Context: an optimization exercise on an open-source flow, tuned for small area. The choices shown serve that exercise and are no tape-out recipe. Only simulation tests tie the RTL to the original design; equivalence was not proved. Some runs may be left out. An edit can pass the tests and still lose a function that they never use.

==> design.v <==
module eq_band #(
    parameter integer A  = 0,
    parameter integer B2 = 0,
    parameter integer B3 = 0,
    parameter integer B5 = 0,
    parameter integer B6 = 0
) (
    input         clk,
    input         rst,
    input         f0,
    input         f33,
    input         ser,
    input  [3:0]  k,
    input  [31:0] az1,
    input  [15:0] g1,
    input  [15:0] g2,
    output [15:0] dout
);
  wire [15:0] y1, y2;
  eq_pole #(.B2(B2), .B3(B3)) p1 (
    .clk(clk), .rst(rst), .f33(f33), .ser(ser), .k(k), .az(az1), .y(y1));
  wire [15:0] x2 = y1 << g1;
  wire signed [16:0] d2;
  eq_zero z2 (.clk(clk), .rst(rst), .f0(f0), .f33(f33), .x(x2), .d(d2));
  wire signed [31:0] d2x = d2;
  wire [31:0] az2;
  generate
    if (A == 927)
      assign az2 = (d2x <<< 10) - (d2x <<< 7) + (d2x <<< 5) - d2x;
    else if (A == 1966)
      assign az2 = (d2x <<< 11) - (d2x <<< 6) - (d2x <<< 4) - (d2x <<< 1);
    else if (A == 3056)
      assign az2 = (d2x <<< 12) - (d2x <<< 10) - (d2x <<< 4);
    else
      assign az2 = (d2x <<< 11) + (d2x <<< 8) - (d2x <<< 6) - (d2x <<< 1);
  endgenerate
  eq_pole #(.B2(B5), .B3(B6)) p2 (
    .clk(clk), .rst(rst), .f33(f33), .ser(ser), .k(k), .az(az2), .y(y2));
  assign dout = y2 << g2;
endmodule
module eq_zero (
    input                clk,
    input                rst,
    input                f0,
    input                f33,
    input         [15:0] x,
    output signed [16:0] d
);
  reg [15:0] r0, r1, r2, v0, v2;
  reg [15:0] s0, s2;
  wire u0 = (r0 == s0);
  wire u2 = (r2 == s2);
  always @(posedge clk or negedge rst)
    if (!rst) begin
      r0 <= 16'd0; r1 <= 16'd0; r2 <= 16'd0;
      v0 <= 16'd0; v2 <= 16'd0;
    end else begin
      if (x != r0) begin
        r0 <= x; r1 <= r0; r2 <= r1;
      end
      if (f33 & u0) v0 <= r0;
      if (f33 & u2) v2 <= r2;
    end
  always @(posedge clk)
    if (f0) begin
      s0 <= r0; s2 <= r2;
    end
  wire signed [15:0] n0 = u0 ? s0 : v0;
  wire signed [15:0] n2 = u2 ? s2 : v2;
  assign d = n0 - n2;
endmodule
module eq_pole #(
    parameter integer B2 = 0,
    parameter integer B3 = 0
) (
    input         clk,
    input         rst,
    input         f33,
    input         ser,
    input  [3:0]  k,
    input  [31:0] az,
    output reg [15:0] y
);
  reg [15:0] h1, h2;
  reg        shifted;
  reg [31:0] tp;
  wire [31:0] t = az - tp;
  wire [15:0] ynew = t[31:16];
  wire        chg = (ynew != y);
  always @(posedge clk or negedge rst)
    if (!rst) begin
      y <= 16'd0; h1 <= 16'd0; h2 <= 16'd0; shifted <= 1'b0;
    end else if (f33) begin
      y <= ynew;
      shifted <= chg;
      if (chg) begin
        h1 <= y; h2 <= h1;
      end
    end
  wire        bit1 = h1[k];
  wire        bit2 = h2[k];
  wire signed [15:0] c2 = B2;
  wire signed [15:0] c3 = B3;
  wire signed [15:0] c23 = B2 + B3;
  wire signed [15:0] xs = bit1 ? (bit2 ? c23 : c2) : (bit2 ? c3 : 16'sd0);
  wire signed [16:0] xa = (k == 4'd15) ? -{xs[15], xs} : {xs[15], xs};
  wire signed [16:0] acc = (k == 4'd0) ? 17'sd0 : {tp[31], tp[31:16]};
  wire signed [16:0] sum = acc + xa;
  always @(posedge clk)
    if (ser & ~shifted)
      tp <= {sum[16:1], sum[0], tp[15:1]};
endmodule
module filter_all (
    input             clk,
    input             clk_enable,
    input             reset,
    input      [31:0] filter_in,
    output reg [31:0] filter_out_all,
    input      [15:0] filter_gain_100_1k_1,
    input      [15:0] filter_gain_100_1k_2,
    input      [15:0] filter_gain_1k_3k_1,
    input      [15:0] filter_gain_1k_3k_2,
    input      [15:0] filter_gain_3k_5k_1,
    input      [15:0] filter_gain_3k_5k_2,
    input      [15:0] filter_gain_5k_8k_1,
    input      [15:0] filter_gain_5k_8k_2,
    input      [15:0] filter_gain_6k_15k_1,
    input      [15:0] filter_gain_6k_15k_2
);
  reg [5:0] cnt;
  always @(posedge clk or negedge reset)
    if (!reset) cnt <= 6'd0;
    else if (cnt == 6'd33) cnt <= 6'd0;
    else cnt <= cnt + 6'd1;
  wire f0  = (cnt == 6'd0);
  wire f33 = (cnt == 6'd33);
  wire ser = ~cnt[5] & ~cnt[4];         
  wire [3:0] k = cnt[3:0];
  wire signed [16:0] d1;
  eq_zero z1 (.clk(clk), .rst(reset), .f0(f0), .f33(f33),
              .x(filter_in[31:16]), .d(d1));
  wire signed [31:0] d1x = d1;
  wire [31:0] p927  = (d1x <<< 10) - (d1x <<< 7) + (d1x <<< 5) - d1x;
  wire [31:0] p1966 = (d1x <<< 11) - (d1x <<< 6) - (d1x <<< 4) - (d1x <<< 1);
  wire [31:0] p3056 = (d1x <<< 12) - (d1x <<< 10) - (d1x <<< 4);
  wire [31:0] p2238 = (d1x <<< 11) + (d1x <<< 8) - (d1x <<< 6) - (d1x <<< 1);
  wire [15:0] o0, o1, o2, o3, o4;
  eq_band #(.A(927),  .B2(-32478), .B3(16097), .B5(-30279), .B6(14116)) b0 (
    .clk(clk), .rst(reset), .f0(f0), .f33(f33), .ser(ser), .k(k), .az1(p927),
    .g1(filter_gain_100_1k_1), .g2(filter_gain_100_1k_2), .dout(o0));
  eq_band #(.A(1966), .B2(-30704), .B3(14659), .B5(-27287), .B6(12647)) b1 (
    .clk(clk), .rst(reset), .f0(f0), .f33(f33), .ser(ser), .k(k), .az1(p1966),
    .g1(filter_gain_1k_3k_1), .g2(filter_gain_1k_3k_2), .dout(o1));
  eq_band #(.A(1966), .B2(-24232), .B3(13199), .B5(-27761), .B6(14044)) b2 (
    .clk(clk), .rst(reset), .f0(f0), .f33(f33), .ser(ser), .k(k), .az1(p1966),
    .g1(filter_gain_3k_5k_1), .g2(filter_gain_3k_5k_2), .dout(o2));
  eq_band #(.A(3056), .B2(-20931), .B3(12567), .B5(-13402), .B6(11679)) b3 (
    .clk(clk), .rst(reset), .f0(f0), .f33(f33), .ser(ser), .k(k), .az1(p3056),
    .g1(filter_gain_5k_8k_2), .g2(filter_gain_5k_8k_2), .dout(o3));
  eq_band #(.A(2238), .B2(-29802), .B3(14189), .B5(-25864), .B6(19134)) b4 (
    .clk(clk), .rst(reset), .f0(f0), .f33(f33), .ser(ser), .k(k), .az1(p2238),
    .g1(filter_gain_6k_15k_1), .g2(filter_gain_6k_15k_2), .dout(o4));
  reg [18:0] s;
  always @(posedge clk or negedge reset)
    if (!reset) s <= 19'd0;
    else if (clk_enable) s <= o0 + o1 + o2 + o3 + o4;
  wire [31:0] dry = (|filter_gain_100_1k_1) ? filter_in : 32'd0;
  wire [31:0] bands = {s[15:0] + {13'd0, s[18:16]}, s[15:0]};
  always @(posedge clk or negedge reset)
    if (!reset) filter_out_all <= 32'd0;
    else filter_out_all <= dry + bands;
endmodule
==> run.sh <==
#!/bin/bash
# synth_recipe.tcl (not shown) runs the flow's synth.tcl, then flattens the netlist and writes it again
# the make line also repeats each setting of config.mk as NAME=value (left out here)
make -C /OpenROAD-flow-scripts/flow DESIGN_CONFIG=/design/flow/config.mk WORK_HOME=/design/flow/orfs CLKGATE_MAP_FILE= SYNTH_SCRIPT=/design/flow/synth_recipe.tcl finish
==> config.mk <==
export PLATFORM = sky130hd
export DESIGN_NAME = filter_all
export DESIGN_NICKNAME = filter_all
export VERILOG_FILES = /design/flow/design.v
export SDC_FILE = /design/flow/constraint.sdc
export NUM_CORES = 8
export LEC_CHECK = 0
export CAP_MARGIN = 20
export CORE_MARGIN = 2
export CORE_UTILIZATION = 40
export SLEW_MARGIN = 20
==> constraint.sdc <==
create_clock -name core_clock -period 10.0 [get_ports {clk}]
set_input_delay 2.0000 -clock core_clock [delete_from_list [all_inputs] [get_ports {clk}]]
set_output_delay 2.0000 -clock core_clock [all_outputs]
set_load 0.01 [all_outputs]
Figure 1. Metal 1 (run 1).
Scale: 1 px per um. Supply wires on this layer in gray.
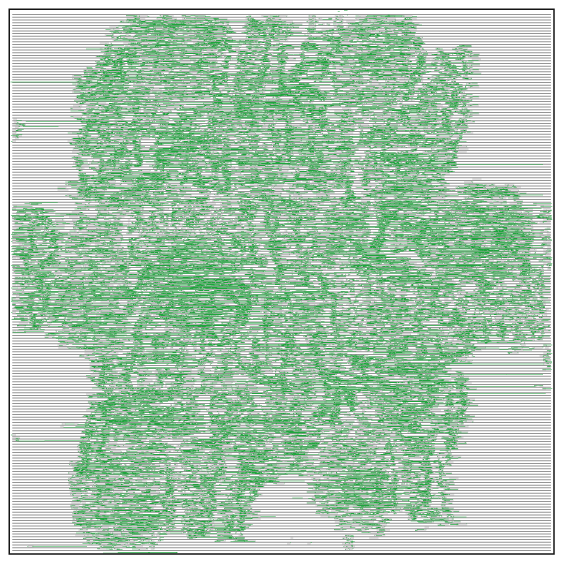
The wires run mostly horizontal. The layer carries 146 mm of wire. The layer holds 46% of the routed length. The longest straight run is 173 um. 13850 nets have wire on it.
Via Count: 90.6k
met1 global-route usage: 28.4%
aggregate routed wire length: 320 mm

Figure 2. M2 wires (run 1).
Scale: 1 px per um.
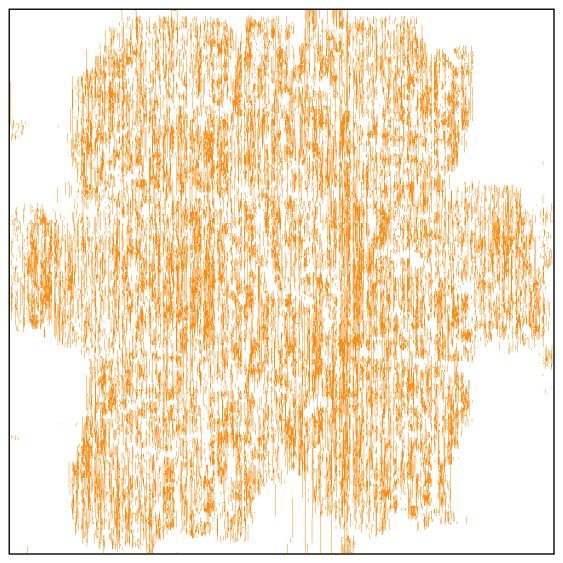
The wires run mostly vertical. 12433 nets have wire on it. The layer carries 151 mm of wire. The layer holds 47% of the routed length.

==> impl_results.md, run 1 <==
- Outcome: finished with violations
- SO Faults: setup timing
- Comb_multi_in: 8635
- IO buf count: 210
- Synth-to-Final Area Change: 23.2%
- Cts hold-fix bufs: 0
- Commonest non-fill, non-tap cell in the layout: buf_4
- Fin cells: about 17k
- Final Instance Area: 143000 um2
- CP Max Fanout: 7
- GRT Max-Usage Layer: met2
- CTS Buffer Depth: 4
- Num ports: 227
- Post-route antenna net violation count: 0
- Mux share of post-synthesis cell area: 13.0%
- Synth top cells by count: ha_1, dfrtp_1, inv_1
- Crit start category: flop
- Number of buffers created by CTS: about 180
- Seq/Total Area, Yosys: 35.3%
- Most numerous cell in the Yosys netlist: ha_1
- Flop2flop setup slack: -0.23 ns
- CTS tree: yes
- Chip height: about 540 um
- Final clock-cell share: 4.23%
- Max Cap Viol: 0
- Clock Sinks: 1539
- CP required: 10.73 ns
- Worst setup endpoint: b4.p2.h1[12]
- Die area: 295000 um2
- Async set-reset flop share out of synthesis: between 60% and 70%
- Max frequency: 0.0977 GHz
- Tot GR Track Use: 21.0%
- Number of cells on the critical path: 53
- Met2 Resource Use GR: 35.2%
- Post-CTS setup buffers: 142
- End-of-flow core utilization: 49.6%
- Drt first pass iters: 6
- Synth Area per Inst: 10.0 um2
- Synth area leaders: dfrtp_1, edfxtp_1, ha_1
- Slew @ Worst Pin: 1.21 ns
- Post-synth top flop: dfrtp_1
- Slowest CP cell: fa_1
- Non-clock inverter total of the final layout: 1007
- Post-Syn Instances: 11.6k
- Reg2Reg Depth: 53
- Delay-heaviest family, CP: compound AO/OA/AOI/OAI gates
- Post-synth top area share: 22.1%
- Post-synth EDFFs: roughly 510
- CP max stage delay: 0.52 ns
- Final WS setup: -0.231 ns
- Hold Crit Depth: 0
- Setup TNS: -11.94 ns
- Met2 wire length: 151 mm
- DR DRC count: 0
- Fraction of area in multi-input gates: 51.1%
- Final #Nets: 14.5k
- Antenna diode count: 6
- Simple-gate area share of the yosys netlist: 11.3%
- Worst r2r dst: b4.p2.h1[12]
- WHS: 0.444 ns
- Non-clk buf share: 9.91%
- Post-Route Skew: 0.0385 ns
- Global route overflow: 0
- Final setup viols: about 110
- Placed cell count: 16.5k
- Initial antenna violation count: 25
- RSZ-0062 raised after global routing: true
- Sequential cell area share: 28.7%
- Hold Vio Cnt, Final: 0
- Placed inst area: 131000 um2
- Routed wl met3: 14.6 mm
- Most used cell, CP: buf_4
- Max Used Layer: met5
- H-tree levels: 4
- Non-CTS buffers: 1685
- Worst r2r src: b4.z2.s0[9]
- Net Count, Synth: around 13k
- Compound-Gate Fraction of Synth Area: 12.6%
- Tmin final: about 10 ns
- Largest area contributor in the netlist: dfrtp_1
- Most frequent cells in the layout: buf_4, dfrtp_1, inv_1
- FFs & Latches: 1539
- #FFs+latches synth: 1539
- CTS clk-pin slew, worst paths: 0.06 ns
- CTS resizes: 369
- Area occupied by registers: 41100 um2
- Dpl hpwl: 240 mm
- Largest net degree at the start of global routing: 172
- Synth Area in Adders: 14.8%
- DRT iter0 DRCs: roughly 5.6k
- Synth unique cells: between 100 and 150
- Slew Limit Fails: 0
- Top class by area: multi-input combinational cells
- Clk root buf: clkbuf_16
- Buf+Inv Stages, Crit Path: 14
- CP Class: flop to flop
- Area of the multi-input gates: around 73000 um2
- Number of vias per cell: 5.30
- Setup crit start: b4.z2.s0[9]
- CLK BUF: between 200 and 300
- Met1 WL: 146 mm
- Starting Density: between 40% and 50%
- Post-DR wirelength/cell: about 19 um
- Total core area: 289000 um2
- Worst min path class: flop to flop
- Place WS: -1.01 ns
- First-pass GRT wire length: 502 mm
- Share of cells above drive strength 1: 25.1%
- CP endpoint kind: flop
- Number of global-route vias before repair: 92.1k
- Placer Congestion: 0.930
- Ys Warns: 12
- CP arrival: approximately 11 ns
- Max-slew headroom: roughly a fifth
- Filler Cells Inserted: 25.9k
- Hold path start: b3.p1.tp[1]
- # rows: around 200
- Hold Path Sink: b3.p1.tp[0]
- Main combinational cell family by area after synthesis: adder cells
- Width of the die: 543 um
- Tapcell count: 3880
- Xor/xnor cell area share of the yosys netlist: 8.28%
- Clock Latency Late Sink: 0.87 ns
- Tcrit/Tclk final: 102%
- Post-synth design cell area: 116000 um2
Figure 3. Signal wires on met3 (run 1).
Scale: 1 px per um.
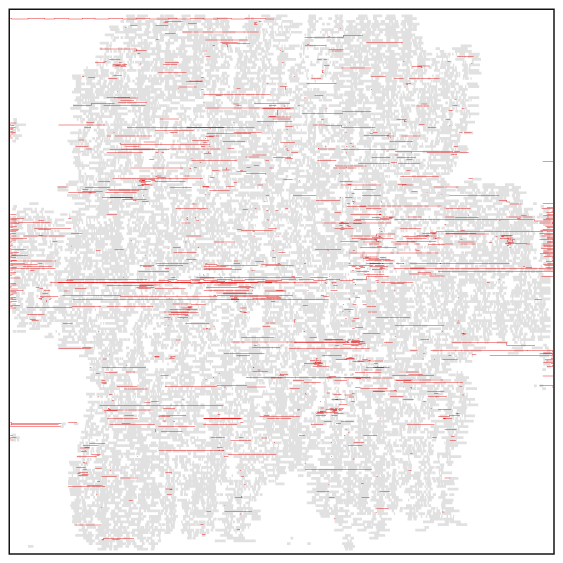
The layer holds 4.6% of the routed length. The wires run mostly horizontal.
met3 Use GR: 2.56%

Figure 4. The metal 4 layer (run 1).
Scale: 1 px per um. Supply wires on this layer in gray.
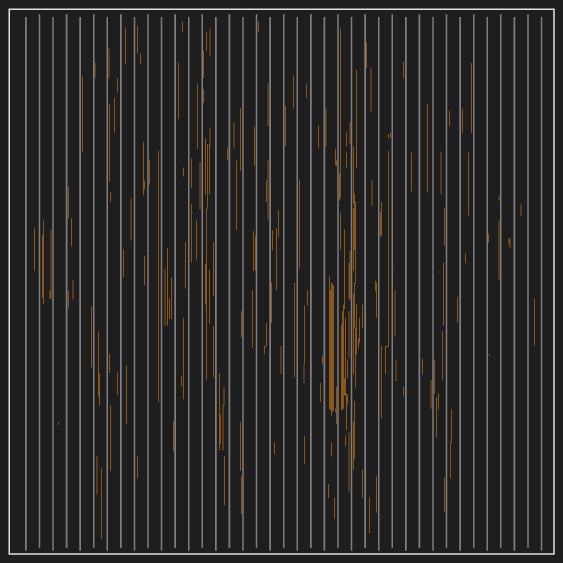

--- run 2 (changed files replaced; the others as in run 1) ---
==> design.v <==
module eq_amul #(
    parameter integer A = 0
) (
    input  [16:0] d,
    output [31:0] s,
    output [31:0] c
);
  wire [31:0] p = {{15{d[16]}}, d};
  wire [31:0] n = ~p;
  wire [31:0] s1, c1, c0;
  assign c = {c0[30:0], 1'b0};
  generate
    if (A == 927) begin : a927          
      eq_csa #(.W(32)) r1 (.a((p << 10) | 32'd129), .b(n << 7), .c(p << 5), .s(s1), .y(c1));
      eq_csa #(.W(32)) r2 (.a(s1), .b(c1 << 1), .c(n), .s(s), .y(c0));
    end else if (A == 1966) begin : a1966  
      eq_csa #(.W(32)) r1 (.a((p << 11) | 32'd82), .b(n << 6), .c(n << 4), .s(s1), .y(c1));
      eq_csa #(.W(32)) r2 (.a(s1), .b(c1 << 1), .c(n << 1), .s(s), .y(c0));
    end else if (A == 3056) begin : a3056  
      eq_csa #(.W(32)) r1 (.a((p << 12) | 32'd1040), .b(n << 10), .c(n << 4), .s(s), .y(c0));
    end else begin : a2238               
      eq_csa #(.W(32)) r1 (.a(p << 11), .b((p << 8) | 32'd66), .c(n << 6), .s(s1), .y(c1));
      eq_csa #(.W(32)) r2 (.a(s1), .b(c1 << 1), .c(n << 1), .s(s), .y(c0));
    end
  endgenerate
endmodule
module eq_csa #(
    parameter integer W = 32
) (
    input  [W-1:0] a,
    input  [W-1:0] b,
    input  [W-1:0] c,
    output [W-1:0] s,
    output [W-1:0] y
);
  assign s = a ^ b ^ c;
  assign y = (a & b) | (a & c) | (b & c);
endmodule
module eq_rca #(
    parameter integer W = 16
) (
    input  [W-1:0] a,
    input  [W-1:0] b,
    input          ci,
    output [W-1:0] s
);
  wire [W:0] c;
  assign c[0] = ci;
  genvar i;
  generate
    for (i = 0; i < W; i = i + 1) begin : g
      assign s[i]   = a[i] ^ b[i] ^ c[i];
      assign c[i+1] = (a[i] & b[i]) | (c[i] & (a[i] ^ b[i]));
    end
  endgenerate
endmodule
module eq_band #(
    parameter integer A  = 0,
    parameter integer B2 = 0,
    parameter integer B3 = 0,
    parameter integer B5 = 0,
    parameter integer B6 = 0
) (
    input         clk,
    input         rst,
    input         f0,
    input         f32,
    input         f33,
    input         ser,
    input         sfst,
    input         slst,
    input  [3:0]  k,
    input  [31:0] zs1,
    input  [31:0] zc1,
    input  [15:0] g1,
    input  [15:0] g2,
    output [15:0] dout
);
  wire [15:0] y1, y2;
  eq_pole #(.B2(B2), .B3(B3)) p1 (
    .clk(clk), .rst(rst), .f33(f33), .ser(ser), .sfst(sfst), .slst(slst), .k(k),
    .zs(zs1), .zc(zc1), .y(y1));
  wire [15:0] x2 = y1 << g1;
  wire [16:0] d2;
  eq_zero z2 (.clk(clk), .rst(rst), .f0(f0), .f32(f32), .x(x2), .d(d2));
  wire [31:0] zs2, zc2;
  eq_amul #(.A(A)) m2 (.d(d2), .s(zs2), .c(zc2));
  eq_pole #(.B2(B5), .B3(B6)) p2 (
    .clk(clk), .rst(rst), .f33(f33), .ser(ser), .sfst(sfst), .slst(slst), .k(k),
    .zs(zs2), .zc(zc2), .y(y2));
  assign dout = y2 << g2;
endmodule
module eq_zero (
    input         clk,
    input         rst,
    input         f0,
    input         f32,
    input  [15:0] x,
    output reg [16:0] d
);
  reg [15:0] r0, r1, r2, v0, v2;
  reg [15:0] s0, s2;
  reg q1, q2;
  wire sh = (x != r0);
  wire e0 = f32 & (x == s0);
  wire e2 = f32 & (sh ? q1 : q2);
  wire signed [15:0] n0 = e0 ? s0 : v0;
  wire signed [15:0] n2 = e2 ? s2 : v2;
  always @(posedge clk or negedge rst)
    if (!rst) begin
      r0 <= 16'd0; r1 <= 16'd0; r2 <= 16'd0;
      v0 <= 16'd0; v2 <= 16'd0;
    end else begin
      r0 <= x;
      if (sh) begin
        r1 <= r0; r2 <= r1;
      end
      v0 <= n0;
      v2 <= n2;
    end
  always @(posedge clk)
    if (f0) begin
      s0 <= r0; s2 <= r2;
    end
  always @(posedge clk)
    d <= n0 - n2;
  always @(posedge clk) begin
    q1 <= ((sh ? r0 : r1) == s2);
    q2 <= ((sh ? r1 : r2) == s2);
  end
endmodule
module eq_pole #(
    parameter integer B2 = 0,
    parameter integer B3 = 0
) (
    input         clk,
    input         rst,
    input         f33,
    input         ser,
    input         sfst,
    input         slst,
    input  [3:0]  k,
    input  [31:0] zs,
    input  [31:0] zc,
    output reg [15:0] y
);
  reg [15:0] h1, h2;
  reg        shifted;
  reg [31:0] tp;
  wire [31:0] ts, tc;
  eq_csa #(.W(32)) sub (.a(zs), .b(zc), .c(~tp), .s(ts), .y(tc));
  wire [31:0] t = ts + {tc[30:0], 1'b1};
  wire [15:0] ynew = t[31:16];
  wire        chg = (ynew != y);
  always @(posedge clk or negedge rst)
    if (!rst) begin
      y <= 16'd0; h1 <= 16'd0; h2 <= 16'd0; shifted <= 1'b0;
    end else if (f33) begin
      y <= ynew;
      shifted <= chg;
      if (chg) begin
        h1 <= y; h2 <= h1;
      end
    end
  reg         bit1, bit2;
  always @(posedge clk) begin
    bit1 <= h1[k];
    bit2 <= h2[k];
  end
  wire signed [15:0] c2 = B2;
  wire signed [15:0] c3 = B3;
  wire signed [15:0] c23 = B2 + B3;
  wire signed [15:0] xs = bit1 ? (bit2 ? c23 : c2) : (bit2 ? c3 : 16'sd0);
  wire signed [16:0] xa = slst ? -{xs[15], xs} : {xs[15], xs};
  wire signed [16:0] acc = sfst ? 17'sd0 : {tp[31], tp[31:16]};
  wire signed [16:0] sum = acc + xa;
  always @(posedge clk)
    if (ser & ~shifted)
      tp <= {sum[16:1], sum[0], tp[15:1]};
endmodule
module filter_all (
    input             clk,
    input             clk_enable,
    input             reset,
    input      [31:0] filter_in,
    output reg [31:0] filter_out_all,
    input      [15:0] filter_gain_100_1k_1,
    input      [15:0] filter_gain_100_1k_2,
    input      [15:0] filter_gain_1k_3k_1,
    input      [15:0] filter_gain_1k_3k_2,
    input      [15:0] filter_gain_3k_5k_1,
    input      [15:0] filter_gain_3k_5k_2,
    input      [15:0] filter_gain_5k_8k_1,
    input      [15:0] filter_gain_5k_8k_2,
    input      [15:0] filter_gain_6k_15k_1,
    input      [15:0] filter_gain_6k_15k_2
);
  reg [5:0] cnt;
  always @(posedge clk or negedge reset)
    if (!reset) cnt <= 6'd0;
    else if (cnt == 6'd33) cnt <= 6'd0;
    else cnt <= cnt + 6'd1;
  wire f0  = (cnt == 6'd0);
  wire f32 = (cnt == 6'd32);
  wire [3:0] k = cnt[3:0];              
  reg f33, ser, sfst, slst;
  always @(posedge clk or negedge reset)
    if (!reset) begin
      f33 <= 1'b0; ser <= 1'b0; sfst <= 1'b0; slst <= 1'b0;
    end else begin
      f33  <= f32;
      ser  <= ~cnt[5] & ~cnt[4];
      sfst <= f0;
      slst <= (cnt == 6'd15);
    end
  wire [16:0] d1;
  eq_zero z1 (.clk(clk), .rst(reset), .f0(f0), .f32(f32),
              .x(filter_in[31:16]), .d(d1));
  wire [31:0] s927, c927, s1966, c1966, s3056, c3056, s2238, c2238;
  eq_amul #(.A(927))  m0 (.d(d1), .s(s927),  .c(c927));
  eq_amul #(.A(1966)) m1 (.d(d1), .s(s1966), .c(c1966));
  eq_amul #(.A(3056)) m3 (.d(d1), .s(s3056), .c(c3056));
  eq_amul #(.A(2238)) m4 (.d(d1), .s(s2238), .c(c2238));
  wire [15:0] o0, o1, o2, o3, o4;
  eq_band #(.A(927),  .B2(-32478), .B3(16097), .B5(-30279), .B6(14116)) b0 (
    .clk(clk), .rst(reset), .f0(f0), .f32(f32), .f33(f33), .ser(ser), .sfst(sfst), .slst(slst), .k(k),
    .zs1(s927), .zc1(c927),
    .g1(filter_gain_100_1k_1), .g2(filter_gain_100_1k_2), .dout(o0));
  eq_band #(.A(1966), .B2(-30704), .B3(14659), .B5(-27287), .B6(12647)) b1 (
    .clk(clk), .rst(reset), .f0(f0), .f32(f32), .f33(f33), .ser(ser), .sfst(sfst), .slst(slst), .k(k),
    .zs1(s1966), .zc1(c1966),
    .g1(filter_gain_1k_3k_1), .g2(filter_gain_1k_3k_2), .dout(o1));
  eq_band #(.A(1966), .B2(-24232), .B3(13199), .B5(-27761), .B6(14044)) b2 (
    .clk(clk), .rst(reset), .f0(f0), .f32(f32), .f33(f33), .ser(ser), .sfst(sfst), .slst(slst), .k(k),
    .zs1(s1966), .zc1(c1966),
    .g1(filter_gain_3k_5k_1), .g2(filter_gain_3k_5k_2), .dout(o2));
  eq_band #(.A(3056), .B2(-20931), .B3(12567), .B5(-13402), .B6(11679)) b3 (
    .clk(clk), .rst(reset), .f0(f0), .f32(f32), .f33(f33), .ser(ser), .sfst(sfst), .slst(slst), .k(k),
    .zs1(s3056), .zc1(c3056),
    .g1(filter_gain_5k_8k_2), .g2(filter_gain_5k_8k_2), .dout(o3));
  eq_band #(.A(2238), .B2(-29802), .B3(14189), .B5(-25864), .B6(19134)) b4 (
    .clk(clk), .rst(reset), .f0(f0), .f32(f32), .f33(f33), .ser(ser), .sfst(sfst), .slst(slst), .k(k),
    .zs1(s2238), .zc1(c2238),
    .g1(filter_gain_6k_15k_1), .g2(filter_gain_6k_15k_2), .dout(o4));
  reg [18:0] s;
  always @(posedge clk or negedge reset)
    if (!reset) s <= 19'd0;
    else if (clk_enable) s <= o0 + o1 + o2 + o3 + o4;
  wire [31:0] dry = (|filter_gain_100_1k_1) ? filter_in : 32'd0;
  wire [31:0] bands = {s[15:0] + {13'd0, s[18:16]}, s[15:0]};
  always @(posedge clk or negedge reset)
    if (!reset) filter_out_all <= 32'd0;
    else filter_out_all <= dry + bands;
endmodule
Figure 5. The metal 4 layer (run 2).
Scale: 1 px per um. Supply wires on this layer in gray.
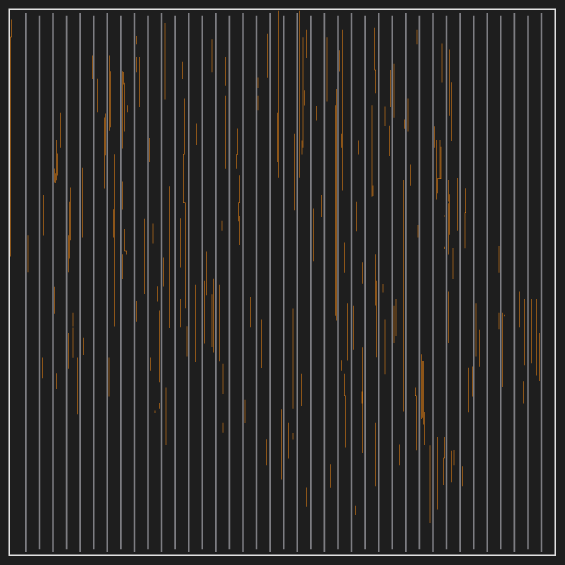
The layer holds 2.8% of the routed length. The layer carries 8340 um of wire. The wires run mostly vertical. The longest straight run is 231 um. 108 nets have wire on it.
aggregate routed wire length: 300 mm
Via Count: 80.9k

Figure 6. Metal 1 (run 2).
Scale: 1 px per um. Supply wires on this layer in gray.
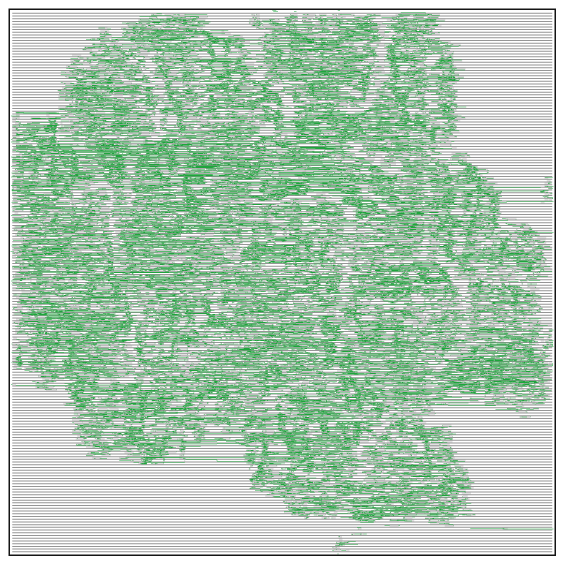
The wires run mostly horizontal. The layer holds 46% of the routed length. The longest straight run is 113 um. 11932 nets have wire on it. The layer carries 137 mm of wire.

Figure 7. Routing view (run 2).
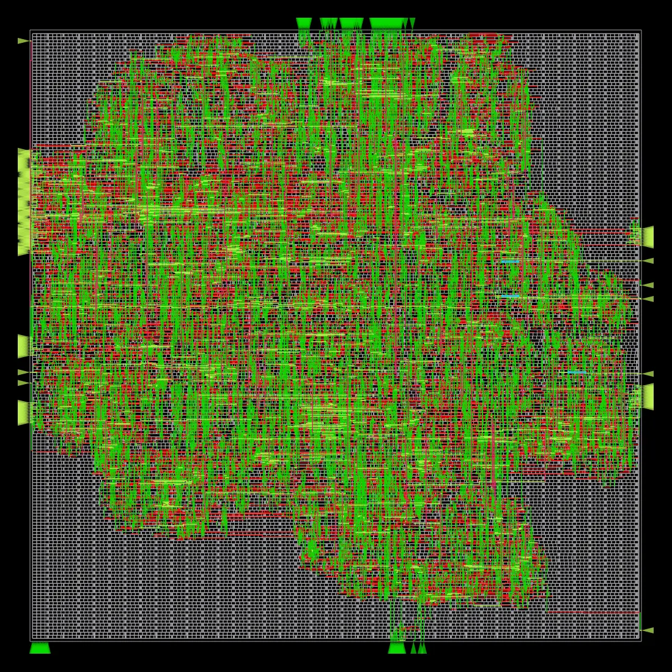
Max Used Layer: met5
Tot GR Track Use: 20.2%
post-DR wirelength/cell: 19.8 um
routed wl met3: 12.6 mm

Figure 8. Signal wires on met3 (run 2).
Scale: 1 px per um.
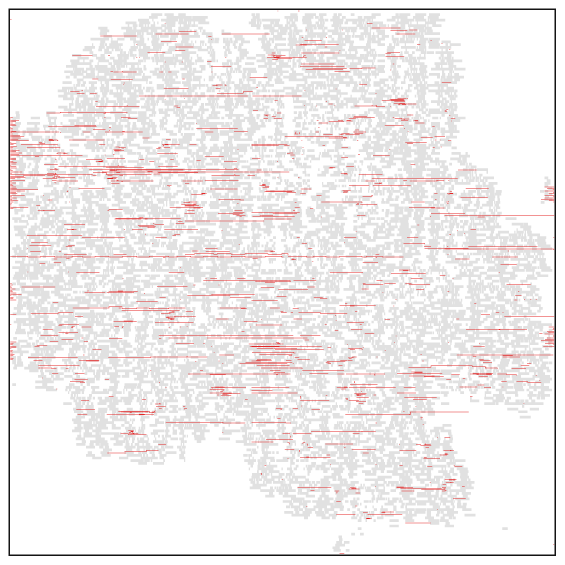
705 nets have wire on it. The wires run mostly horizontal.
met3 Use GR: 2.23%

==> impl_results.md, run 2 <==
- Post-route antenna net violation count: 0
- CTS Buffer Depth: 4
- Width of the die: 545 um
- Mux share of post-synthesis cell area: approximately 13%
- Synth-to-Final Area Change: 11.3%
- Buf+Inv Stages, Crit Path: 4
- Largest area contributor in the netlist: dfrtp_1
- Most frequent cells in the layout: inv_1, dfrtp_1, ha_1
- Starting Density: 40.2%
- Worst setup endpoint: b1.p1.h1[3]
- Setup crit start: z1.d[6]
- Final #Nets: approximately 13k
- Slowest CP cell: dfxtp_1
- Fraction of area in multi-input gates: 51.3%
- Non-clock inverter total of the final layout: 1308
- Cts hold-fix bufs: 0
- Met2 wire length: 142 mm
- Initial antenna violation count: 27
- Placed inst area: 123000 um2
- Worst min path class: flop to flop
- Synth Area in Adders: approximately 17%
- Compound-Gate Fraction of Synth Area: 9.66%
- CLK BUF: 277
- Most numerous cell in the Yosys netlist: inv_1
- Sequential cell area share: 33.7%
- Max-slew headroom: approximately 28%
- Hold Vio Cnt, Final: 0
- Place WS: 0.987 ns
- CTS tree: yes
- Filler Cells Inserted: about 27k
- RSZ-0062 raised after global routing: false
- Final Instance Area: 130000 um2
- CP max stage delay: 0.86 ns
- Post-synth top flop: dfrtp_1
- Number of global-route vias before repair: 83.4k
- Number of cells on the critical path: 20
- Ys Warns: 12
- Total core area: 291000 um2
- DR DRC count: 0
- Worst r2r dst: b1.p1.h1[3]
- Final WS setup: 1.89 ns
- Fin cells: between 15k and 20k
- WHS: 0.416 ns
- Tcrit/Tclk final: 81.1%
- Flop2flop setup slack: 1.89 ns
- Synth top cells by count: inv_1, dfrtp_1, ha_1
- Seq/Total Area, Yosys: 37.5%
- H-tree levels: 4
- Tmin final: 8.11 ns
- Net Count, Synth: 12.4k
- DRT iter0 DRCs: 5418
- Max Cap Viol: 0
- Die area: 297000 um2
- Post-synth top area share: ~22%
- FFs & Latches: 1677
- Largest net degree at the start of global routing: 163
- CTS clk-pin slew, worst paths: 0.06 ns
- Slew Limit Fails: 0
- Post-CTS setup buffers: 0
- Hold Path Sink: b4.z2.s2[13]
- Comb_multi_in: 7569
- Async set-reset flop share out of synthesis: 61.5%
- First-pass GRT wire length: roughly 480 mm
- Antenna diode count: 11
- Outcome: timing/DRC/antenna clean
- CTS resizes: 0
- Clock Sinks: about 1.7k
- Placer Congestion: 0.897
- Met1 WL: 137 mm
- Simple-gate area share of the yosys netlist: about 10%
- Delay-heaviest family, CP: compound AO/OA/AOI/OAI gates
Figure 9. M2 wires (run 2).
Scale: 1 px per um.
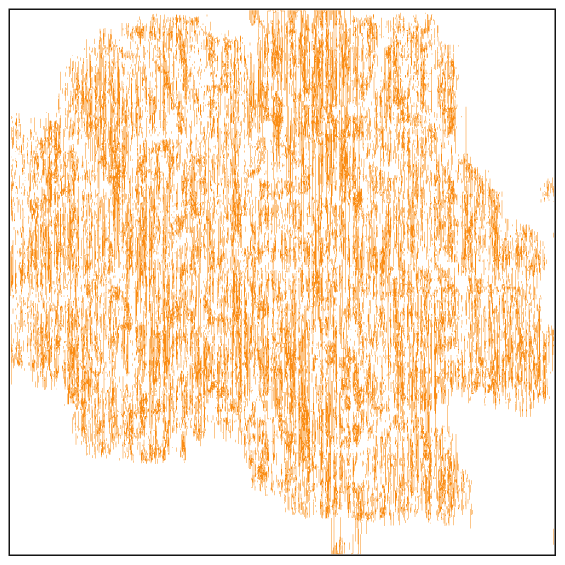

==> run 2 -> run 3 <==
--- a/design.v
+++ b/design.v
@@ -53,6 +53,39 @@
       assign c[i+1] = (a[i] & b[i]) | (c[i] & (a[i] ^ b[i]));
     end
   endgenerate
+endmodule
+module eq_add #(
+    parameter integer W = 32
+) (
+    input  [W-1:0] a,
+    input  [W-1:0] b,
+    input          ci,
+    output [W-1:0] s
+);
+  localparam integer L = (W <= 2) ? 1 : (W <= 4) ? 2 : (W <= 8) ? 3 :
+                         (W <= 16) ? 4 : (W <= 32) ? 5 : 6;
+  wire [W-1:0] p0 = a ^ b;
+  wire [W-1:0] g0 = (a & b) | {{(W-1){1'b0}}, p0[0] & ci};
+  wire [W-1:0] gl [0:L];
+  wire [W-1:0] pl [0:L];
+  assign gl[0] = g0;
+  assign pl[0] = p0;
+  genvar l, i;
+  generate
+    for (l = 0; l < L; l = l + 1) begin : lv
+      for (i = 0; i < W; i = i + 1) begin : bt
+        if ((i >> l) & 1) begin : m
+          localparam integer J = ((i >> l) << l) - 1;
+          assign gl[l+1][i] = gl[l][i] | (pl[l][i] & gl[l][J]);
+          assign pl[l+1][i] = pl[l][i] & pl[l][J];
+        end else begin : t
+          assign gl[l+1][i] = gl[l][i];
+          assign pl[l+1][i] = pl[l][i];
+        end
+      end
+    end
+  endgenerate
+  assign s = p0 ^ {gl[L][W-2:0], ci};
 endmodule
 module eq_band #(
     parameter integer A  = 0,
@@ -122,8 +155,10 @@
     if (f0) begin
       s0 <= r0; s2 <= r2;
     end
+  wire [16:0] dn;
+  eq_add #(.W(17)) sub (.a({n0[15], n0}), .b(~{n2[15], n2}), .ci(1'b1), .s(dn));
   always @(posedge clk)
-    d <= n0 - n2;
+    d <= dn;
   always @(posedge clk) begin
     q1 <= ((sh ? r0 : r1) == s2);
     q2 <= ((sh ? r1 : r2) == s2);
@@ -145,38 +180,45 @@
     output reg [15:0] y
 );
   reg [15:0] h1, h2;
+  reg        hv1, hv2;
   reg        shifted;
-  reg [31:0] tp;
+  reg [31:0] ntp;
   wire [31:0] ts, tc;
-  eq_csa #(.W(32)) sub (.a(zs), .b(zc), .c(~tp), .s(ts), .y(tc));
-  wire [31:0] t = ts + {tc[30:0], 1'b1};
+  eq_csa #(.W(32)) sub (.a(zs), .b(zc), .c(ntp), .s(ts), .y(tc));
+  wire [31:0] t;
+  eq_add #(.W(32)) cpa (.a(ts), .b({tc[30:0], 1'b0}), .ci(1'b0), .s(t));
   wire [15:0] ynew = t[31:16];
   wire        chg = (ynew != y);
   always @(posedge clk or negedge rst)
     if (!rst) begin
-      y <= 16'd0; h1 <= 16'd0; h2 <= 16'd0; shifted <= 1'b0;
+      y <= 16'd0; hv1 <= 1'b0; hv2 <= 1'b0; shifted <= 1'b0;
     end else if (f33) begin
       y <= ynew;
       shifted <= chg;
       if (chg) begin
-        h1 <= y; h2 <= h1;
+        hv1 <= 1'b1; hv2 <= hv1;
       end
+    end
+  always @(posedge clk)
+    if (f33 & chg) begin
+      h1 <= y; h2 <= h1;
     end
   reg         bit1, bit2;
   always @(posedge clk) begin
-    bit1 <= h1[k];
-    bit2 <= h2[k];
+    bit1 <= h1[k] & hv1;
+    bit2 <= h2[k] & hv2;
   end
-  wire signed [15:0] c2 = B2;
-  wire signed [15:0] c3 = B3;
-  wire signed [15:0] c23 = B2 + B3;
+  wire signed [15:0] c2 = -B2;
+  wire signed [15:0] c3 = -B3;
+  wire signed [15:0] c23 = -(B2 + B3);
   wire signed [15:0] xs = bit1 ? (bit2 ? c23 : c2) : (bit2 ? c3 : 16'sd0);
   wire signed [16:0] xa = slst ? -{xs[15], xs} : {xs[15], xs};
-  wire signed [16:0] acc = sfst ? 17'sd0 : {tp[31], tp[31:16]};
-  wire signed [16:0] sum = acc + xa;
+  wire signed [16:0] acc = sfst ? 17'sd0 : {ntp[31], ntp[31:16]};
+  wire signed [16:0] sum;
+  eq_rca #(.W(17)) add (.a(acc), .b(xa), .ci(1'b0), .s(sum));
   always @(posedge clk)
     if (ser & ~shifted)
-      tp <= {sum[16:1], sum[0], tp[15:1]};
+      ntp <= {sum[16:1], sum[0], ntp[15:1]};
 endmodule
 module filter_all (
     input             clk,
@@ -242,13 +284,22 @@
     .clk(clk), .rst(reset), .f0(f0), .f32(f32), .f33(f33), .ser(ser), .sfst(sfst), .slst(slst), .k(k),
     .zs1(s2238), .zc1(c2238),
     .g1(filter_gain_6k_15k_1), .g2(filter_gain_6k_15k_2), .dout(o4));
+  wire [18:0] a0 = {3'd0, o0}, a1 = {3'd0, o1}, a2 = {3'd0, o2},
+              a3 = {3'd0, o3}, a4 = {3'd0, o4};
+  wire [18:0] u1s, u1c, u2s, u2c, u3s, u3c, sn;
+  eq_csa #(.W(19)) sa1 (.a(a0), .b(a1), .c(a2), .s(u1s), .y(u1c));
+  eq_csa #(.W(19)) sa2 (.a(u1s), .b({u1c[17:0], 1'b0}), .c(a3), .s(u2s), .y(u2c));
+  eq_csa #(.W(19)) sa3 (.a(u2s), .b({u2c[17:0], 1'b0}), .c(a4), .s(u3s), .y(u3c));
+  eq_add #(.W(19)) sa4 (.a(u3s), .b({u3c[17:0], 1'b0}), .ci(1'b0), .s(sn));
   reg [18:0] s;
   always @(posedge clk or negedge reset)
     if (!reset) s <= 19'd0;
-    else if (clk_enable) s <= o0 + o1 + o2 + o3 + o4;
+    else if (clk_enable) s <= sn;
   wire [31:0] dry = (|filter_gain_100_1k_1) ? filter_in : 32'd0;
-  wire [31:0] bands = {s[15:0] + {13'd0, s[18:16]}, s[15:0]};
+  wire [15:0] bh = s[15:0] + {13'd0, s[18:16]};
+  wire [31:0] on;
+  eq_add #(.W(32)) oa2 (.a(dry), .b({bh, s[15:0]}), .ci(1'b0), .s(on));
   always @(posedge clk or negedge reset)
     if (!reset) filter_out_all <= 32'd0;
-    else filter_out_all <= dry + bands;
-endmodule
+    else filter_out_all <= on;
+endmodule
Figure 10. M2 wires (run 3).
Scale: 1 px per um.
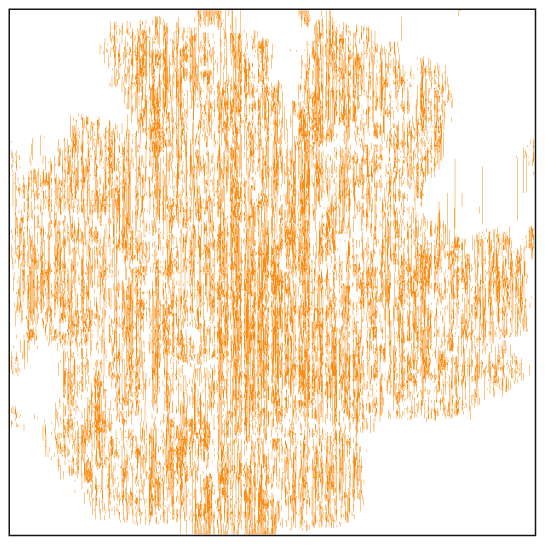
9254 nets have wire on it. The layer holds 48% of the routed length. The longest straight run is 147 um. The wires run mostly vertical.

Figure 11. Metal 1 (run 3).
Scale: 1 px per um. Supply wires on this layer in gray.
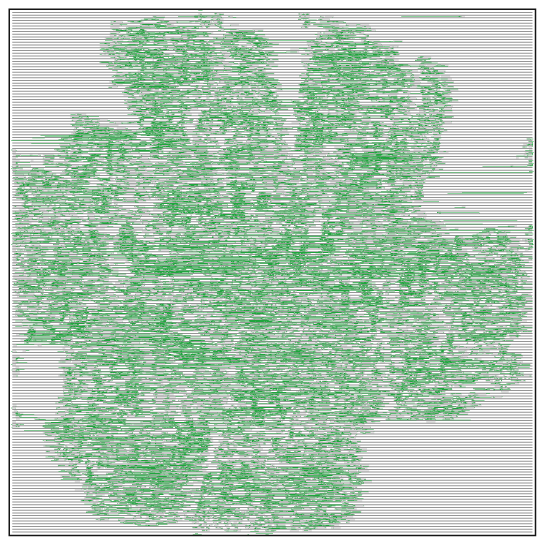
aggregate routed wire length: 273 mm
Via Count: 68.8k
met1 global-route usage: 26.3%

==> impl_results.md, run 3 <==
- Outcome: timing/DRC/antenna clean
- Top class by area: multi-input combinational cells
- DRT iter0 DRCs: 4719
- Hold Path Sink: b3.p2.h2[10]
- Tmin final: 8.63 ns
- Non-clk buf share: around 2.5%
- Post-synth design cell area: ~110000 um2
- Synth area leaders: edfxtp_1, dfrtp_1, fa_1
- GRT Max-Usage Layer: met2
- Post-route antenna net violation count: 0
- Setup crit start: z1.d[4]
- Slowest CP cell: o41ai_1
- Buf+Inv Stages, Crit Path: 4
- Starting Density: 40.1%
- Crit start category: flop
- Share of cells above drive strength 1: 11.8%
- CP arrival: 9.22 ns
- Number of cells on the critical path: 23
- Largest area contributor in the netlist: edfxtp_1
- # rows: 191
- End-of-flow core utilization: 45.0%
- Max-slew headroom: between 20 and 30%
- Mux share of post-synthesis cell area: 11.2%
- Die area: approximately 280000 um2
- Post-Route Skew: 0.0836 ns
- Tapcell count: 3570
- Max frequency: 0.116 GHz
- Worst r2r src: z1.d[4]
- Fraction of area in multi-input gates: a little under half
- Synth Area per Inst: 12.0 um2
- Fin cells: 13.0k
- Hold Crit Depth: 0
- Placed cell count: 12.7k
- #FFs+latches synth: between 1.5k and 2k
- Delay-heaviest family, CP: adder cells
- Reg2Reg Depth: 23
- Area of the multi-input gates: slightly below 60000 um2
- Dpl hpwl: around 210 mm
- Slew Limit Fails: 0
- DR DRC count: 0
- CP required: 10.59 ns
- Number of global-route vias before repair: a little over 70k
- Most used cell, CP: fa_1
- First-pass GRT wire length: between 400 and 500 mm
- Post-synth EDFFs: roughly 820
- Routed wl met3: 12.5 mm
- Area occupied by registers: roughly 46000 um2
- Setup TNS: 0 ns
- Hold Vio Cnt, Final: 0
- CTS clk-pin slew, worst paths: roughly 0.06 ns
- Placer Congestion: 0.909
- Sequential cell area share: approximately 37%
- Most numerous cell in the Yosys netlist: inv_1
- H-tree levels: 4
- Commonest non-fill, non-tap cell in the layout: inv_1
- Final clock-cell share: 5.44%
- Simple-gate area share of the yosys netlist: 8.84%
- Post-CTS setup buffers: 0
- Max Cap Viol: 0
- Hold path start: b3.p2.h1[10]
- Most frequent cells in the layout: inv_1, edfxtp_1, dfrtp_1
- Synth top cells by count: inv_1, edfxtp_1, dfrtp_1
- Placed inst area: 115000 um2
- CTS tree: yes
- Global route overflow: 0
- Post-synth top flop: edfxtp_1
- CP Max Fanout: 32
- Worst r2r dst: b4.p1.h1[15]
- Met2 Resource Use GR: 33.2%
- Synth Area in Adders: 19.2%
- Synth unique cells: 108
- Async set-reset flop share out of synthesis: 43.4%
- Worst min path class: flop to flop
- Post-Syn Instances: 9038
- Cts hold-fix bufs: 0
- CP max stage delay: 0.87 ns
- Drt first pass iters: 9
- CP endpoint kind: flop
- Chip height: 525 um
- Clock Latency Late Sink: 0.88 ns
- CTS resizes: 0
- Clock Sinks: 1683
- FFs & Latches: 1683
- Compound-Gate Fraction of Synth Area: 7.21%
- Post-synth top area share: 22.7%
- Synth-to-Final Area Change: 12.1%
- Tcrit/Tclk final: 86.3%
- CTS Buffer Depth: 4
- Clk root buf: clkbuf_16
- Tot GR Track Use: approximately a fifth
- Worst setup endpoint: b4.p1.h1[15]
- Met1 WL: about 120 mm
- Initial antenna violation count: 28
- Largest net degree at the start of global routing: 151
- Non-clock inverter total of the final layout: 972
- Total core area: between 200000 and 300000 um2
- Comb_multi_in: 6097
- CLK BUF: 287
- CP Class: flop to flop
- Flop2flop setup slack: 1.37 ns
- Number of vias per cell: 5.28
- Antenna diode count: 11
- Seq/Total Area, Yosys: 42.0%
- Net Count, Synth: roughly 11k
Figure 12. Signal wires on met3 (run 3).
Scale: 1 px per um.
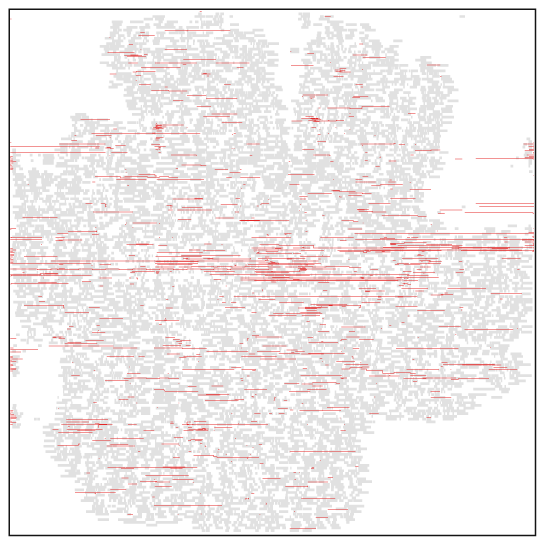
met3 Use GR: 3.04%

Figure 13. The metal 4 layer (run 3).
Scale: 1 px per um. Supply wires on this layer in gray.
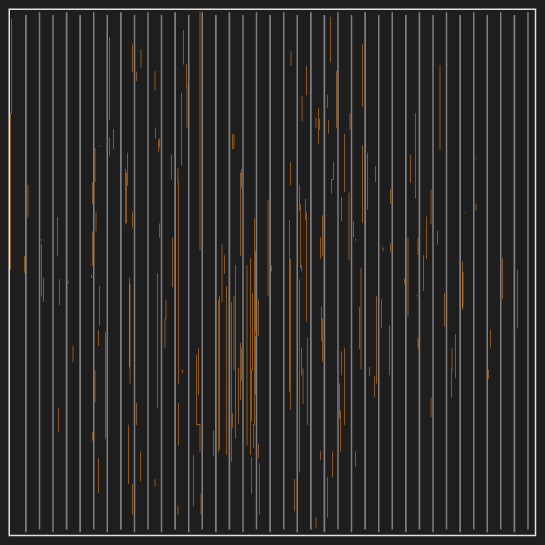
106 nets have wire on it. The wires run mostly vertical. The longest straight run is 239 um. The layer carries 8310 um of wire. The layer holds 3.1% of the routed length.

Figure 14. Routing view (run 3).
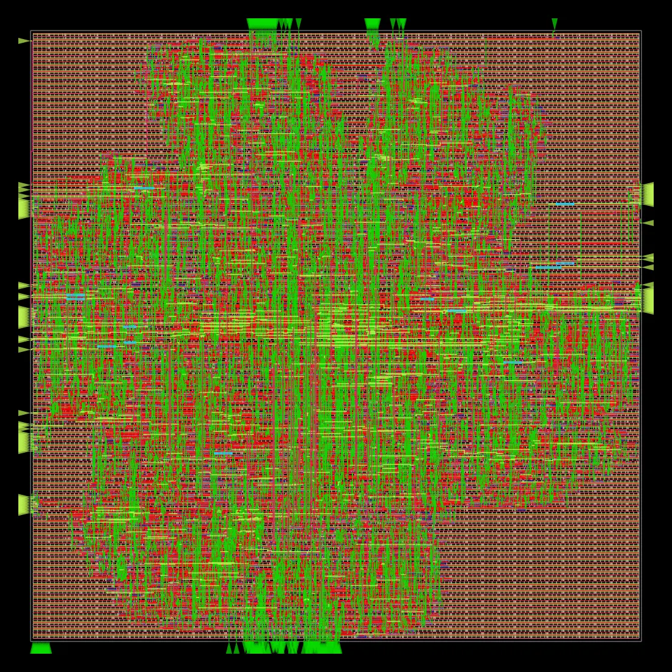

==> run 3 -> run 4 <==
--- a/design.v
+++ b/design.v
@@ -99,10 +99,11 @@
     input         f0,
     input         f32,
     input         f33,
-    input         ser,
+    input         stp1,
+    input         stp2,
     input         sfst,
     input         slst,
-    input  [3:0]  k,
+    input  [4:0]  k,
     input  [31:0] zs1,
     input  [31:0] zc1,
     input  [15:0] g1,
@@ -110,18 +111,55 @@
     output [15:0] dout
 );
   wire [15:0] y1, y2;
-  eq_pole #(.B2(B2), .B3(B3)) p1 (
-    .clk(clk), .rst(rst), .f33(f33), .ser(ser), .sfst(sfst), .slst(slst), .k(k),
-    .zs(zs1), .zc(zc1), .y(y1));
+  wire [31:0] ntp1, ntp2;
+  wire [15:0] h11, h12, h21, h22;
+  wire        hv11, hv12, hv21, hv22;
+  wire [16:0] sum;
+  eq_pole p1 (
+    .clk(clk), .rst(rst), .f33(f33), .stp(stp1), .sum(sum),
+    .zs(zs1), .zc(zc1), .ntp(ntp1),
+    .h1(h11), .h2(h12), .hv1(hv11), .hv2(hv12), .y(y1));
   wire [15:0] x2 = y1 << g1;
   wire [16:0] d2;
   eq_zero z2 (.clk(clk), .rst(rst), .f0(f0), .f32(f32), .x(x2), .d(d2));
   wire [31:0] zs2, zc2;
   eq_amul #(.A(A)) m2 (.d(d2), .s(zs2), .c(zc2));
-  eq_pole #(.B2(B5), .B3(B6)) p2 (
-    .clk(clk), .rst(rst), .f33(f33), .ser(ser), .sfst(sfst), .slst(slst), .k(k),
-    .zs(zs2), .zc(zc2), .y(y2));
+  eq_pole p2 (
+    .clk(clk), .rst(rst), .f33(f33), .stp(stp2), .sum(sum),
+    .zs(zs2), .zc(zc2), .ntp(ntp2),
+    .h1(h21), .h2(h22), .hv1(hv21), .hv2(hv22), .y(y2));
   assign dout = y2 << g2;
+  reg bit1, bit2, ph;
+  always @(posedge clk) begin
+    bit1 <= k[4] ? (h21[k[3:0]] & hv21) : (h11[k[3:0]] & hv11);
+    bit2 <= k[4] ? (h22[k[3:0]] & hv22) : (h12[k[3:0]] & hv12);
+    ph   <= k[4];
+  end
+  localparam signed [16:0] C2  = -B2;
+  localparam signed [16:0] C3  = -B3;
+  localparam signed [16:0] C23 = -(B2 + B3);
+  localparam signed [16:0] C5  = -B5;
+  localparam signed [16:0] C6  = -B6;
+  localparam signed [16:0] C56 = -(B5 + B6);
+  reg signed [16:0] xa;
+  always @(*)
+    case ({ph, slst, bit1, bit2})
+      4'b0001: xa = C3;
+      4'b0010: xa = C2;
+      4'b0011: xa = C23;
+      4'b0101: xa = -C3;
+      4'b0110: xa = -C2;
+      4'b0111: xa = -C23;
+      4'b1001: xa = C6;
+      4'b1010: xa = C5;
+      4'b1011: xa = C56;
+      4'b1101: xa = -C6;
+      4'b1110: xa = -C5;
+      4'b1111: xa = -C56;
+      default: xa = 17'sd0;
+    endcase
+  wire [16:0] acc = sfst ? 17'd0 : (ph ? {ntp2[31], ntp2[31:16]} : {ntp1[31], ntp1[31:16]});
+  eq_rca #(.W(17)) add (.a(acc), .b(xa), .ci(1'b0), .s(sum));
 endmodule
 module eq_zero (
     input         clk,
@@ -129,7 +167,7 @@
     input         f0,
     input         f32,
     input  [15:0] x,
-    output reg [16:0] d
+    output [16:0] d
 );
   reg [15:0] r0, r1, r2, v0, v2;
   reg [15:0] s0, s2;
@@ -155,34 +193,28 @@
     if (f0) begin
       s0 <= r0; s2 <= r2;
     end
-  wire [16:0] dn;
-  eq_add #(.W(17)) sub (.a({n0[15], n0}), .b(~{n2[15], n2}), .ci(1'b1), .s(dn));
-  always @(posedge clk)
-    d <= dn;
+  eq_add #(.W(17)) sub (.a({v0[15], v0}), .b(~{v2[15], v2}), .ci(1'b1), .s(d));
   always @(posedge clk) begin
     q1 <= ((sh ? r0 : r1) == s2);
     q2 <= ((sh ? r1 : r2) == s2);
   end
 endmodule
-module eq_pole #(
-    parameter integer B2 = 0,
-    parameter integer B3 = 0
-) (
-    input         clk,
-    input         rst,
-    input         f33,
-    input         ser,
-    input         sfst,
-    input         slst,
-    input  [3:0]  k,
-    input  [31:0] zs,
-    input  [31:0] zc,
+module eq_pole (
+    input             clk,
+    input             rst,
+    input             f33,
+    input             stp,
+    input      [16:0] sum,
+    input      [31:0] zs,
+    input      [31:0] zc,
+    output reg [31:0] ntp,
+    output reg [15:0] h1,
+    output reg [15:0] h2,
+    output reg        hv1,
+    output reg        hv2,
     output reg [15:0] y
 );
-  reg [15:0] h1, h2;
-  reg        hv1, hv2;
-  reg        shifted;
-  reg [31:0] ntp;
+  reg         shifted;
   wire [31:0] ts, tc;
   eq_csa #(.W(32)) sub (.a(zs), .b(zc), .c(ntp), .s(ts), .y(tc));
   wire [31:0] t;
@@ -203,21 +235,8 @@
     if (f33 & chg) begin
       h1 <= y; h2 <= h1;
     end
-  reg         bit1, bit2;
-  always @(posedge clk) begin
-    bit1 <= h1[k] & hv1;
-    bit2 <= h2[k] & hv2;
-  end
-  wire signed [15:0] c2 = -B2;
-  wire signed [15:0] c3 = -B3;
-  wire signed [15:0] c23 = -(B2 + B3);
-  wire signed [15:0] xs = bit1 ? (bit2 ? c23 : c2) : (bit2 ? c3 : 16'sd0);
-  wire signed [16:0] xa = slst ? -{xs[15], xs} : {xs[15], xs};
-  wire signed [16:0] acc = sfst ? 17'sd0 : {ntp[31], ntp[31:16]};
-  wire signed [16:0] sum;
-  eq_rca #(.W(17)) add (.a(acc), .b(xa), .ci(1'b0), .s(sum));
   always @(posedge clk)
-    if (ser & ~shifted)
+    if (stp & ~shifted)
       ntp <= {sum[16:1], sum[0], ntp[15:1]};
 endmodule
 module filter_all (
@@ -244,16 +263,17 @@
     else cnt <= cnt + 6'd1;
   wire f0  = (cnt == 6'd0);
   wire f32 = (cnt == 6'd32);
-  wire [3:0] k = cnt[3:0];              
-  reg f33, ser, sfst, slst;
+  wire [4:0] k = cnt[4:0];              
+  reg f33, stp1, stp2, sfst, slst;
   always @(posedge clk or negedge reset)
     if (!reset) begin
-      f33 <= 1'b0; ser <= 1'b0; sfst <= 1'b0; slst <= 1'b0;
+      f33 <= 1'b0; stp1 <= 1'b0; stp2 <= 1'b0; sfst <= 1'b0; slst <= 1'b0;
     end else begin
       f33  <= f32;
-      ser  <= ~cnt[5] & ~cnt[4];
-      sfst <= f0;
-      slst <= (cnt == 6'd15);
+      stp1 <= ~cnt[5] & ~cnt[4];
+      stp2 <= ~cnt[5] & cnt[4];
+      sfst <= ~cnt[5] & (cnt[3:0] == 4'd0);
+      slst <= ~cnt[5] & (cnt[3:0] == 4'd15);
     end
   wire [16:0] d1;
   eq_zero z1 (.clk(clk), .rst(reset), .f0(f0), .f32(f32),
@@ -265,23 +285,23 @@
   eq_amul #(.A(2238)) m4 (.d(d1), .s(s2238), .c(c2238));
   wire [15:0] o0, o1, o2, o3, o4;
   eq_band #(.A(927),  .B2(-32478), .B3(16097), .B5(-30279), .B6(14116)) b0 (
-    .clk(clk), .rst(reset), .f0(f0), .f32(f32), .f33(f33), .ser(ser), .sfst(sfst), .slst(slst), .k(k),
+    .clk(clk), .rst(reset), .f0(f0), .f32(f32), .f33(f33), .stp1(stp1), .stp2(stp2), .sfst(sfst), .slst(slst), .k(k),
     .zs1(s927), .zc1(c927),
     .g1(filter_gain_100_1k_1), .g2(filter_gain_100_1k_2), .dout(o0));
   eq_band #(.A(1966), .B2(-30704), .B3(14659), .B5(-27287), .B6(12647)) b1 (
-    .clk(clk), .rst(reset), .f0(f0), .f32(f32), .f33(f33), .ser(ser), .sfst(sfst), .slst(slst), .k(k),
+    .clk(clk), .rst(reset), .f0(f0), .f32(f32), .f33(f33), .stp1(stp1), .stp2(stp2), .sfst(sfst), .slst(slst), .k(k),
     .zs1(s1966), .zc1(c1966),
     .g1(filter_gain_1k_3k_1), .g2(filter_gain_1k_3k_2), .dout(o1));
   eq_band #(.A(1966), .B2(-24232), .B3(13199), .B5(-27761), .B6(14044)) b2 (
-    .clk(clk), .rst(reset), .f0(f0), .f32(f32), .f33(f33), .ser(ser), .sfst(sfst), .slst(slst), .k(k),
+    .clk(clk), .rst(reset), .f0(f0), .f32(f32), .f33(f33), .stp1(stp1), .stp2(stp2), .sfst(sfst), .slst(slst), .k(k),
     .zs1(s1966), .zc1(c1966),
     .g1(filter_gain_3k_5k_1), .g2(filter_gain_3k_5k_2), .dout(o2));
   eq_band #(.A(3056), .B2(-20931), .B3(12567), .B5(-13402), .B6(11679)) b3 (
-    .clk(clk), .rst(reset), .f0(f0), .f32(f32), .f33(f33), .ser(ser), .sfst(sfst), .slst(slst), .k(k),
+    .clk(clk), .rst(reset), .f0(f0), .f32(f32), .f33(f33), .stp1(stp1), .stp2(stp2), .sfst(sfst), .slst(slst), .k(k),
     .zs1(s3056), .zc1(c3056),
     .g1(filter_gain_5k_8k_2), .g2(filter_gain_5k_8k_2), .dout(o3));
   eq_band #(.A(2238), .B2(-29802), .B3(14189), .B5(-25864), .B6(19134)) b4 (
-    .clk(clk), .rst(reset), .f0(f0), .f32(f32), .f33(f33), .ser(ser), .sfst(sfst), .slst(slst), .k(k),
+    .clk(clk), .rst(reset), .f0(f0), .f32(f32), .f33(f33), .stp1(stp1), .stp2(stp2), .sfst(sfst), .slst(slst), .k(k),
     .zs1(s2238), .zc1(c2238),
     .g1(filter_gain_6k_15k_1), .g2(filter_gain_6k_15k_2), .dout(o4));
   wire [18:0] a0 = {3'd0, o0}, a1 = {3'd0, o1}, a2 = {3'd0, o2},
--- a/config.mk
+++ b/config.mk
@@ -7,5 +7,8 @@
 export LEC_CHECK = 0
 export CAP_MARGIN = 20
 export CORE_MARGIN = 2
-export CORE_UTILIZATION = 40
+export CORE_UTILIZATION = 65
+export CTS_BUF_LIST = sky130_fd_sc_hd__clkbuf_8 sky130_fd_sc_hd__clkbuf_16
+export CTS_CLUSTER_DIAMETER = 70
+export CTS_CLUSTER_SIZE = 25
 export SLEW_MARGIN = 20
Figure 15. Routing view (run 4).
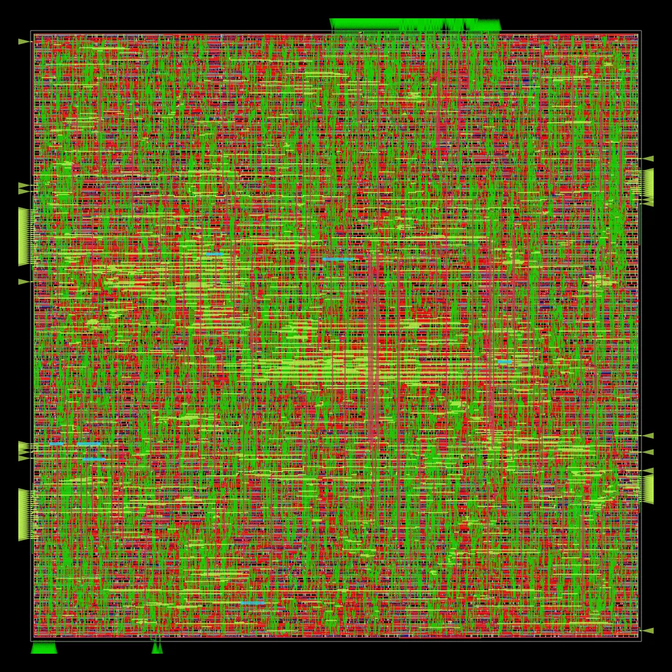
Tot GR Track Use: 32.9%
post-DR wirelength/cell: 23.6 um

Figure 16. M2 wires (run 4).
Scale: 1 px per um.
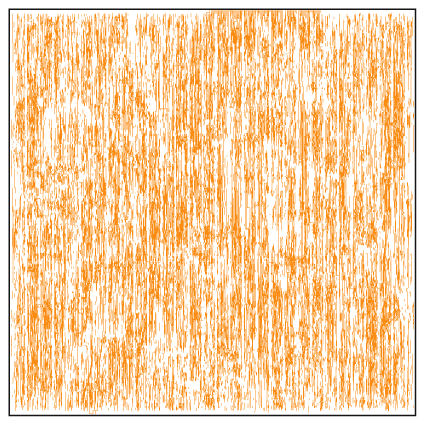
Via Count: 69.6k
aggregate routed wire length: 266 mm
met2 Resource Use GR: 53.7%

Figure 17. The metal 4 layer (run 4).
Scale: 1.5 px per um. Supply wires on this layer in gray.
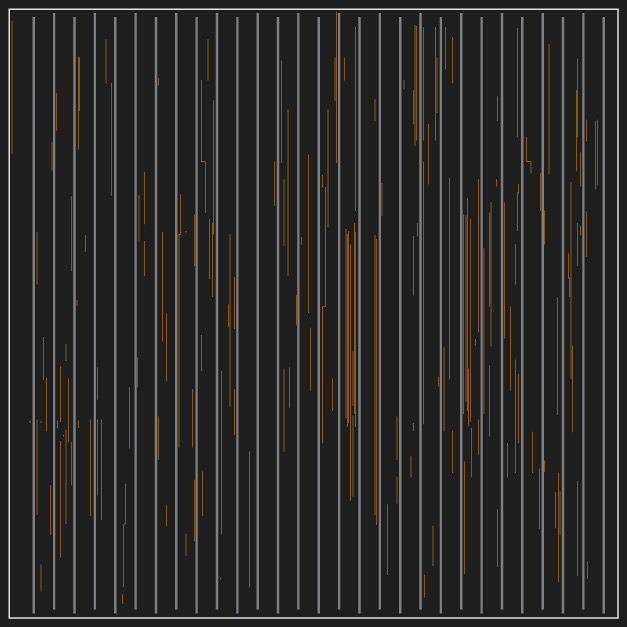

Figure 18. Metal 1 (run 4).
Scale: 1 px per um. Supply wires on this layer in gray.
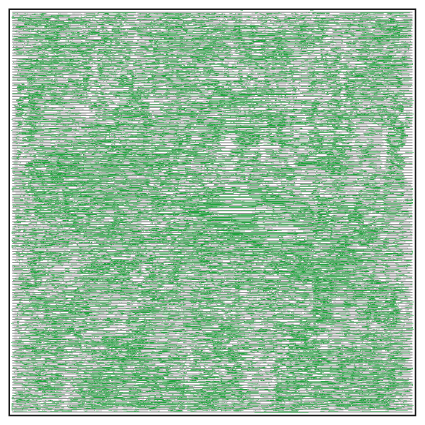
met1 global-route usage: 46.0%

==> impl_results.md, run 4 <==
- Cts hold-fix bufs: 0
- Hold Path Sink: b1.p1.h2[13]
- Synth unique cells: 114
- Worst r2r src: z1.v0[0]
- Final #Nets: roughly 10k
- Synth top cells by count: inv_1, edfxtp_1, dfrtp_1
- Tapcell count: 2086
- Main combinational cell family by area after synthesis: adder cells
- Post-Route Skew: ~0.04 ns
- Slowest CP cell: fa_1
- Post-synth top area share: 23.5%
- Non-clk buf share: 2.74%
- Non-CTS buffers: ~330
- DR DRC count: 0
- Reg2Reg Depth: 37
- Flop2flop setup slack: 0.63 ns
- Worst r2r dst: b2.p1.hv2
- Most numerous cell in the Yosys netlist: inv_1
- Worst min path class: flop to flop
- Met2 wire length: 128 mm
- CP endpoint kind: flop
- Async set-reset flop share out of synthesis: between 40% and 50%
- CP Max Fanout: 9
- Hold Vio Cnt, Final: 0
- # rows: approximately 150
- Delay-heaviest family, CP: compound AO/OA/AOI/OAI gates
- Global route overflow: 0
- First-pass GRT wire length: 414 mm
- Share of cells above drive strength 1: 11.7%
- Number of buffers created by CTS: 109
- End-of-flow core utilization: 70.7%
- #FFs+latches synth: 1573
- Net Count, Synth: 10.3k
- Tcrit/Tclk final: 93.7%
- WHS: approximately 0.44 ns
- Met3 Use GR: 5.08%
- Placed cell count: 11.1k
- Clk root buf: clkbuf_16
- Outcome: timing/DRC/antenna clean
- Drt first pass iters: 8
- Post-synth EDFFs: between 800 and 900
- Post-route antenna net violation count: 0
- Seq/Total Area, Yosys: 41.5%
- Die area: roughly 160000 um2
- Final setup viols: 0
- Number of cells on the critical path: 37
- Hold path start: b1.p1.h1[13]
- Number of vias per cell: slightly above 6
- Comb_multi_in: between 6k and 7k
- Slew @ Worst Pin: 1.07 ns
- Num ports: between 200 and 250
- Dpl hpwl: 205 mm
- Synth area leaders: edfxtp_1, dfrtp_1, fa_1
- Met1 WL: 112 mm
- Final clock-cell share: roughly 3.6%
- Largest net degree at the start of global routing: around 160
- Non-clock inverter total of the final layout: 870
- H-tree levels: 3
- Max Cap Viol: 0
- CP Class: flop to flop
- Commonest non-fill, non-tap cell in the layout: inv_1
- Place WS: around 0.57 ns
- Total core area: 160000 um2
Figure 19. Signal wires on met3 (run 4).
Scale: 1.5 px per um.
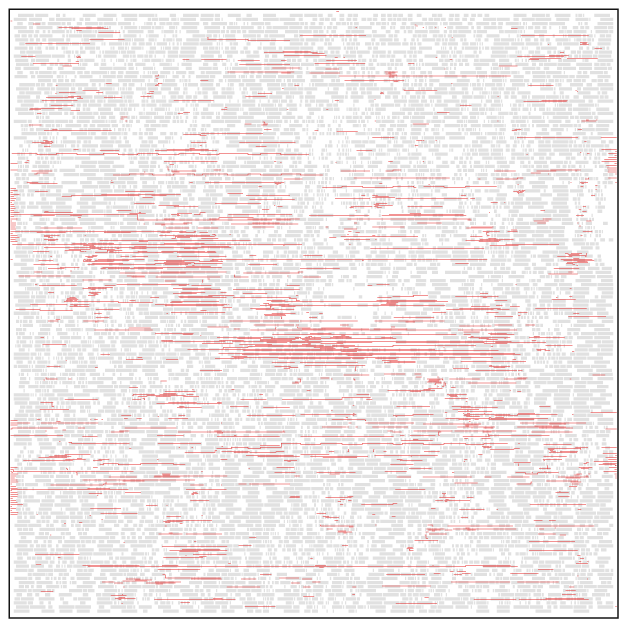

==> run 4 -> run 5 <==
==> config.mk (replaced) <==
export PLATFORM = sky130hd
export DESIGN_NAME = filter_all
export DESIGN_NICKNAME = filter_all
export VERILOG_FILES = /design/flow/design.v
export SDC_FILE = /design/flow/constraint.sdc
export NUM_CORES = 8
export LEC_CHECK = 0
export CAP_MARGIN = 20
export CORE_MARGIN = 2
export CORE_UTILIZATION = 40
export SLEW_MARGIN = 20
Figure 20. Signal wires on met3 (run 5).
Scale: 1 px per um.
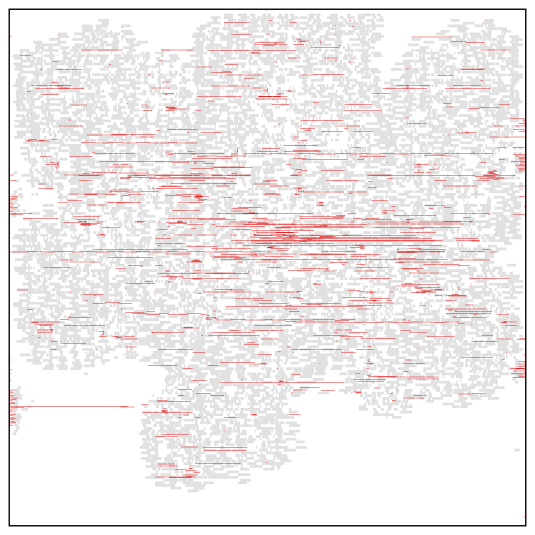
met3 Use GR: 3.40%
Via Count: 69.1k

Figure 21. M2 wires (run 5).
Scale: 1 px per um.
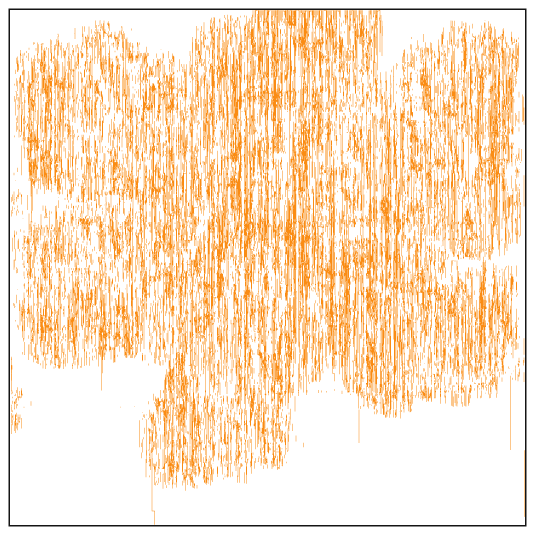
The wires run mostly vertical. 8990 nets have wire on it. The layer holds 47% of the routed length. The layer carries 131 mm of wire.

Figure 22. Metal 1 (run 5).
Scale: 1 px per um. Supply wires on this layer in gray.
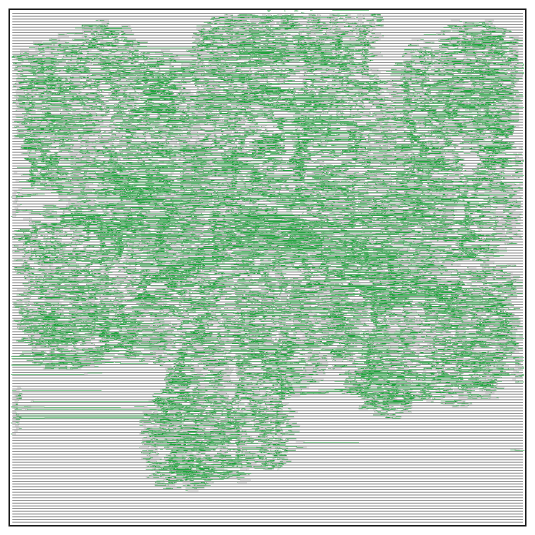
The longest straight run is 157 um. 9924 nets have wire on it. The layer carries 126 mm of wire. The wires run mostly horizontal. The layer holds 45% of the routed length.

Figure 23. Routing view (run 5).
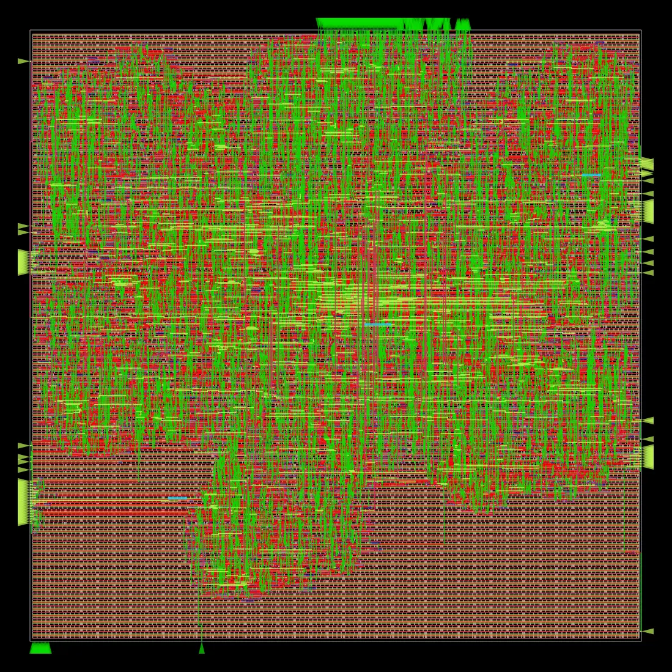
post-DR wirelength/cell: 21.9 um
routed wl met3: 15.3 mm
met2 wire length: 131 mm

==> impl_results.md, run 5 <==
- Setup TNS: 0 ns
- Tapcell count: approximately 3.4k
- Worst min path class: flop to flop
- Chip height: 515 um
- Fraction of area in multi-input gates: 48.4%
- CLK BUF: around 240
- Starting Density: 40.2%
- Sequential cell area share: 37.1%
- Worst r2r dst: b2.p1.hv2
- FFs & Latches: 1573
- Aggregate routed wire length: 279 mm
- Width of the die: 515 um
- Tcrit/Tclk final: 93.4%
- Seq/Total Area, Yosys: around two fifths
- Clock Sinks: 1573
- Number of vias per cell: 5.42
- Largest net degree at the start of global routing: 157
- Worst setup endpoint: b2.p1.hv2
- Outcome: timing/DRC/antenna clean
- Tot GR Track Use: 21.0%
- Synth top cells by count: inv_1, edfxtp_1, dfrtp_1
- Flop2flop setup slack: 0.66 ns
- Post-route antenna net violation count: 0
- IO buf count: 210
- CTS Buffer Depth: 3
- Tmin final: 9.34 ns
- Total core area: around 260000 um2
- CP Class: flop to flop
- Post-synth EDFFs: 818
- CP max stage delay: roughly 0.69 ns
- CP Max Fanout: 12
- WHS: 0.424 ns
- Clk root buf: clkbuf_16
- Hold Vio Cnt, Final: 0
- Post-Route Skew: 0.0612 ns
- H-tree levels: 4
- Clock Latency Late Sink: 0.84 ns
- Synth area leaders: edfxtp_1, dfrtp_1, fa_1
- Number of buffers created by CTS: 178
- GRT Max-Usage Layer: met2
- Top class by area: multi-input combinational cells
- Placed inst area: ~110000 um2
- End-of-flow core utilization: 45.0%
- CP required: between 10 and 15 ns
- Initial antenna violation count: 23
- Setup crit start: z1.v0[0]
- Post-Syn Instances: 8987
- Filler Cells Inserted: around 24k
- CP arrival: 10.00 ns
- Num ports: 227
- Number of cells on the critical path: 37
- Compound-Gate Fraction of Synth Area: roughly 8.3%
- #FFs+latches synth: roughly 1.6k
- Mux share of post-synthesis cell area: 11.2%
- DRT iter0 DRCs: 4965
- Placed cell count: 12.4k
- Non-clock inverter total of the final layout: 870
- Die area: about 270000 um2
Figure 24. The metal 4 layer (run 5).
Scale: 1 px per um. Supply wires on this layer in gray.
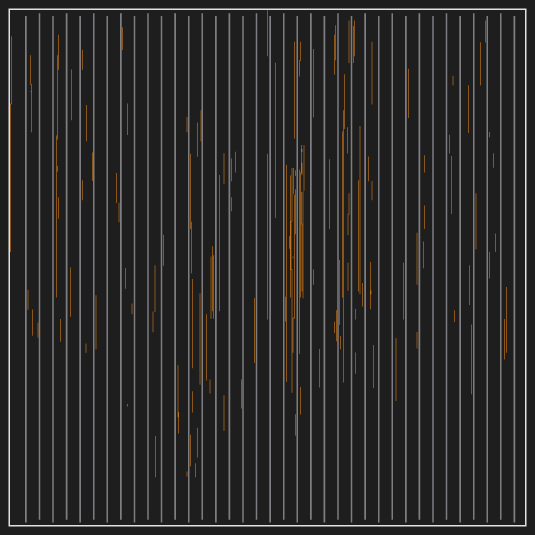

==> run 5 -> run 6 <==
--- a/design.v
+++ b/design.v
@@ -171,10 +171,11 @@
 );
   reg [15:0] r0, r1, r2, v0, v2;
   reg [15:0] s0, s2;
-  reg q1, q2;
-  wire sh = (x != r0);
-  wire e0 = f32 & (x == s0);
-  wire e2 = f32 & (sh ? q1 : q2);
+  wire        sh  = (x != r0);
+  wire [15:0] r1n = sh ? r0 : r1;
+  wire [15:0] r2n = sh ? r1 : r2;
+  wire        e0  = f32 & (x == s0);
+  wire        e2  = f32 & (r2n == s2);
   wire signed [15:0] n0 = e0 ? s0 : v0;
   wire signed [15:0] n2 = e2 ? s2 : v2;
   always @(posedge clk or negedge rst)
@@ -183,9 +184,8 @@
       v0 <= 16'd0; v2 <= 16'd0;
     end else begin
       r0 <= x;
-      if (sh) begin
-        r1 <= r0; r2 <= r1;
-      end
+      r1 <= r1n;
+      r2 <= r2n;
       v0 <= n0;
       v2 <= n2;
     end
@@ -194,10 +194,6 @@
       s0 <= r0; s2 <= r2;
     end
   eq_add #(.W(17)) sub (.a({v0[15], v0}), .b(~{v2[15], v2}), .ci(1'b1), .s(d));
-  always @(posedge clk) begin
-    q1 <= ((sh ? r0 : r1) == s2);
-    q2 <= ((sh ? r1 : r2) == s2);
-  end
 endmodule
 module eq_pole (
     input             clk,
--- a/config.mk
+++ b/config.mk
@@ -7,5 +7,8 @@
 export LEC_CHECK = 0
 export CAP_MARGIN = 20
 export CORE_MARGIN = 2
-export CORE_UTILIZATION = 40
+export CORE_UTILIZATION = 65
+export CTS_BUF_LIST = sky130_fd_sc_hd__clkbuf_8 sky130_fd_sc_hd__clkbuf_16
+export CTS_CLUSTER_DIAMETER = 70
+export CTS_CLUSTER_SIZE = 25
 export SLEW_MARGIN = 20
Figure 25. The metal 4 layer (run 6).
Scale: 1.5 px per um. Supply wires on this layer in gray.
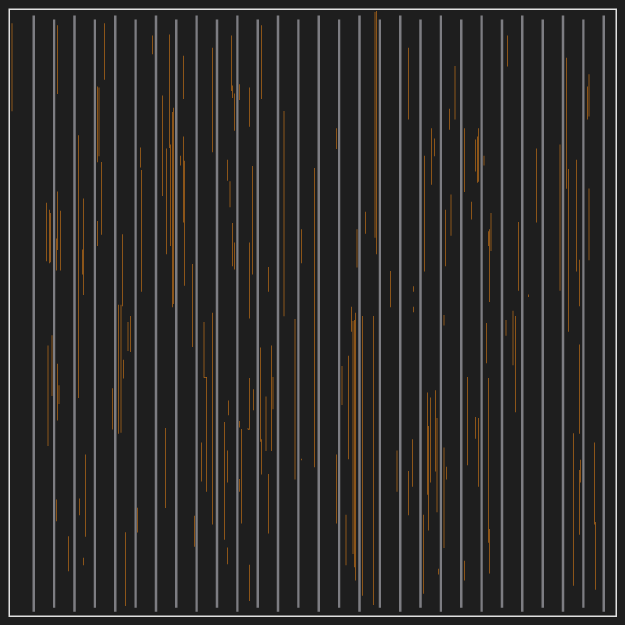
120 nets have wire on it. The layer holds 3.0% of the routed length. The layer carries 7900 um of wire.
Via Count: 69.0k
aggregate routed wire length: 265 mm

Figure 26. Routing view (run 6).
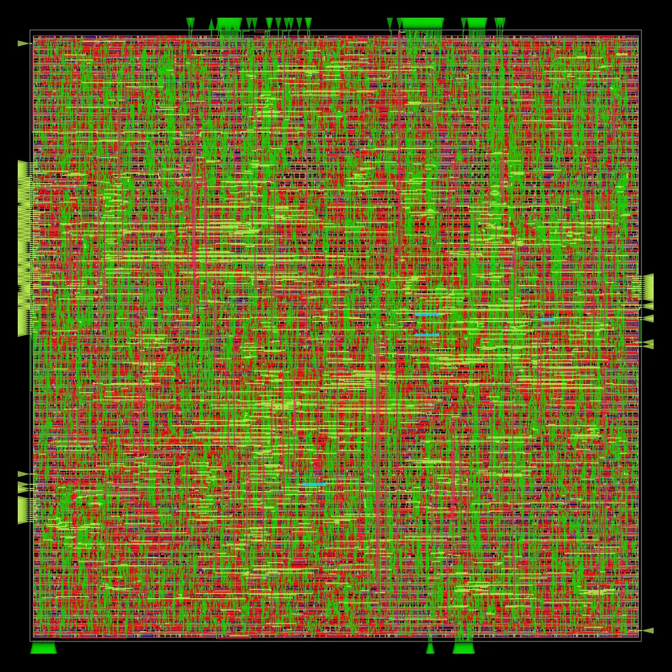
met2 wire length: 126 mm
routed wl met3: 18.3 mm
met1 WL: 113 mm
Tot GR Track Use: 32.9%
post-DR wirelength/cell: 23.9 um

Figure 27. Metal 1 (run 6).
Scale: 1 px per um. Supply wires on this layer in gray.
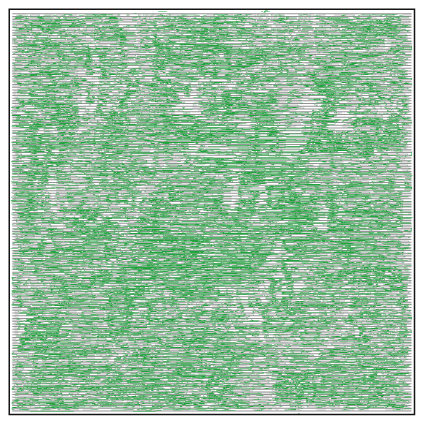
9653 nets have wire on it. The layer holds 43% of the routed length. The wires run mostly horizontal. The layer carries 113 mm of wire.
met1 global-route usage: 47.0%

Figure 28. Signal wires on met3 (run 6).
Scale: 1.5 px per um.
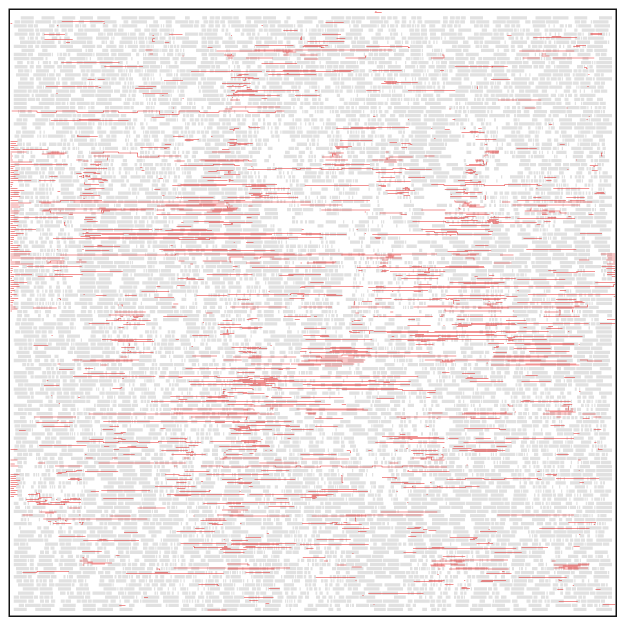
The layer carries 18300 um of wire. The longest straight run is 159 um.
met3 Use GR: 4.89%

==> impl_results.md, run 6 <==
- Width of the die: 404 um
- Starting Density: 65.5%
- Die area: 163000 um2
- CP Max Fanout: 32
- Final Instance Area: 113000 um2
- Worst min path class: flop to flop
- Post-route antenna net violation count: 0
- Placed inst area: 108000 um2
- Number of global-route vias before repair: 69.4k
- Hold Vio Cnt, Final: 0
- Tmin final: around 9.4 ns
- DRT iter0 DRCs: 6691
- Most frequent cells in the layout: inv_1, edfxtp_1, dfrtp_1
- CTS Buffer Depth: 3
- Drt first pass iters: 6
- Hold path start: b3.z2.r2[15]
- Chip height: 404 um
- Met2 Resource Use GR: between 50% and 60%
- Commonest non-fill, non-tap cell in the layout: inv_1
- Clock Latency Late Sink: between 0.8 and 0.9 ns
- Share of cells above drive strength 1: between 10% and 20%
- Non-clk buf share: under 10%
- Max frequency: 0.107 GHz
- Main combinational cell family by area after synthesis: adder cells
- Tapcell count: 2072
- CP required: 10.51 ns
- Non-CTS buffers: 342
- Max Cap Viol: 0
- End-of-flow core utilization: ~70%
- Crit start category: flop
- Post-Syn Instances: 8770
- Place WS: approximately 0.34 ns
- Largest net degree at the start of global routing: 180
- Number of buffers created by CTS: 113
- Number of vias per cell: between 6 and 7
- WHS: 0.432 ns
- Post-synth EDFFs: between 800 and 900
- Synth Area in Adders: 17.9%
- Final #Nets: 10.2k
- Fin cells: 11.1k
- H-tree levels: 3
- Setup crit start: z1.v0[0]
- Net Count, Synth: 10.1k
- Mux share of post-synthesis cell area: 12.2%
- Area occupied by registers: 43100 um2
- Total core area: 159000 um2
- Num ports: about 230
- Worst setup endpoint: b0.p1.h2[1]
- Worst r2r src: z1.v0[0]
- Hold Path Sink: b3.z2.s2[15]
- Filler Cells Inserted: 11.2k
- Outcome: timing/DRC/antenna clean
- Placer Congestion: 0.966
- Post-synth top flop: edfxtp_1
- Comb_multi_in: 5973
- CTS clk-pin slew, worst paths: 0.10 ns
- Non-clock inverter total of the final layout: a little over 900
- Slew @ Worst Pin: 1.15 ns
- Synth-to-Final Area Change: 8.60%
- Number of cells on the critical path: 34
- Synth unique cells: 118
- CP arrival: 9.87 ns
- Seq/Total Area, Yosys: just over 40%
- Most numerous cell in the Yosys netlist: inv_1
- Final clock-cell share: 3.85%
- Max Used Layer: met5
- Post-synth design cell area: 104000 um2
- Final setup viols: 0
- DR DRC count: 0
- Buf+Inv Stages, Crit Path: 7
- Slowest CP cell: fa_1
- Area of the multi-input gates: 56100 um2
- Xor/xnor cell area share of the yosys netlist: 6.75%
- First-pass GRT wire length: 410 mm
- Delay-heaviest family, CP: compound AO/OA/AOI/OAI gates
- Clock Sinks: 1561
- Tcrit/Tclk final: 93.6%
- Reg2Reg Depth: 34
- Synth area leaders: edfxtp_1, dfrtp_1, fa_1
- Top class by area: multi-input combinational cells
- Hold Crit Depth: 0
- Fraction of area in multi-input gates: between 40% and 50%
- IO buf count: 210
- GRT Max-Usage Layer: met2
- # rows: 146
- CP Class: flop to flop
- Post-Route Skew: 0.0510 ns
- Cts hold-fix bufs: 0
- Post-CTS setup buffers: 0
- CP max stage delay: 0.53 ns
- Max-slew headroom: 22.7%
- Sequential cell area share: 38.2%
- CLK BUF: 117
- CP endpoint kind: flop
- Largest area contributor in the netlist: edfxtp_1
- Initial antenna violation count: 16
- Async set-reset flop share out of synthesis: 46.9%
- Flop2flop setup slack: 0.64 ns
- Global route overflow: 0
- #FFs+latches synth: 1561
- Simple-gate area share of the yosys netlist: 8.67%
- Dpl hpwl: 204 mm
- Placed cell count: 10.9k
- Setup TNS: 0 ns
- Clk root buf: clkbuf_16
Figure 29. M2 wires (run 6).
Scale: 1 px per um.
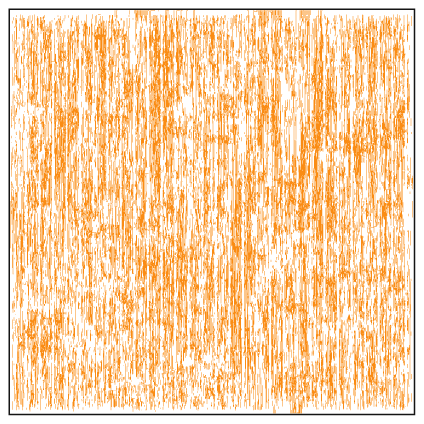

==> run 6 -> run 7 <==
==> flow/run.sh (new file) <==
#!/bin/bash
# Own layout flow. It runs the standard synthesis unchanged, then maps the
# combinational logic again for area (registers, adder cells and tie cells
# stay as the standard synthesis made them), then the standard layout
# steps with two changes: the port buffers are buf_1 cells, and clock tree
# synthesis inserts no dummy loads. Each tool writes its output to a log file
# of its own in the work folder (log_*.txt).
set -euo pipefail
W=$(pwd)
F=$W/flow
R=$W/orfs/results/${FLOW_PLATFORM}/filter_all/base
LIB=$FLOW_HOME/platforms/${FLOW_PLATFORM}/lib/sky130_fd_sc_hd__tt_025C_1v80.lib
YOSYS=$FLOW_HOME/../tools/install/yosys/bin/yosys
[ -x "$YOSYS" ] || YOSYS=yosys

# 1. the standard synthesis
bash standard.sh synth > $W/log_1_synth.txt 2>&1

# 2. area-oriented re-mapping of the combinational logic
cp $R/1_2_yosys.v $W/netlist_standard.v
python3 $F/conv.py $LIB $W/netlist_standard.v $W/remap_in.v $W/remap_stubs.v > $W/log_2_conv.txt 2>&1
DONT_USE="-dont_use sky130_fd_sc_hd__lpflow_bleeder_1 -dont_use sky130_fd_sc_hd__lpflow_clkbufkapwr_1 -dont_use sky130_fd_sc_hd__lpflow_clkbufkapwr_16 -dont_use sky130_fd_sc_hd__lpflow_clkbufkapwr_2 -dont_use sky130_fd_sc_hd__lpflow_clkbufkapwr_4 -dont_use sky130_fd_sc_hd__lpflow_clkbufkapwr_8 -dont_use sky130_fd_sc_hd__lpflow_clkinvkapwr_1 -dont_use sky130_fd_sc_hd__lpflow_clkinvkapwr_16 -dont_use sky130_fd_sc_hd__lpflow_clkinvkapwr_2 -dont_use sky130_fd_sc_hd__lpflow_clkinvkapwr_4 -dont_use sky130_fd_sc_hd__lpflow_clkinvkapwr_8 -dont_use sky130_fd_sc_hd__lpflow_decapkapwr_12 -dont_use sky130_fd_sc_hd__lpflow_decapkapwr_3 -dont_use sky130_fd_sc_hd__lpflow_decapkapwr_4 -dont_use sky130_fd_sc_hd__lpflow_decapkapwr_6 -dont_use sky130_fd_sc_hd__lpflow_decapkapwr_8 -dont_use sky130_fd_sc_hd__lpflow_inputiso0n_1 -dont_use sky130_fd_sc_hd__lpflow_inputiso0p_1 -dont_use sky130_fd_sc_hd__lpflow_inputiso1n_1 -dont_use sky130_fd_sc_hd__lpflow_inputiso1p_1 -dont_use sky130_fd_sc_hd__lpflow_inputisolatch_1 -dont_use sky130_fd_sc_hd__lpflow_isobufsrc_1 -dont_use sky130_fd_sc_hd__lpflow_isobufsrc_16 -dont_use sky130_fd_sc_hd__lpflow_isobufsrc_2 -dont_use sky130_fd_sc_hd__lpflow_isobufsrc_4 -dont_use sky130_fd_sc_hd__lpflow_isobufsrc_8 -dont_use sky130_fd_sc_hd__lpflow_isobufsrckapwr_16 -dont_use sky130_fd_sc_hd__lpflow_lsbuf_lh_hl_isowell_tap_1 -dont_use sky130_fd_sc_hd__lpflow_lsbuf_lh_hl_isowell_tap_2 -dont_use sky130_fd_sc_hd__lpflow_lsbuf_lh_hl_isowell_tap_4 -dont_use sky130_fd_sc_hd__lpflow_lsbuf_lh_isowell_4 -dont_use sky130_fd_sc_hd__lpflow_lsbuf_lh_isowell_tap_1 -dont_use sky130_fd_sc_hd__lpflow_lsbuf_lh_isowell_tap_2 -dont_use sky130_fd_sc_hd__lpflow_lsbuf_lh_isowell_tap_4 -dont_use sky130_fd_sc_hd__probe_p_8 -dont_use sky130_fd_sc_hd__probec_p_8 "
$YOSYS -l $W/log_3_remap.txt -p "read_verilog $W/remap_stubs.v; read_verilog $W/remap_in.v; hierarchy -check -top $FLOW_TOP; proc; opt; techmap; opt -purge; abc -liberty $LIB $DONT_USE -constr $F/abc.constr -script $F/remap.abc; opt_clean -purge; stat -liberty $LIB; write_verilog -noattr $W/netlist_remapped.v" > /dev/null 2>&1
cp $W/netlist_remapped.v $R/1_2_yosys.v
touch $R/1_2_yosys.v

# 3. the standard layout of the re-mapped netlist
bash standard.sh \
  "BUFFER_PORTS_ARGS=-buffer_cell sky130_fd_sc_hd__buf_1" \
  "CTS_ARGS=-sink_clustering_enable -repair_clock_nets -dont_use_dummy_load -sink_clustering_size 25 -sink_clustering_max_diameter 70 -buf_list {sky130_fd_sc_hd__clkbuf_8 sky130_fd_sc_hd__clkbuf_16}" \
  finish > $W/log_4_layout.txt 2>&1
==> flow/abc.constr (new file) <==
set_driving_cell sky130_fd_sc_hd__buf_1
set_load 5
==> flow/conv.py (new file) <==
#!/usr/bin/env python3
"""Turn a mapped netlist into one yosys can re-map: every single-output
combinational cell becomes an assign of its liberty function; registers,
adder cells (fa, ha), tie cells and multi-output cells stay as instances of
black-box modules (written to the stub file).

usage: conv.py LIBERTY NETLIST OUT_NETLIST OUT_STUBS
"""
import re
import sys

lib_path, net_path, out_path, stub_path = sys.argv[1:5]
lib = open(lib_path).read()


def cell_body(name):
    m = re.search(r'\n\s*cell\s*\(\s*"?%s"?\s*\)\s*\{' % re.escape(name), lib)
    start = m.end()
    depth, i = 1, start
    while depth > 0:
        c = lib[i]
        if c == '{':
            depth += 1
        elif c == '}':
            depth -= 1
        i += 1
    return lib[start:i]


info = {}


def cell_info(name):
    if name not in info:
        body = cell_body(name)
        outs = re.findall(r'pin\s*\(\s*"?(\w+)"?\s*\)\s*\{[^{}]*?direction\s*:\s*"?output"?\s*;'
                          r'[^{}]*?function\s*:\s*"([^"]+)"', body, re.S)
        seq = ('ff (' in body or 'ff(' in body or 'latch (' in body or 'latch(' in body
               or 'statetable' in body)
        pins = re.findall(r'pin\s*\(\s*"?(\w+)"?\s*\)\s*\{[^{}]*?direction\s*:\s*"?(\w+)"?',
                          body, re.S)
        info[name] = (outs, seq, pins)
    return info[name]


def keep(t):
    outs, seq, _ = cell_info(t)
    base = t.split('__', 1)[1]
    return seq or len(outs) != 1 or base.startswith(('fa_', 'ha_', 'conb_'))


kept = set()


def conv(m):
    typ, conns = m.group(1), m.group(3)
    pins = dict((p, n.strip()) for p, n in re.findall(r'\.(\w+)\(([^()]*)\)', conns))
    if keep(typ):
        kept.add(typ)
        return m.group(0)
    (opin, f), = cell_info(typ)[0]
    e = re.sub(r'\b([A-Za-z]\w*)\b',
               lambda mm: '(' + pins[mm.group(1)] + ' )' if mm.group(1) in pins else mm.group(1), f)
    e = e.replace('!', '~')
    e = re.sub(r'\)\s+\(', ') & (', e)
    return "assign %s = %s;" % (pins[opin], e)


net = open(net_path).read()
net = re.sub(r'(sky130_fd_sc_hd__\w+)\s+(\S+)\s*\((.*?)\);', conv, net, flags=re.S)
open(out_path, 'w').write(net)

stubs = []
for t in sorted(kept):
    pins = cell_info(t)[2]
    decl = "\n".join("  %s %s;" % ('output' if d == 'output' else 'input', p) for p, d in pins)
    stubs.append("(* blackbox *)\nmodule %s(%s);\n%s\nendmodule\n" % (t, ", ".join(p for p, d in pins), decl))
open(stub_path, 'w').write("\n".join(stubs))
print("kept cell types:", " ".join(sorted(kept)))
==> flow/remap.abc (new file) <==
strash
dc2
&get -n
&st
&syn2
&dch
&nf -a
&put
&get -n
&st
&dch
&nf -a
&put
topo
buffer -c
upsize -c
dnsize -c
stime -c
==> standard.sh (new file) <==
#!/bin/bash
# synth_recipe.tcl (not shown) runs the flow's synth.tcl, then flattens the netlist and writes it again
# the make line also repeats each setting of config.mk as NAME=value (left out here)
make -C /OpenROAD-flow-scripts/flow DESIGN_CONFIG=/design/flow/config.mk WORK_HOME=/design/flow/orfs CLKGATE_MAP_FILE= SYNTH_SCRIPT=/design/flow/synth_recipe.tcl "${@:-finish}"
removed: run.sh
Figure 30. M2 wires (run 7).
Scale: 1 px per um.
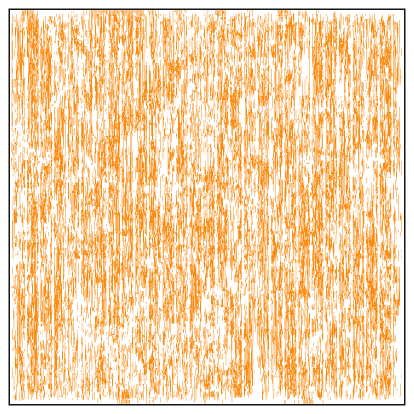
The layer carries 122 mm of wire. 8849 nets have wire on it.
Via Count: 67.4k
aggregate routed wire length: 263 mm

Figure 31. Metal 1 (run 7).
Scale: 1 px per um. Supply wires on this layer in gray.
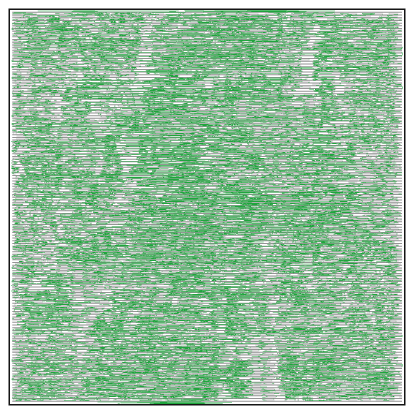
met1 global-route usage: 49.2%

Figure 32. The metal 4 layer (run 7).
Scale: 1.5 px per um. Supply wires on this layer in gray.
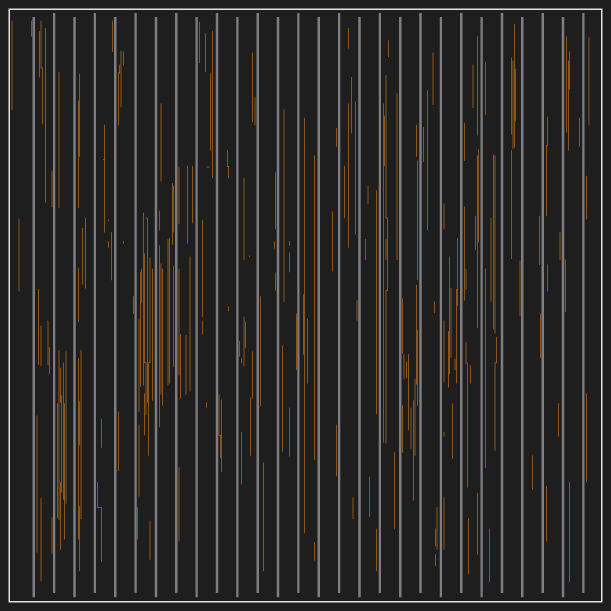
The wires run mostly vertical. The layer carries 10500 um of wire. The layer holds 4.0% of the routed length. 152 nets have wire on it.

Figure 33. Routing view (run 7).
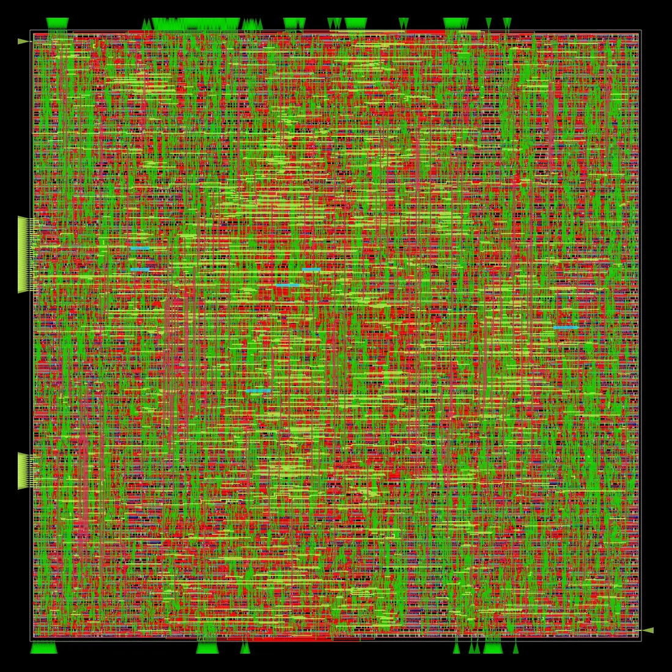
met2 wire length: 122 mm
routed wl met3: 19.5 mm
met1 WL: 111 mm
post-DR wirelength/cell: 24.0 um

==> impl_results.md, run 7 <==
- Max Used Layer: met5
- Net Count, Synth: 10.0k
- Met3 Use GR: 5.60%
- Commonest non-fill, non-tap cell in the layout: inv_1
- Chip height: 394 um
- Clock Sinks: 1561
- # rows: 143
- Number of vias per cell: 6.16
- Most frequent cells in the layout: inv_1, edfxtp_1, dfrtp_1
- Largest net degree at the start of global routing: 160
- Placer Congestion: a little under 1
- Setup crit start: z1.v0[0]
- DRT iter0 DRCs: around 6.3k
- CP arrival: 10.05 ns
- Width of the die: 394 um
- Final clock-cell share: 2.60%
- IO buf count: 210
- Most used cell, CP: a21oi_2
- H-tree levels: 3
- Delay-heaviest family, CP: compound AO/OA/AOI/OAI gates
- Final #Nets: 10.3k
- Met2 Resource Use GR: 53.5%
- Top class by area: multi-input combinational cells
- Non-clock inverter total of the final layout: 900
- CP required: 10.46 ns
- Tmin final: between 9 and 10 ns
- Hold Path Sink: b3.p1.h2[12]
- CTS clk-pin slew, worst paths: 0.09 ns
- Slowest CP cell: a21oi_4
- Post-CTS setup buffers: 0
- Fraction of area in multi-input gates: 48.9%
- Max frequency: 0.104 GHz
- CTS resizes: 2
- Post-Syn Instances: approximately 8.7k
- Outcome: timing/DRC/antenna clean
- Num ports: ~230
- WHS: approximately 0.4 ns
- CP endpoint kind: flop
- Max Cap Viol: 0
- CTS Buffer Depth: 3
- Initial antenna violation count: 12
- Post-synth design cell area: about 99000 um2
- Number of global-route vias before repair: 67.9k
- Starting Density: between 60% and 70%
- Clk root buf: clkbuf_16
- CP max stage delay: between 0.6 and 0.7 ns
- Worst min path class: flop to flop
- Worst r2r dst: b2.p1.h2[10]
- Antenna diode count: 1
- Dpl hpwl: 203 mm
- Non-CTS buffers: 382
- Synth-to-Final Area Change: 7.03%
- Final setup viols: 0
- Post-route antenna net violation count: 0
- CP Max Fanout: 23
- Global route overflow: 0
- Fin cells: between 10k and 15k
- Sequential cell area share: just over 40%
- Number of buffers created by CTS: 110
- Slew Limit Fails: 0
- Final WS setup: 0.418 ns
- Max-slew headroom: 24.4%
- Hold path start: b3.p1.h1[12]
- Slew @ Worst Pin: 1.13 ns
- Final Instance Area: around 110000 um2
- Tot GR Track Use: between 30% and 40%
- Tcrit/Tclk final: a little over nine tenths
- FFs & Latches: 1561
- Placed cell count: between 10k and 15k
- Crit start category: flop
- Clock Latency Late Sink: 0.78 ns
- Filler Cells Inserted: around 11k
- Placed inst area: about 100000 um2
- Setup TNS: 0 ns
- CP Class: flop to flop
- Synth Area per Inst: 11.4 um2
- Die area: about 160000 um2
Figure 34. Signal wires on met3 (run 7).
Scale: 1.5 px per um.
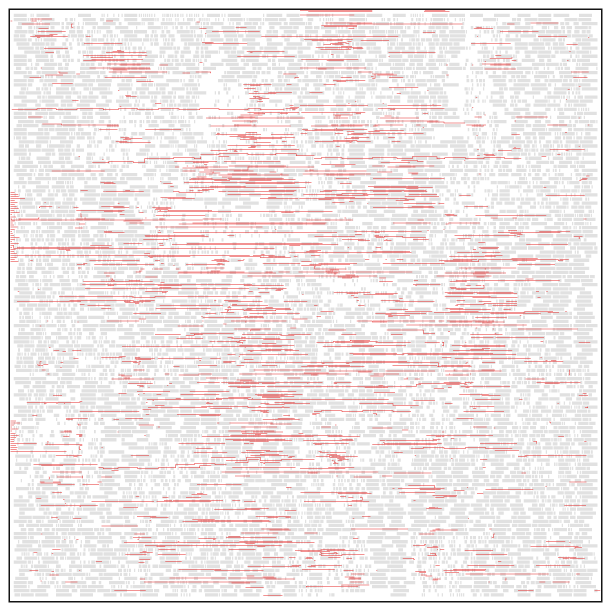

==> run 7 -> run 8 <==
--- a/flow/run.sh
+++ b/flow/run.sh
@@ -1,7 +1,9 @@
 #!/bin/bash
 # Own layout flow. It runs the standard synthesis unchanged, then maps the
-# combinational logic again for area (registers, adder cells and tie cells
-# stay as the standard synthesis made them), then the standard layout
+# combinational logic again for area (registers, full-adder cells and tie
+# cells stay as the standard synthesis made them; a full adder may be turned
+# into its dual, with inverted inputs and outputs, where that saves
+# inverters), then the standard layout
 # steps with two changes: the port buffers are buf_1 cells, and clock tree
 # synthesis inserts no dummy loads. Each tool writes its output to a log file
 # of its own in the work folder (log_*.txt).
@@ -18,7 +20,8 @@
 
 # 2. area-oriented re-mapping of the combinational logic
 cp $R/1_2_yosys.v $W/netlist_standard.v
-python3 $F/conv.py $LIB $W/netlist_standard.v $W/remap_in.v $W/remap_stubs.v > $W/log_2_conv.txt 2>&1
+python3 $F/conv.py $LIB $W/netlist_standard.v $W/remap_conv.v $W/remap_stubs.v fa_,conb_ > $W/log_2_conv.txt 2>&1
+python3 $F/faflip.py $W/remap_conv.v $W/remap_in.v > $W/log_2_faflip.txt 2>&1
 DONT_USE="-dont_use sky130_fd_sc_hd__lpflow_bleeder_1 -dont_use sky130_fd_sc_hd__lpflow_clkbufkapwr_1 -dont_use sky130_fd_sc_hd__lpflow_clkbufkapwr_16 -dont_use sky130_fd_sc_hd__lpflow_clkbufkapwr_2 -dont_use sky130_fd_sc_hd__lpflow_clkbufkapwr_4 -dont_use sky130_fd_sc_hd__lpflow_clkbufkapwr_8 -dont_use sky130_fd_sc_hd__lpflow_clkinvkapwr_1 -dont_use sky130_fd_sc_hd__lpflow_clkinvkapwr_16 -dont_use sky130_fd_sc_hd__lpflow_clkinvkapwr_2 -dont_use sky130_fd_sc_hd__lpflow_clkinvkapwr_4 -dont_use sky130_fd_sc_hd__lpflow_clkinvkapwr_8 -dont_use sky130_fd_sc_hd__lpflow_decapkapwr_12 -dont_use sky130_fd_sc_hd__lpflow_decapkapwr_3 -dont_use sky130_fd_sc_hd__lpflow_decapkapwr_4 -dont_use sky130_fd_sc_hd__lpflow_decapkapwr_6 -dont_use sky130_fd_sc_hd__lpflow_decapkapwr_8 -dont_use sky130_fd_sc_hd__lpflow_inputiso0n_1 -dont_use sky130_fd_sc_hd__lpflow_inputiso0p_1 -dont_use sky130_fd_sc_hd__lpflow_inputiso1n_1 -dont_use sky130_fd_sc_hd__lpflow_inputiso1p_1 -dont_use sky130_fd_sc_hd__lpflow_inputisolatch_1 -dont_use sky130_fd_sc_hd__lpflow_isobufsrc_1 -dont_use sky130_fd_sc_hd__lpflow_isobufsrc_16 -dont_use sky130_fd_sc_hd__lpflow_isobufsrc_2 -dont_use sky130_fd_sc_hd__lpflow_isobufsrc_4 -dont_use sky130_fd_sc_hd__lpflow_isobufsrc_8 -dont_use sky130_fd_sc_hd__lpflow_isobufsrckapwr_16 -dont_use sky130_fd_sc_hd__lpflow_lsbuf_lh_hl_isowell_tap_1 -dont_use sky130_fd_sc_hd__lpflow_lsbuf_lh_hl_isowell_tap_2 -dont_use sky130_fd_sc_hd__lpflow_lsbuf_lh_hl_isowell_tap_4 -dont_use sky130_fd_sc_hd__lpflow_lsbuf_lh_isowell_4 -dont_use sky130_fd_sc_hd__lpflow_lsbuf_lh_isowell_tap_1 -dont_use sky130_fd_sc_hd__lpflow_lsbuf_lh_isowell_tap_2 -dont_use sky130_fd_sc_hd__lpflow_lsbuf_lh_isowell_tap_4 -dont_use sky130_fd_sc_hd__probe_p_8 -dont_use sky130_fd_sc_hd__probec_p_8 "
 $YOSYS -l $W/log_3_remap.txt -p "read_verilog $W/remap_stubs.v; read_verilog $W/remap_in.v; hierarchy -check -top $FLOW_TOP; proc; opt; techmap; opt -purge; abc -liberty $LIB $DONT_USE -constr $F/abc.constr -script $F/remap.abc; opt_clean -purge; stat -liberty $LIB; write_verilog -noattr $W/netlist_remapped.v" > /dev/null 2>&1
 cp $W/netlist_remapped.v $R/1_2_yosys.v
--- a/flow/conv.py
+++ b/flow/conv.py
@@ -1,10 +1,10 @@
 #!/usr/bin/env python3
-"""Turn a mapped netlist into one yosys can re-map: every single-output
-combinational cell becomes an assign of its liberty function; registers,
-adder cells (fa, ha), tie cells and multi-output cells stay as instances of
+"""Turn a mapped netlist into one yosys can re-map: every combinational cell
+becomes assigns of its liberty functions; registers and the cells whose names
+start with one of KEEP_PREFIXES (default fa_,ha_,conb_) stay as instances of
 black-box modules (written to the stub file).
 
-usage: conv.py LIBERTY NETLIST OUT_NETLIST OUT_STUBS
+usage: conv.py LIBERTY NETLIST OUT_NETLIST OUT_STUBS [KEEP_PREFIXES]
 """
 import re
 import sys
@@ -46,9 +46,10 @@
 def keep(t):
     outs, seq, _ = cell_info(t)
     base = t.split('__', 1)[1]
-    return seq or len(outs) != 1 or base.startswith(('fa_', 'ha_', 'conb_'))
+    return seq or len(outs) == 0 or base.startswith(KEEP_PREFIX)
 
 
+KEEP_PREFIX = tuple(sys.argv[5].split(',')) if len(sys.argv) > 5 else ('fa_', 'ha_', 'conb_')
 kept = set()
 
 
@@ -58,12 +59,16 @@
     if keep(typ):
         kept.add(typ)
         return m.group(0)
-    (opin, f), = cell_info(typ)[0]
-    e = re.sub(r'\b([A-Za-z]\w*)\b',
-               lambda mm: '(' + pins[mm.group(1)] + ' )' if mm.group(1) in pins else mm.group(1), f)
-    e = e.replace('!', '~')
-    e = re.sub(r'\)\s+\(', ') & (', e)
-    return "assign %s = %s;" % (pins[opin], e)
+    res = []
+    for opin, f in cell_info(typ)[0]:
+        if opin not in pins:
+            continue
+        e = re.sub(r'\b([A-Za-z]\w*)\b',
+                   lambda mm: '(' + pins[mm.group(1)] + ' )' if mm.group(1) in pins else mm.group(1), f)
+        e = e.replace('!', '~')
+        e = re.sub(r'\)\s+\(', ') & (', e)
+        res.append("assign %s = %s;" % (pins[opin], e))
+    return "\n  ".join(res)
 
 
 net = open(net_path).read()
==> flow/faflip.py (new file) <==
#!/usr/bin/env python3
"""Choose, for each full-adder cell of a converted netlist, whether to use it
with all inputs and outputs inverted (a full adder is self-dual), so that
fewer inverters are left between full adders and registers, where the
re-mapping cannot absorb them. Rewrites the netlist with the chosen cells
wrapped in inverters; the re-mapping cancels inverter pairs.

usage: faflip.py IN_NETLIST OUT_NETLIST
"""
import re
import sys
import collections

src = open(sys.argv[1]).read()
inst_re = re.compile(r'(sky130_fd_sc_hd__\w+)\s+(\S+)\s*\((.*?)\);', re.S)
assign_re = re.compile(r'assign\s+(.+?)\s*=\s*(.+?);', re.S)

cells = []
for m in inst_re.finditer(src):
    typ, name, conns = m.group(1), m.group(2), m.group(3)
    pins = dict((p, n.strip()) for p, n in re.findall(r'\.(\w+)\(([^()]*)\)', conns))
    cells.append((typ, name, pins, m.span()))

inv_of = {}          # net -> (net it copies or inverts, parity)
for m in assign_re.finditer(src):
    lhs, rhs = m.group(1).strip(), m.group(2).strip()
    k = 0
    while True:
        r = rhs.strip()
        if r.startswith('~'):
            k ^= 1
            rhs = r[1:]
            continue
        if r.startswith('(') and r.endswith(')'):
            # strip one pair of outer parentheses if they match each other
            depth = 0
            ok = True
            for i, ch in enumerate(r):
                depth += (ch == '(') - (ch == ')')
                if depth == 0 and i < len(r) - 1:
                    ok = False
                    break
            if ok:
                rhs = r[1:-1]
                continue
        break
    r = rhs.strip()
    if re.fullmatch(r'\\?\S+', r) and not re.search(r'[&|^~()]', r):
        inv_of[lhs] = (r, k)

fa = [c for c in cells if c[0].split('__')[1].startswith('fa_')]
fa_idx = {c[1]: i for i, c in enumerate(fa)}
out_of = {}          # net -> (fa index, pin)
for i, (t, n, p, s) in enumerate(fa):
    out_of[p['SUM']] = (i, 'SUM')
    out_of[p['COUT']] = (i, 'COUT')
fixed_out = set()    # nets driven by registers
fixed_in = collections.defaultdict(int)  # net -> count of register D pins reading it
for t, n, p, s in cells:
    b = t.split('__')[1]
    if b.startswith(('df', 'edf', 'sdf')):
        for k, v in p.items():
            if k in ('Q', 'Q_N'):
                fixed_out.add(v)
            elif k == 'D':
                fixed_in[v] += 1


def source(net):
    """walk back through inverters: (root net, parity)"""
    k = 0
    seen = 0
    while net in inv_of and seen < 8:
        net, kk = inv_of[net]
        k ^= kk
        seen += 1
    return net, k


# edges: (fa_i or None for fixed, parity k, fa_j or None for fixed consumer)
edges = []
for j, (t, n, p, s) in enumerate(fa):
    for pin in ('A', 'B', 'CIN'):
        root, k = source(p[pin])
        if root in out_of:
            edges.append((out_of[root][0], k, j))
        elif root in fixed_out:
            edges.append((None, k, j))
# FA outputs read by registers (possibly through inverters)
for net, cnt in fixed_in.items():
    root, k = source(net)
    if root in out_of:
        edges.append((out_of[root][0], k, None))

flip = [0] * len(fa)


def cost():
    return sum(((flip[a] if a is not None else 0) ^ k ^ (flip[b] if b is not None else 0)) for a, k, b in edges)


adj = collections.defaultdict(list)
for e in edges:
    a, k, b = e
    if a is not None:
        adj[a].append(e)
    if b is not None and b != a:
        adj[b].append(e)

before = cost()
improved = True
while improved:
    improved = False
    for i in range(len(fa)):
        c0 = sum(((flip[a] if a is not None else 0) ^ k ^ (flip[b] if b is not None else 0)) for a, k, b in adj[i])
        flip[i] ^= 1
        c1 = sum(((flip[a] if a is not None else 0) ^ k ^ (flip[b] if b is not None else 0)) for a, k, b in adj[i])
        if c1 < c0:
            improved = True
        else:
            flip[i] ^= 1
after = cost()

# rewrite
out = []
last = 0
extra = []
for i, (t, n, p, span) in enumerate(fa):
    if not flip[i]:
        continue
    newp = dict(p)
    tag = re.sub(r'\W', '_', n)
    for pin in ('A', 'B', 'CIN'):
        w = 'fi_%s_%s' % (tag, pin)
        extra.append('  wire %s;\n  assign %s = ~(%s );' % (w, w, p[pin]))
        newp[pin] = w
    for pin in ('SUM', 'COUT'):
        w = 'fo_%s_%s' % (tag, pin)
        extra.append('  wire %s;\n  assign %s = ~(%s );' % (w, p[pin], w))
        newp[pin] = w
    txt = '%s %s (\n%s\n  );' % (t, n, ',\n'.join('    .%s(%s)' % (k, v) for k, v in newp.items()))
    out.append((span, txt))
res = []
pos = 0
for (a, b), txt in sorted(out):
    res.append(src[pos:a])
    res.append(txt)
    pos = b
res.append(src[pos:])
res = ''.join(res)
k = res.rfind('endmodule')
res = res[:k] + '\n'.join(extra) + '\n' + res[k:]
open(sys.argv[2], 'w').write(res)
print('full adders %d, flipped %d, inverter edges %d -> %d' % (len(fa), sum(flip), before, after))
--- a/flow/remap.abc
+++ b/flow/remap.abc
@@ -1,5 +1,17 @@
 strash
 dc2
+&get -n
+&st
+&syn2
+&dch
+&nf -a
+&put
+&get -n
+&st
+&syn2
+&dch
+&nf -a
+&put
 &get -n
 &st
 &syn2
Figure 35. Signal wires on met3 (run 8).
Scale: 1.5 px per um.
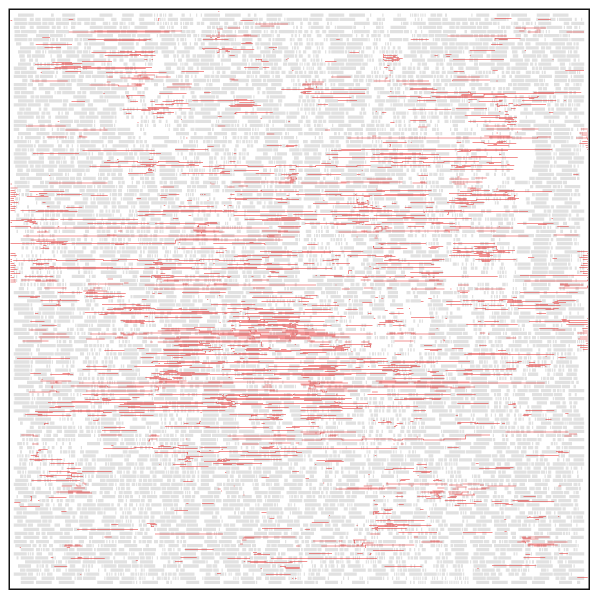
The longest straight run is 201 um. 944 nets have wire on it. The layer holds 8.1% of the routed length.

Figure 36. The metal 4 layer (run 8).
Scale: 1.5 px per um. Supply wires on this layer in gray.
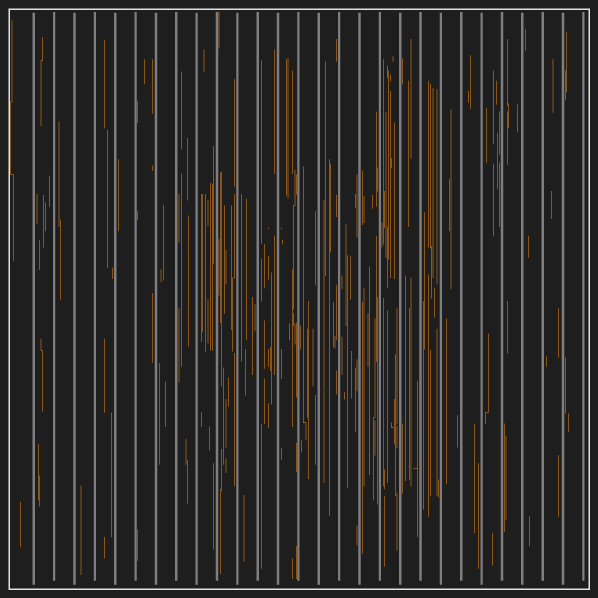
aggregate routed wire length: 257 mm
Via Count: 68.4k

Figure 37. M2 wires (run 8).
Scale: 1 px per um.
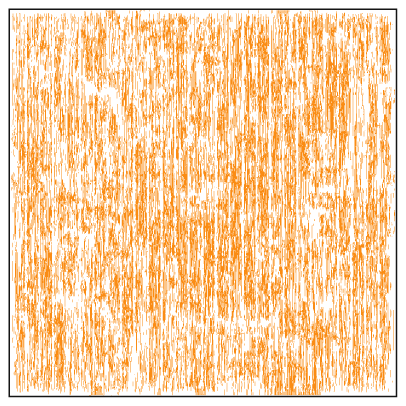
met2 Resource Use GR: 53.7%

Figure 38. Routing view (run 8).
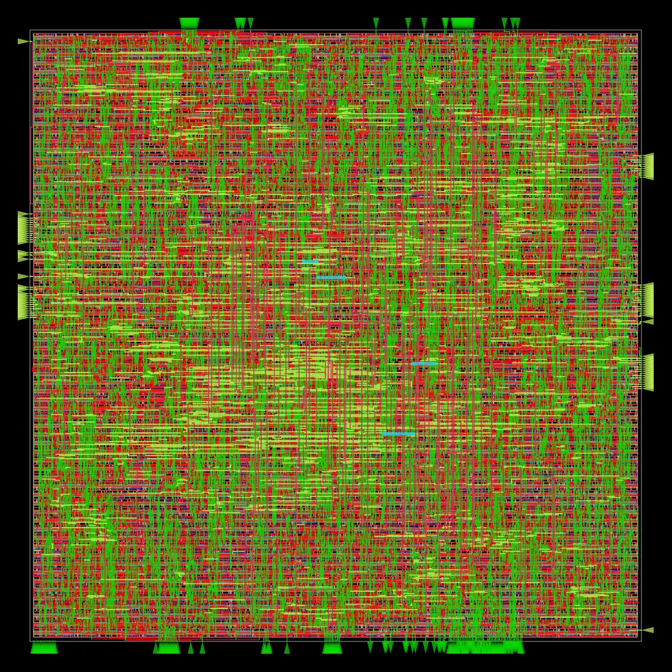
met1 WL: 107 mm
routed wl met3: 20.8 mm
post-DR wirelength/cell: 23.8 um
met2 wire length: 117 mm
Tot GR Track Use: 34.6%

==> impl_results.md, run 8 <==
- Die area: around 150000 um2
- CTS resizes: 40
- Drt first pass iters: 6
- Final clock-cell share: under 10%
- Post-CTS setup buffers: 7
- CP max stage delay: 0.52 ns
- Post-Route Skew: 0.0978 ns
- Most frequent cells in the layout: nor2_1, edfxtp_1, dfrtp_1
- Final WS setup: 0.409 ns
- Initial antenna violation count: 11
- CP endpoint kind: flop
- H-tree levels: 3
- Most used cell, CP: maj3_2
- Delay-heaviest family, CP: adder cells
- Area of the multi-input gates: 49800 um2
- CLK BUF: 110
- Commonest non-fill, non-tap cell in the layout: nor2_1
- Slew Limit Fails: 0
- Cts hold-fix bufs: 0
- First-pass GRT wire length: 393 mm
- Top flop regs: b0.p1.ntp: 32 flops, b0.p2.ntp: 32 flops, filter_out_all: 32 flops
- Met1 global-route usage: between 40% and 50%
- WHS: 0.356 ns
- Slowest CP cell: fa_1
- Final setup viols: 0
- CTS clk-pin slew, worst paths: 0.10 ns
- FFs & Latches: 1561
- Placed inst area: slightly below 100000 um2
- Final #Nets: 9644
- Tcrit/Tclk final: 95.9%
- Top class by area: multi-input combinational cells
- Worst r2r dst: b1.p2.h2[14]
- Synth-to-Final Area Change: 8.44%
- Sequential cell area share: a little over two fifths
- Number of vias per cell: 6.32
- Chip height: between 300 and 400 um
- Number of cells on the critical path: 38
- Synth Area per Inst: 11.0 um2
- CTS tree: yes
- GRT Max-Usage Layer: met2
- Worst r2r src: b1.z2.v0[0]
- Non-clk buf share: 2.98%
- Share of cells above drive strength 1: 12.1%
- Worst min path class: flop to flop
- Post-synth design cell area: 94700 um2
- Antenna diode count: 5
- Number of buffers created by CTS: 110
- CP Class: flop to flop
- Clock Sinks: about 1.6k
- Width of the die: 386 um
- DRT iter0 DRCs: 6069
- Slew @ Worst Pin: 1.20 ns
- Final Instance Area: between 100000 and 150000 um2
- Largest net degree at the start of global routing: ~170
- End-of-flow core utilization: 70.8%
- Met3 Use GR: 6.11%
- Placer Congestion: about 1.0
- Worst setup endpoint: b1.p2.h2[14]
- Clock Latency Late Sink: 0.77 ns
- CP arrival: 10.09 ns
- Setup TNS: 0 ns
- Hold Crit Depth: 0
- Post-Syn Instances: 8641
- Place WS: -0.502 ns
- Outcome: timing/DRC/antenna clean
- Max frequency: 0.104 GHz
- Non-CTS buffers: 483
- IO buf count: 210
- Max-slew headroom: roughly 20%
- Reg2Reg Depth: 38
- CTS Buffer Depth: 3
- Max Cap Viol: 0
- Hold path start: b0.p1.h1[4]
- Comb_multi_in: between 6k and 7k
- Max Used Layer: met5
- Placed cell count: 10.7k
- DR DRC count: 0
- CP Max Fanout: 8
- Tapcell count: 1917
- Num ports: 227
- Ys Warns: 11
- Clk root buf: clkbuf_16
- Net Count, Synth: 9384
- Flop2flop setup slack: 0.41 ns
- Filler Cells Inserted: between 10k and 15k
- Number of global-route vias before repair: 66.8k
- # rows: 140
- Starting Density: 65.3%
- Hold Vio Cnt, Final: 0
- Global route overflow: 0
- Buf+Inv Stages, Crit Path: 4
- Setup crit start: b1.z2.v0[0]
- Fraction of area in multi-input gates: 48.5%
- Fin cells: 10.8k
- Area occupied by registers: between 40000 and 50000 um2
- CP required: 10.50 ns
- Dpl hpwl: 194 mm
- Total core area: between 100000 and 150000 um2
- Crit start category: flop
- Hold Path Sink: b0.p1.h2[4]
- Tmin final: approximately 9.6 ns
- Non-clock inverter total of the final layout: slightly below 400
- Post-route antenna net violation count: 0

==> afterwards: timing with drivers on the ports <==
The flow's constraints put no driver on any port. The routed layouts listed below were extracted and timed again, unchanged, in two steps.
Step 1 sets driving cells, clkbuf_16 on the clock port and buf_2 on the other inputs (assumed; they add their load-dependent delay and slew).
Step 2 times the ports against the registers' clock, not the clock port: input delays grow and output delays shrink by t, the midpoint of the rising clock arrivals with the driver on.
Slacks: no drivers / after step 1 / after step 2; pairs: no drivers / after step 1.
run | shift t [ns] | slack for setup (ns) | worst setup path after step 2 | latest minus earliest clock arrival (ns)
run 1 | 0.959 | -0.231 / -0.231 / -0.231 | register to register | 0.051 / 0.051
run 2 | 0.957 | 1.886 / 1.886 / 0.939 | input to register | 0.073 / 0.072
run 3 | 0.941 | 1.373 / 1.373 / 0.614 | input to register | 0.089 / 0.090
run 4 | 0.849 | 0.630 / 0.630 / 0.630 | register to register | 0.046 / 0.045
run 5 | 0.907 | 0.665 / 0.665 / 0.665 | register to register | 0.084 / 0.083
run 6 | 0.885 | 0.642 / 0.642 / 0.642 | register to register | 0.051 / 0.051
run 7 | 0.825 | 0.418 / 0.418 / 0.418 | register to register | 0.098 / 0.097
run 8 | 0.803 | 0.409 / 0.409 / 0.342 | input to register | 0.105 / 0.104
The setup slack of run 2, which loses most, moves by 0.000 ns with the drivers and by -0.947 ns with both steps.
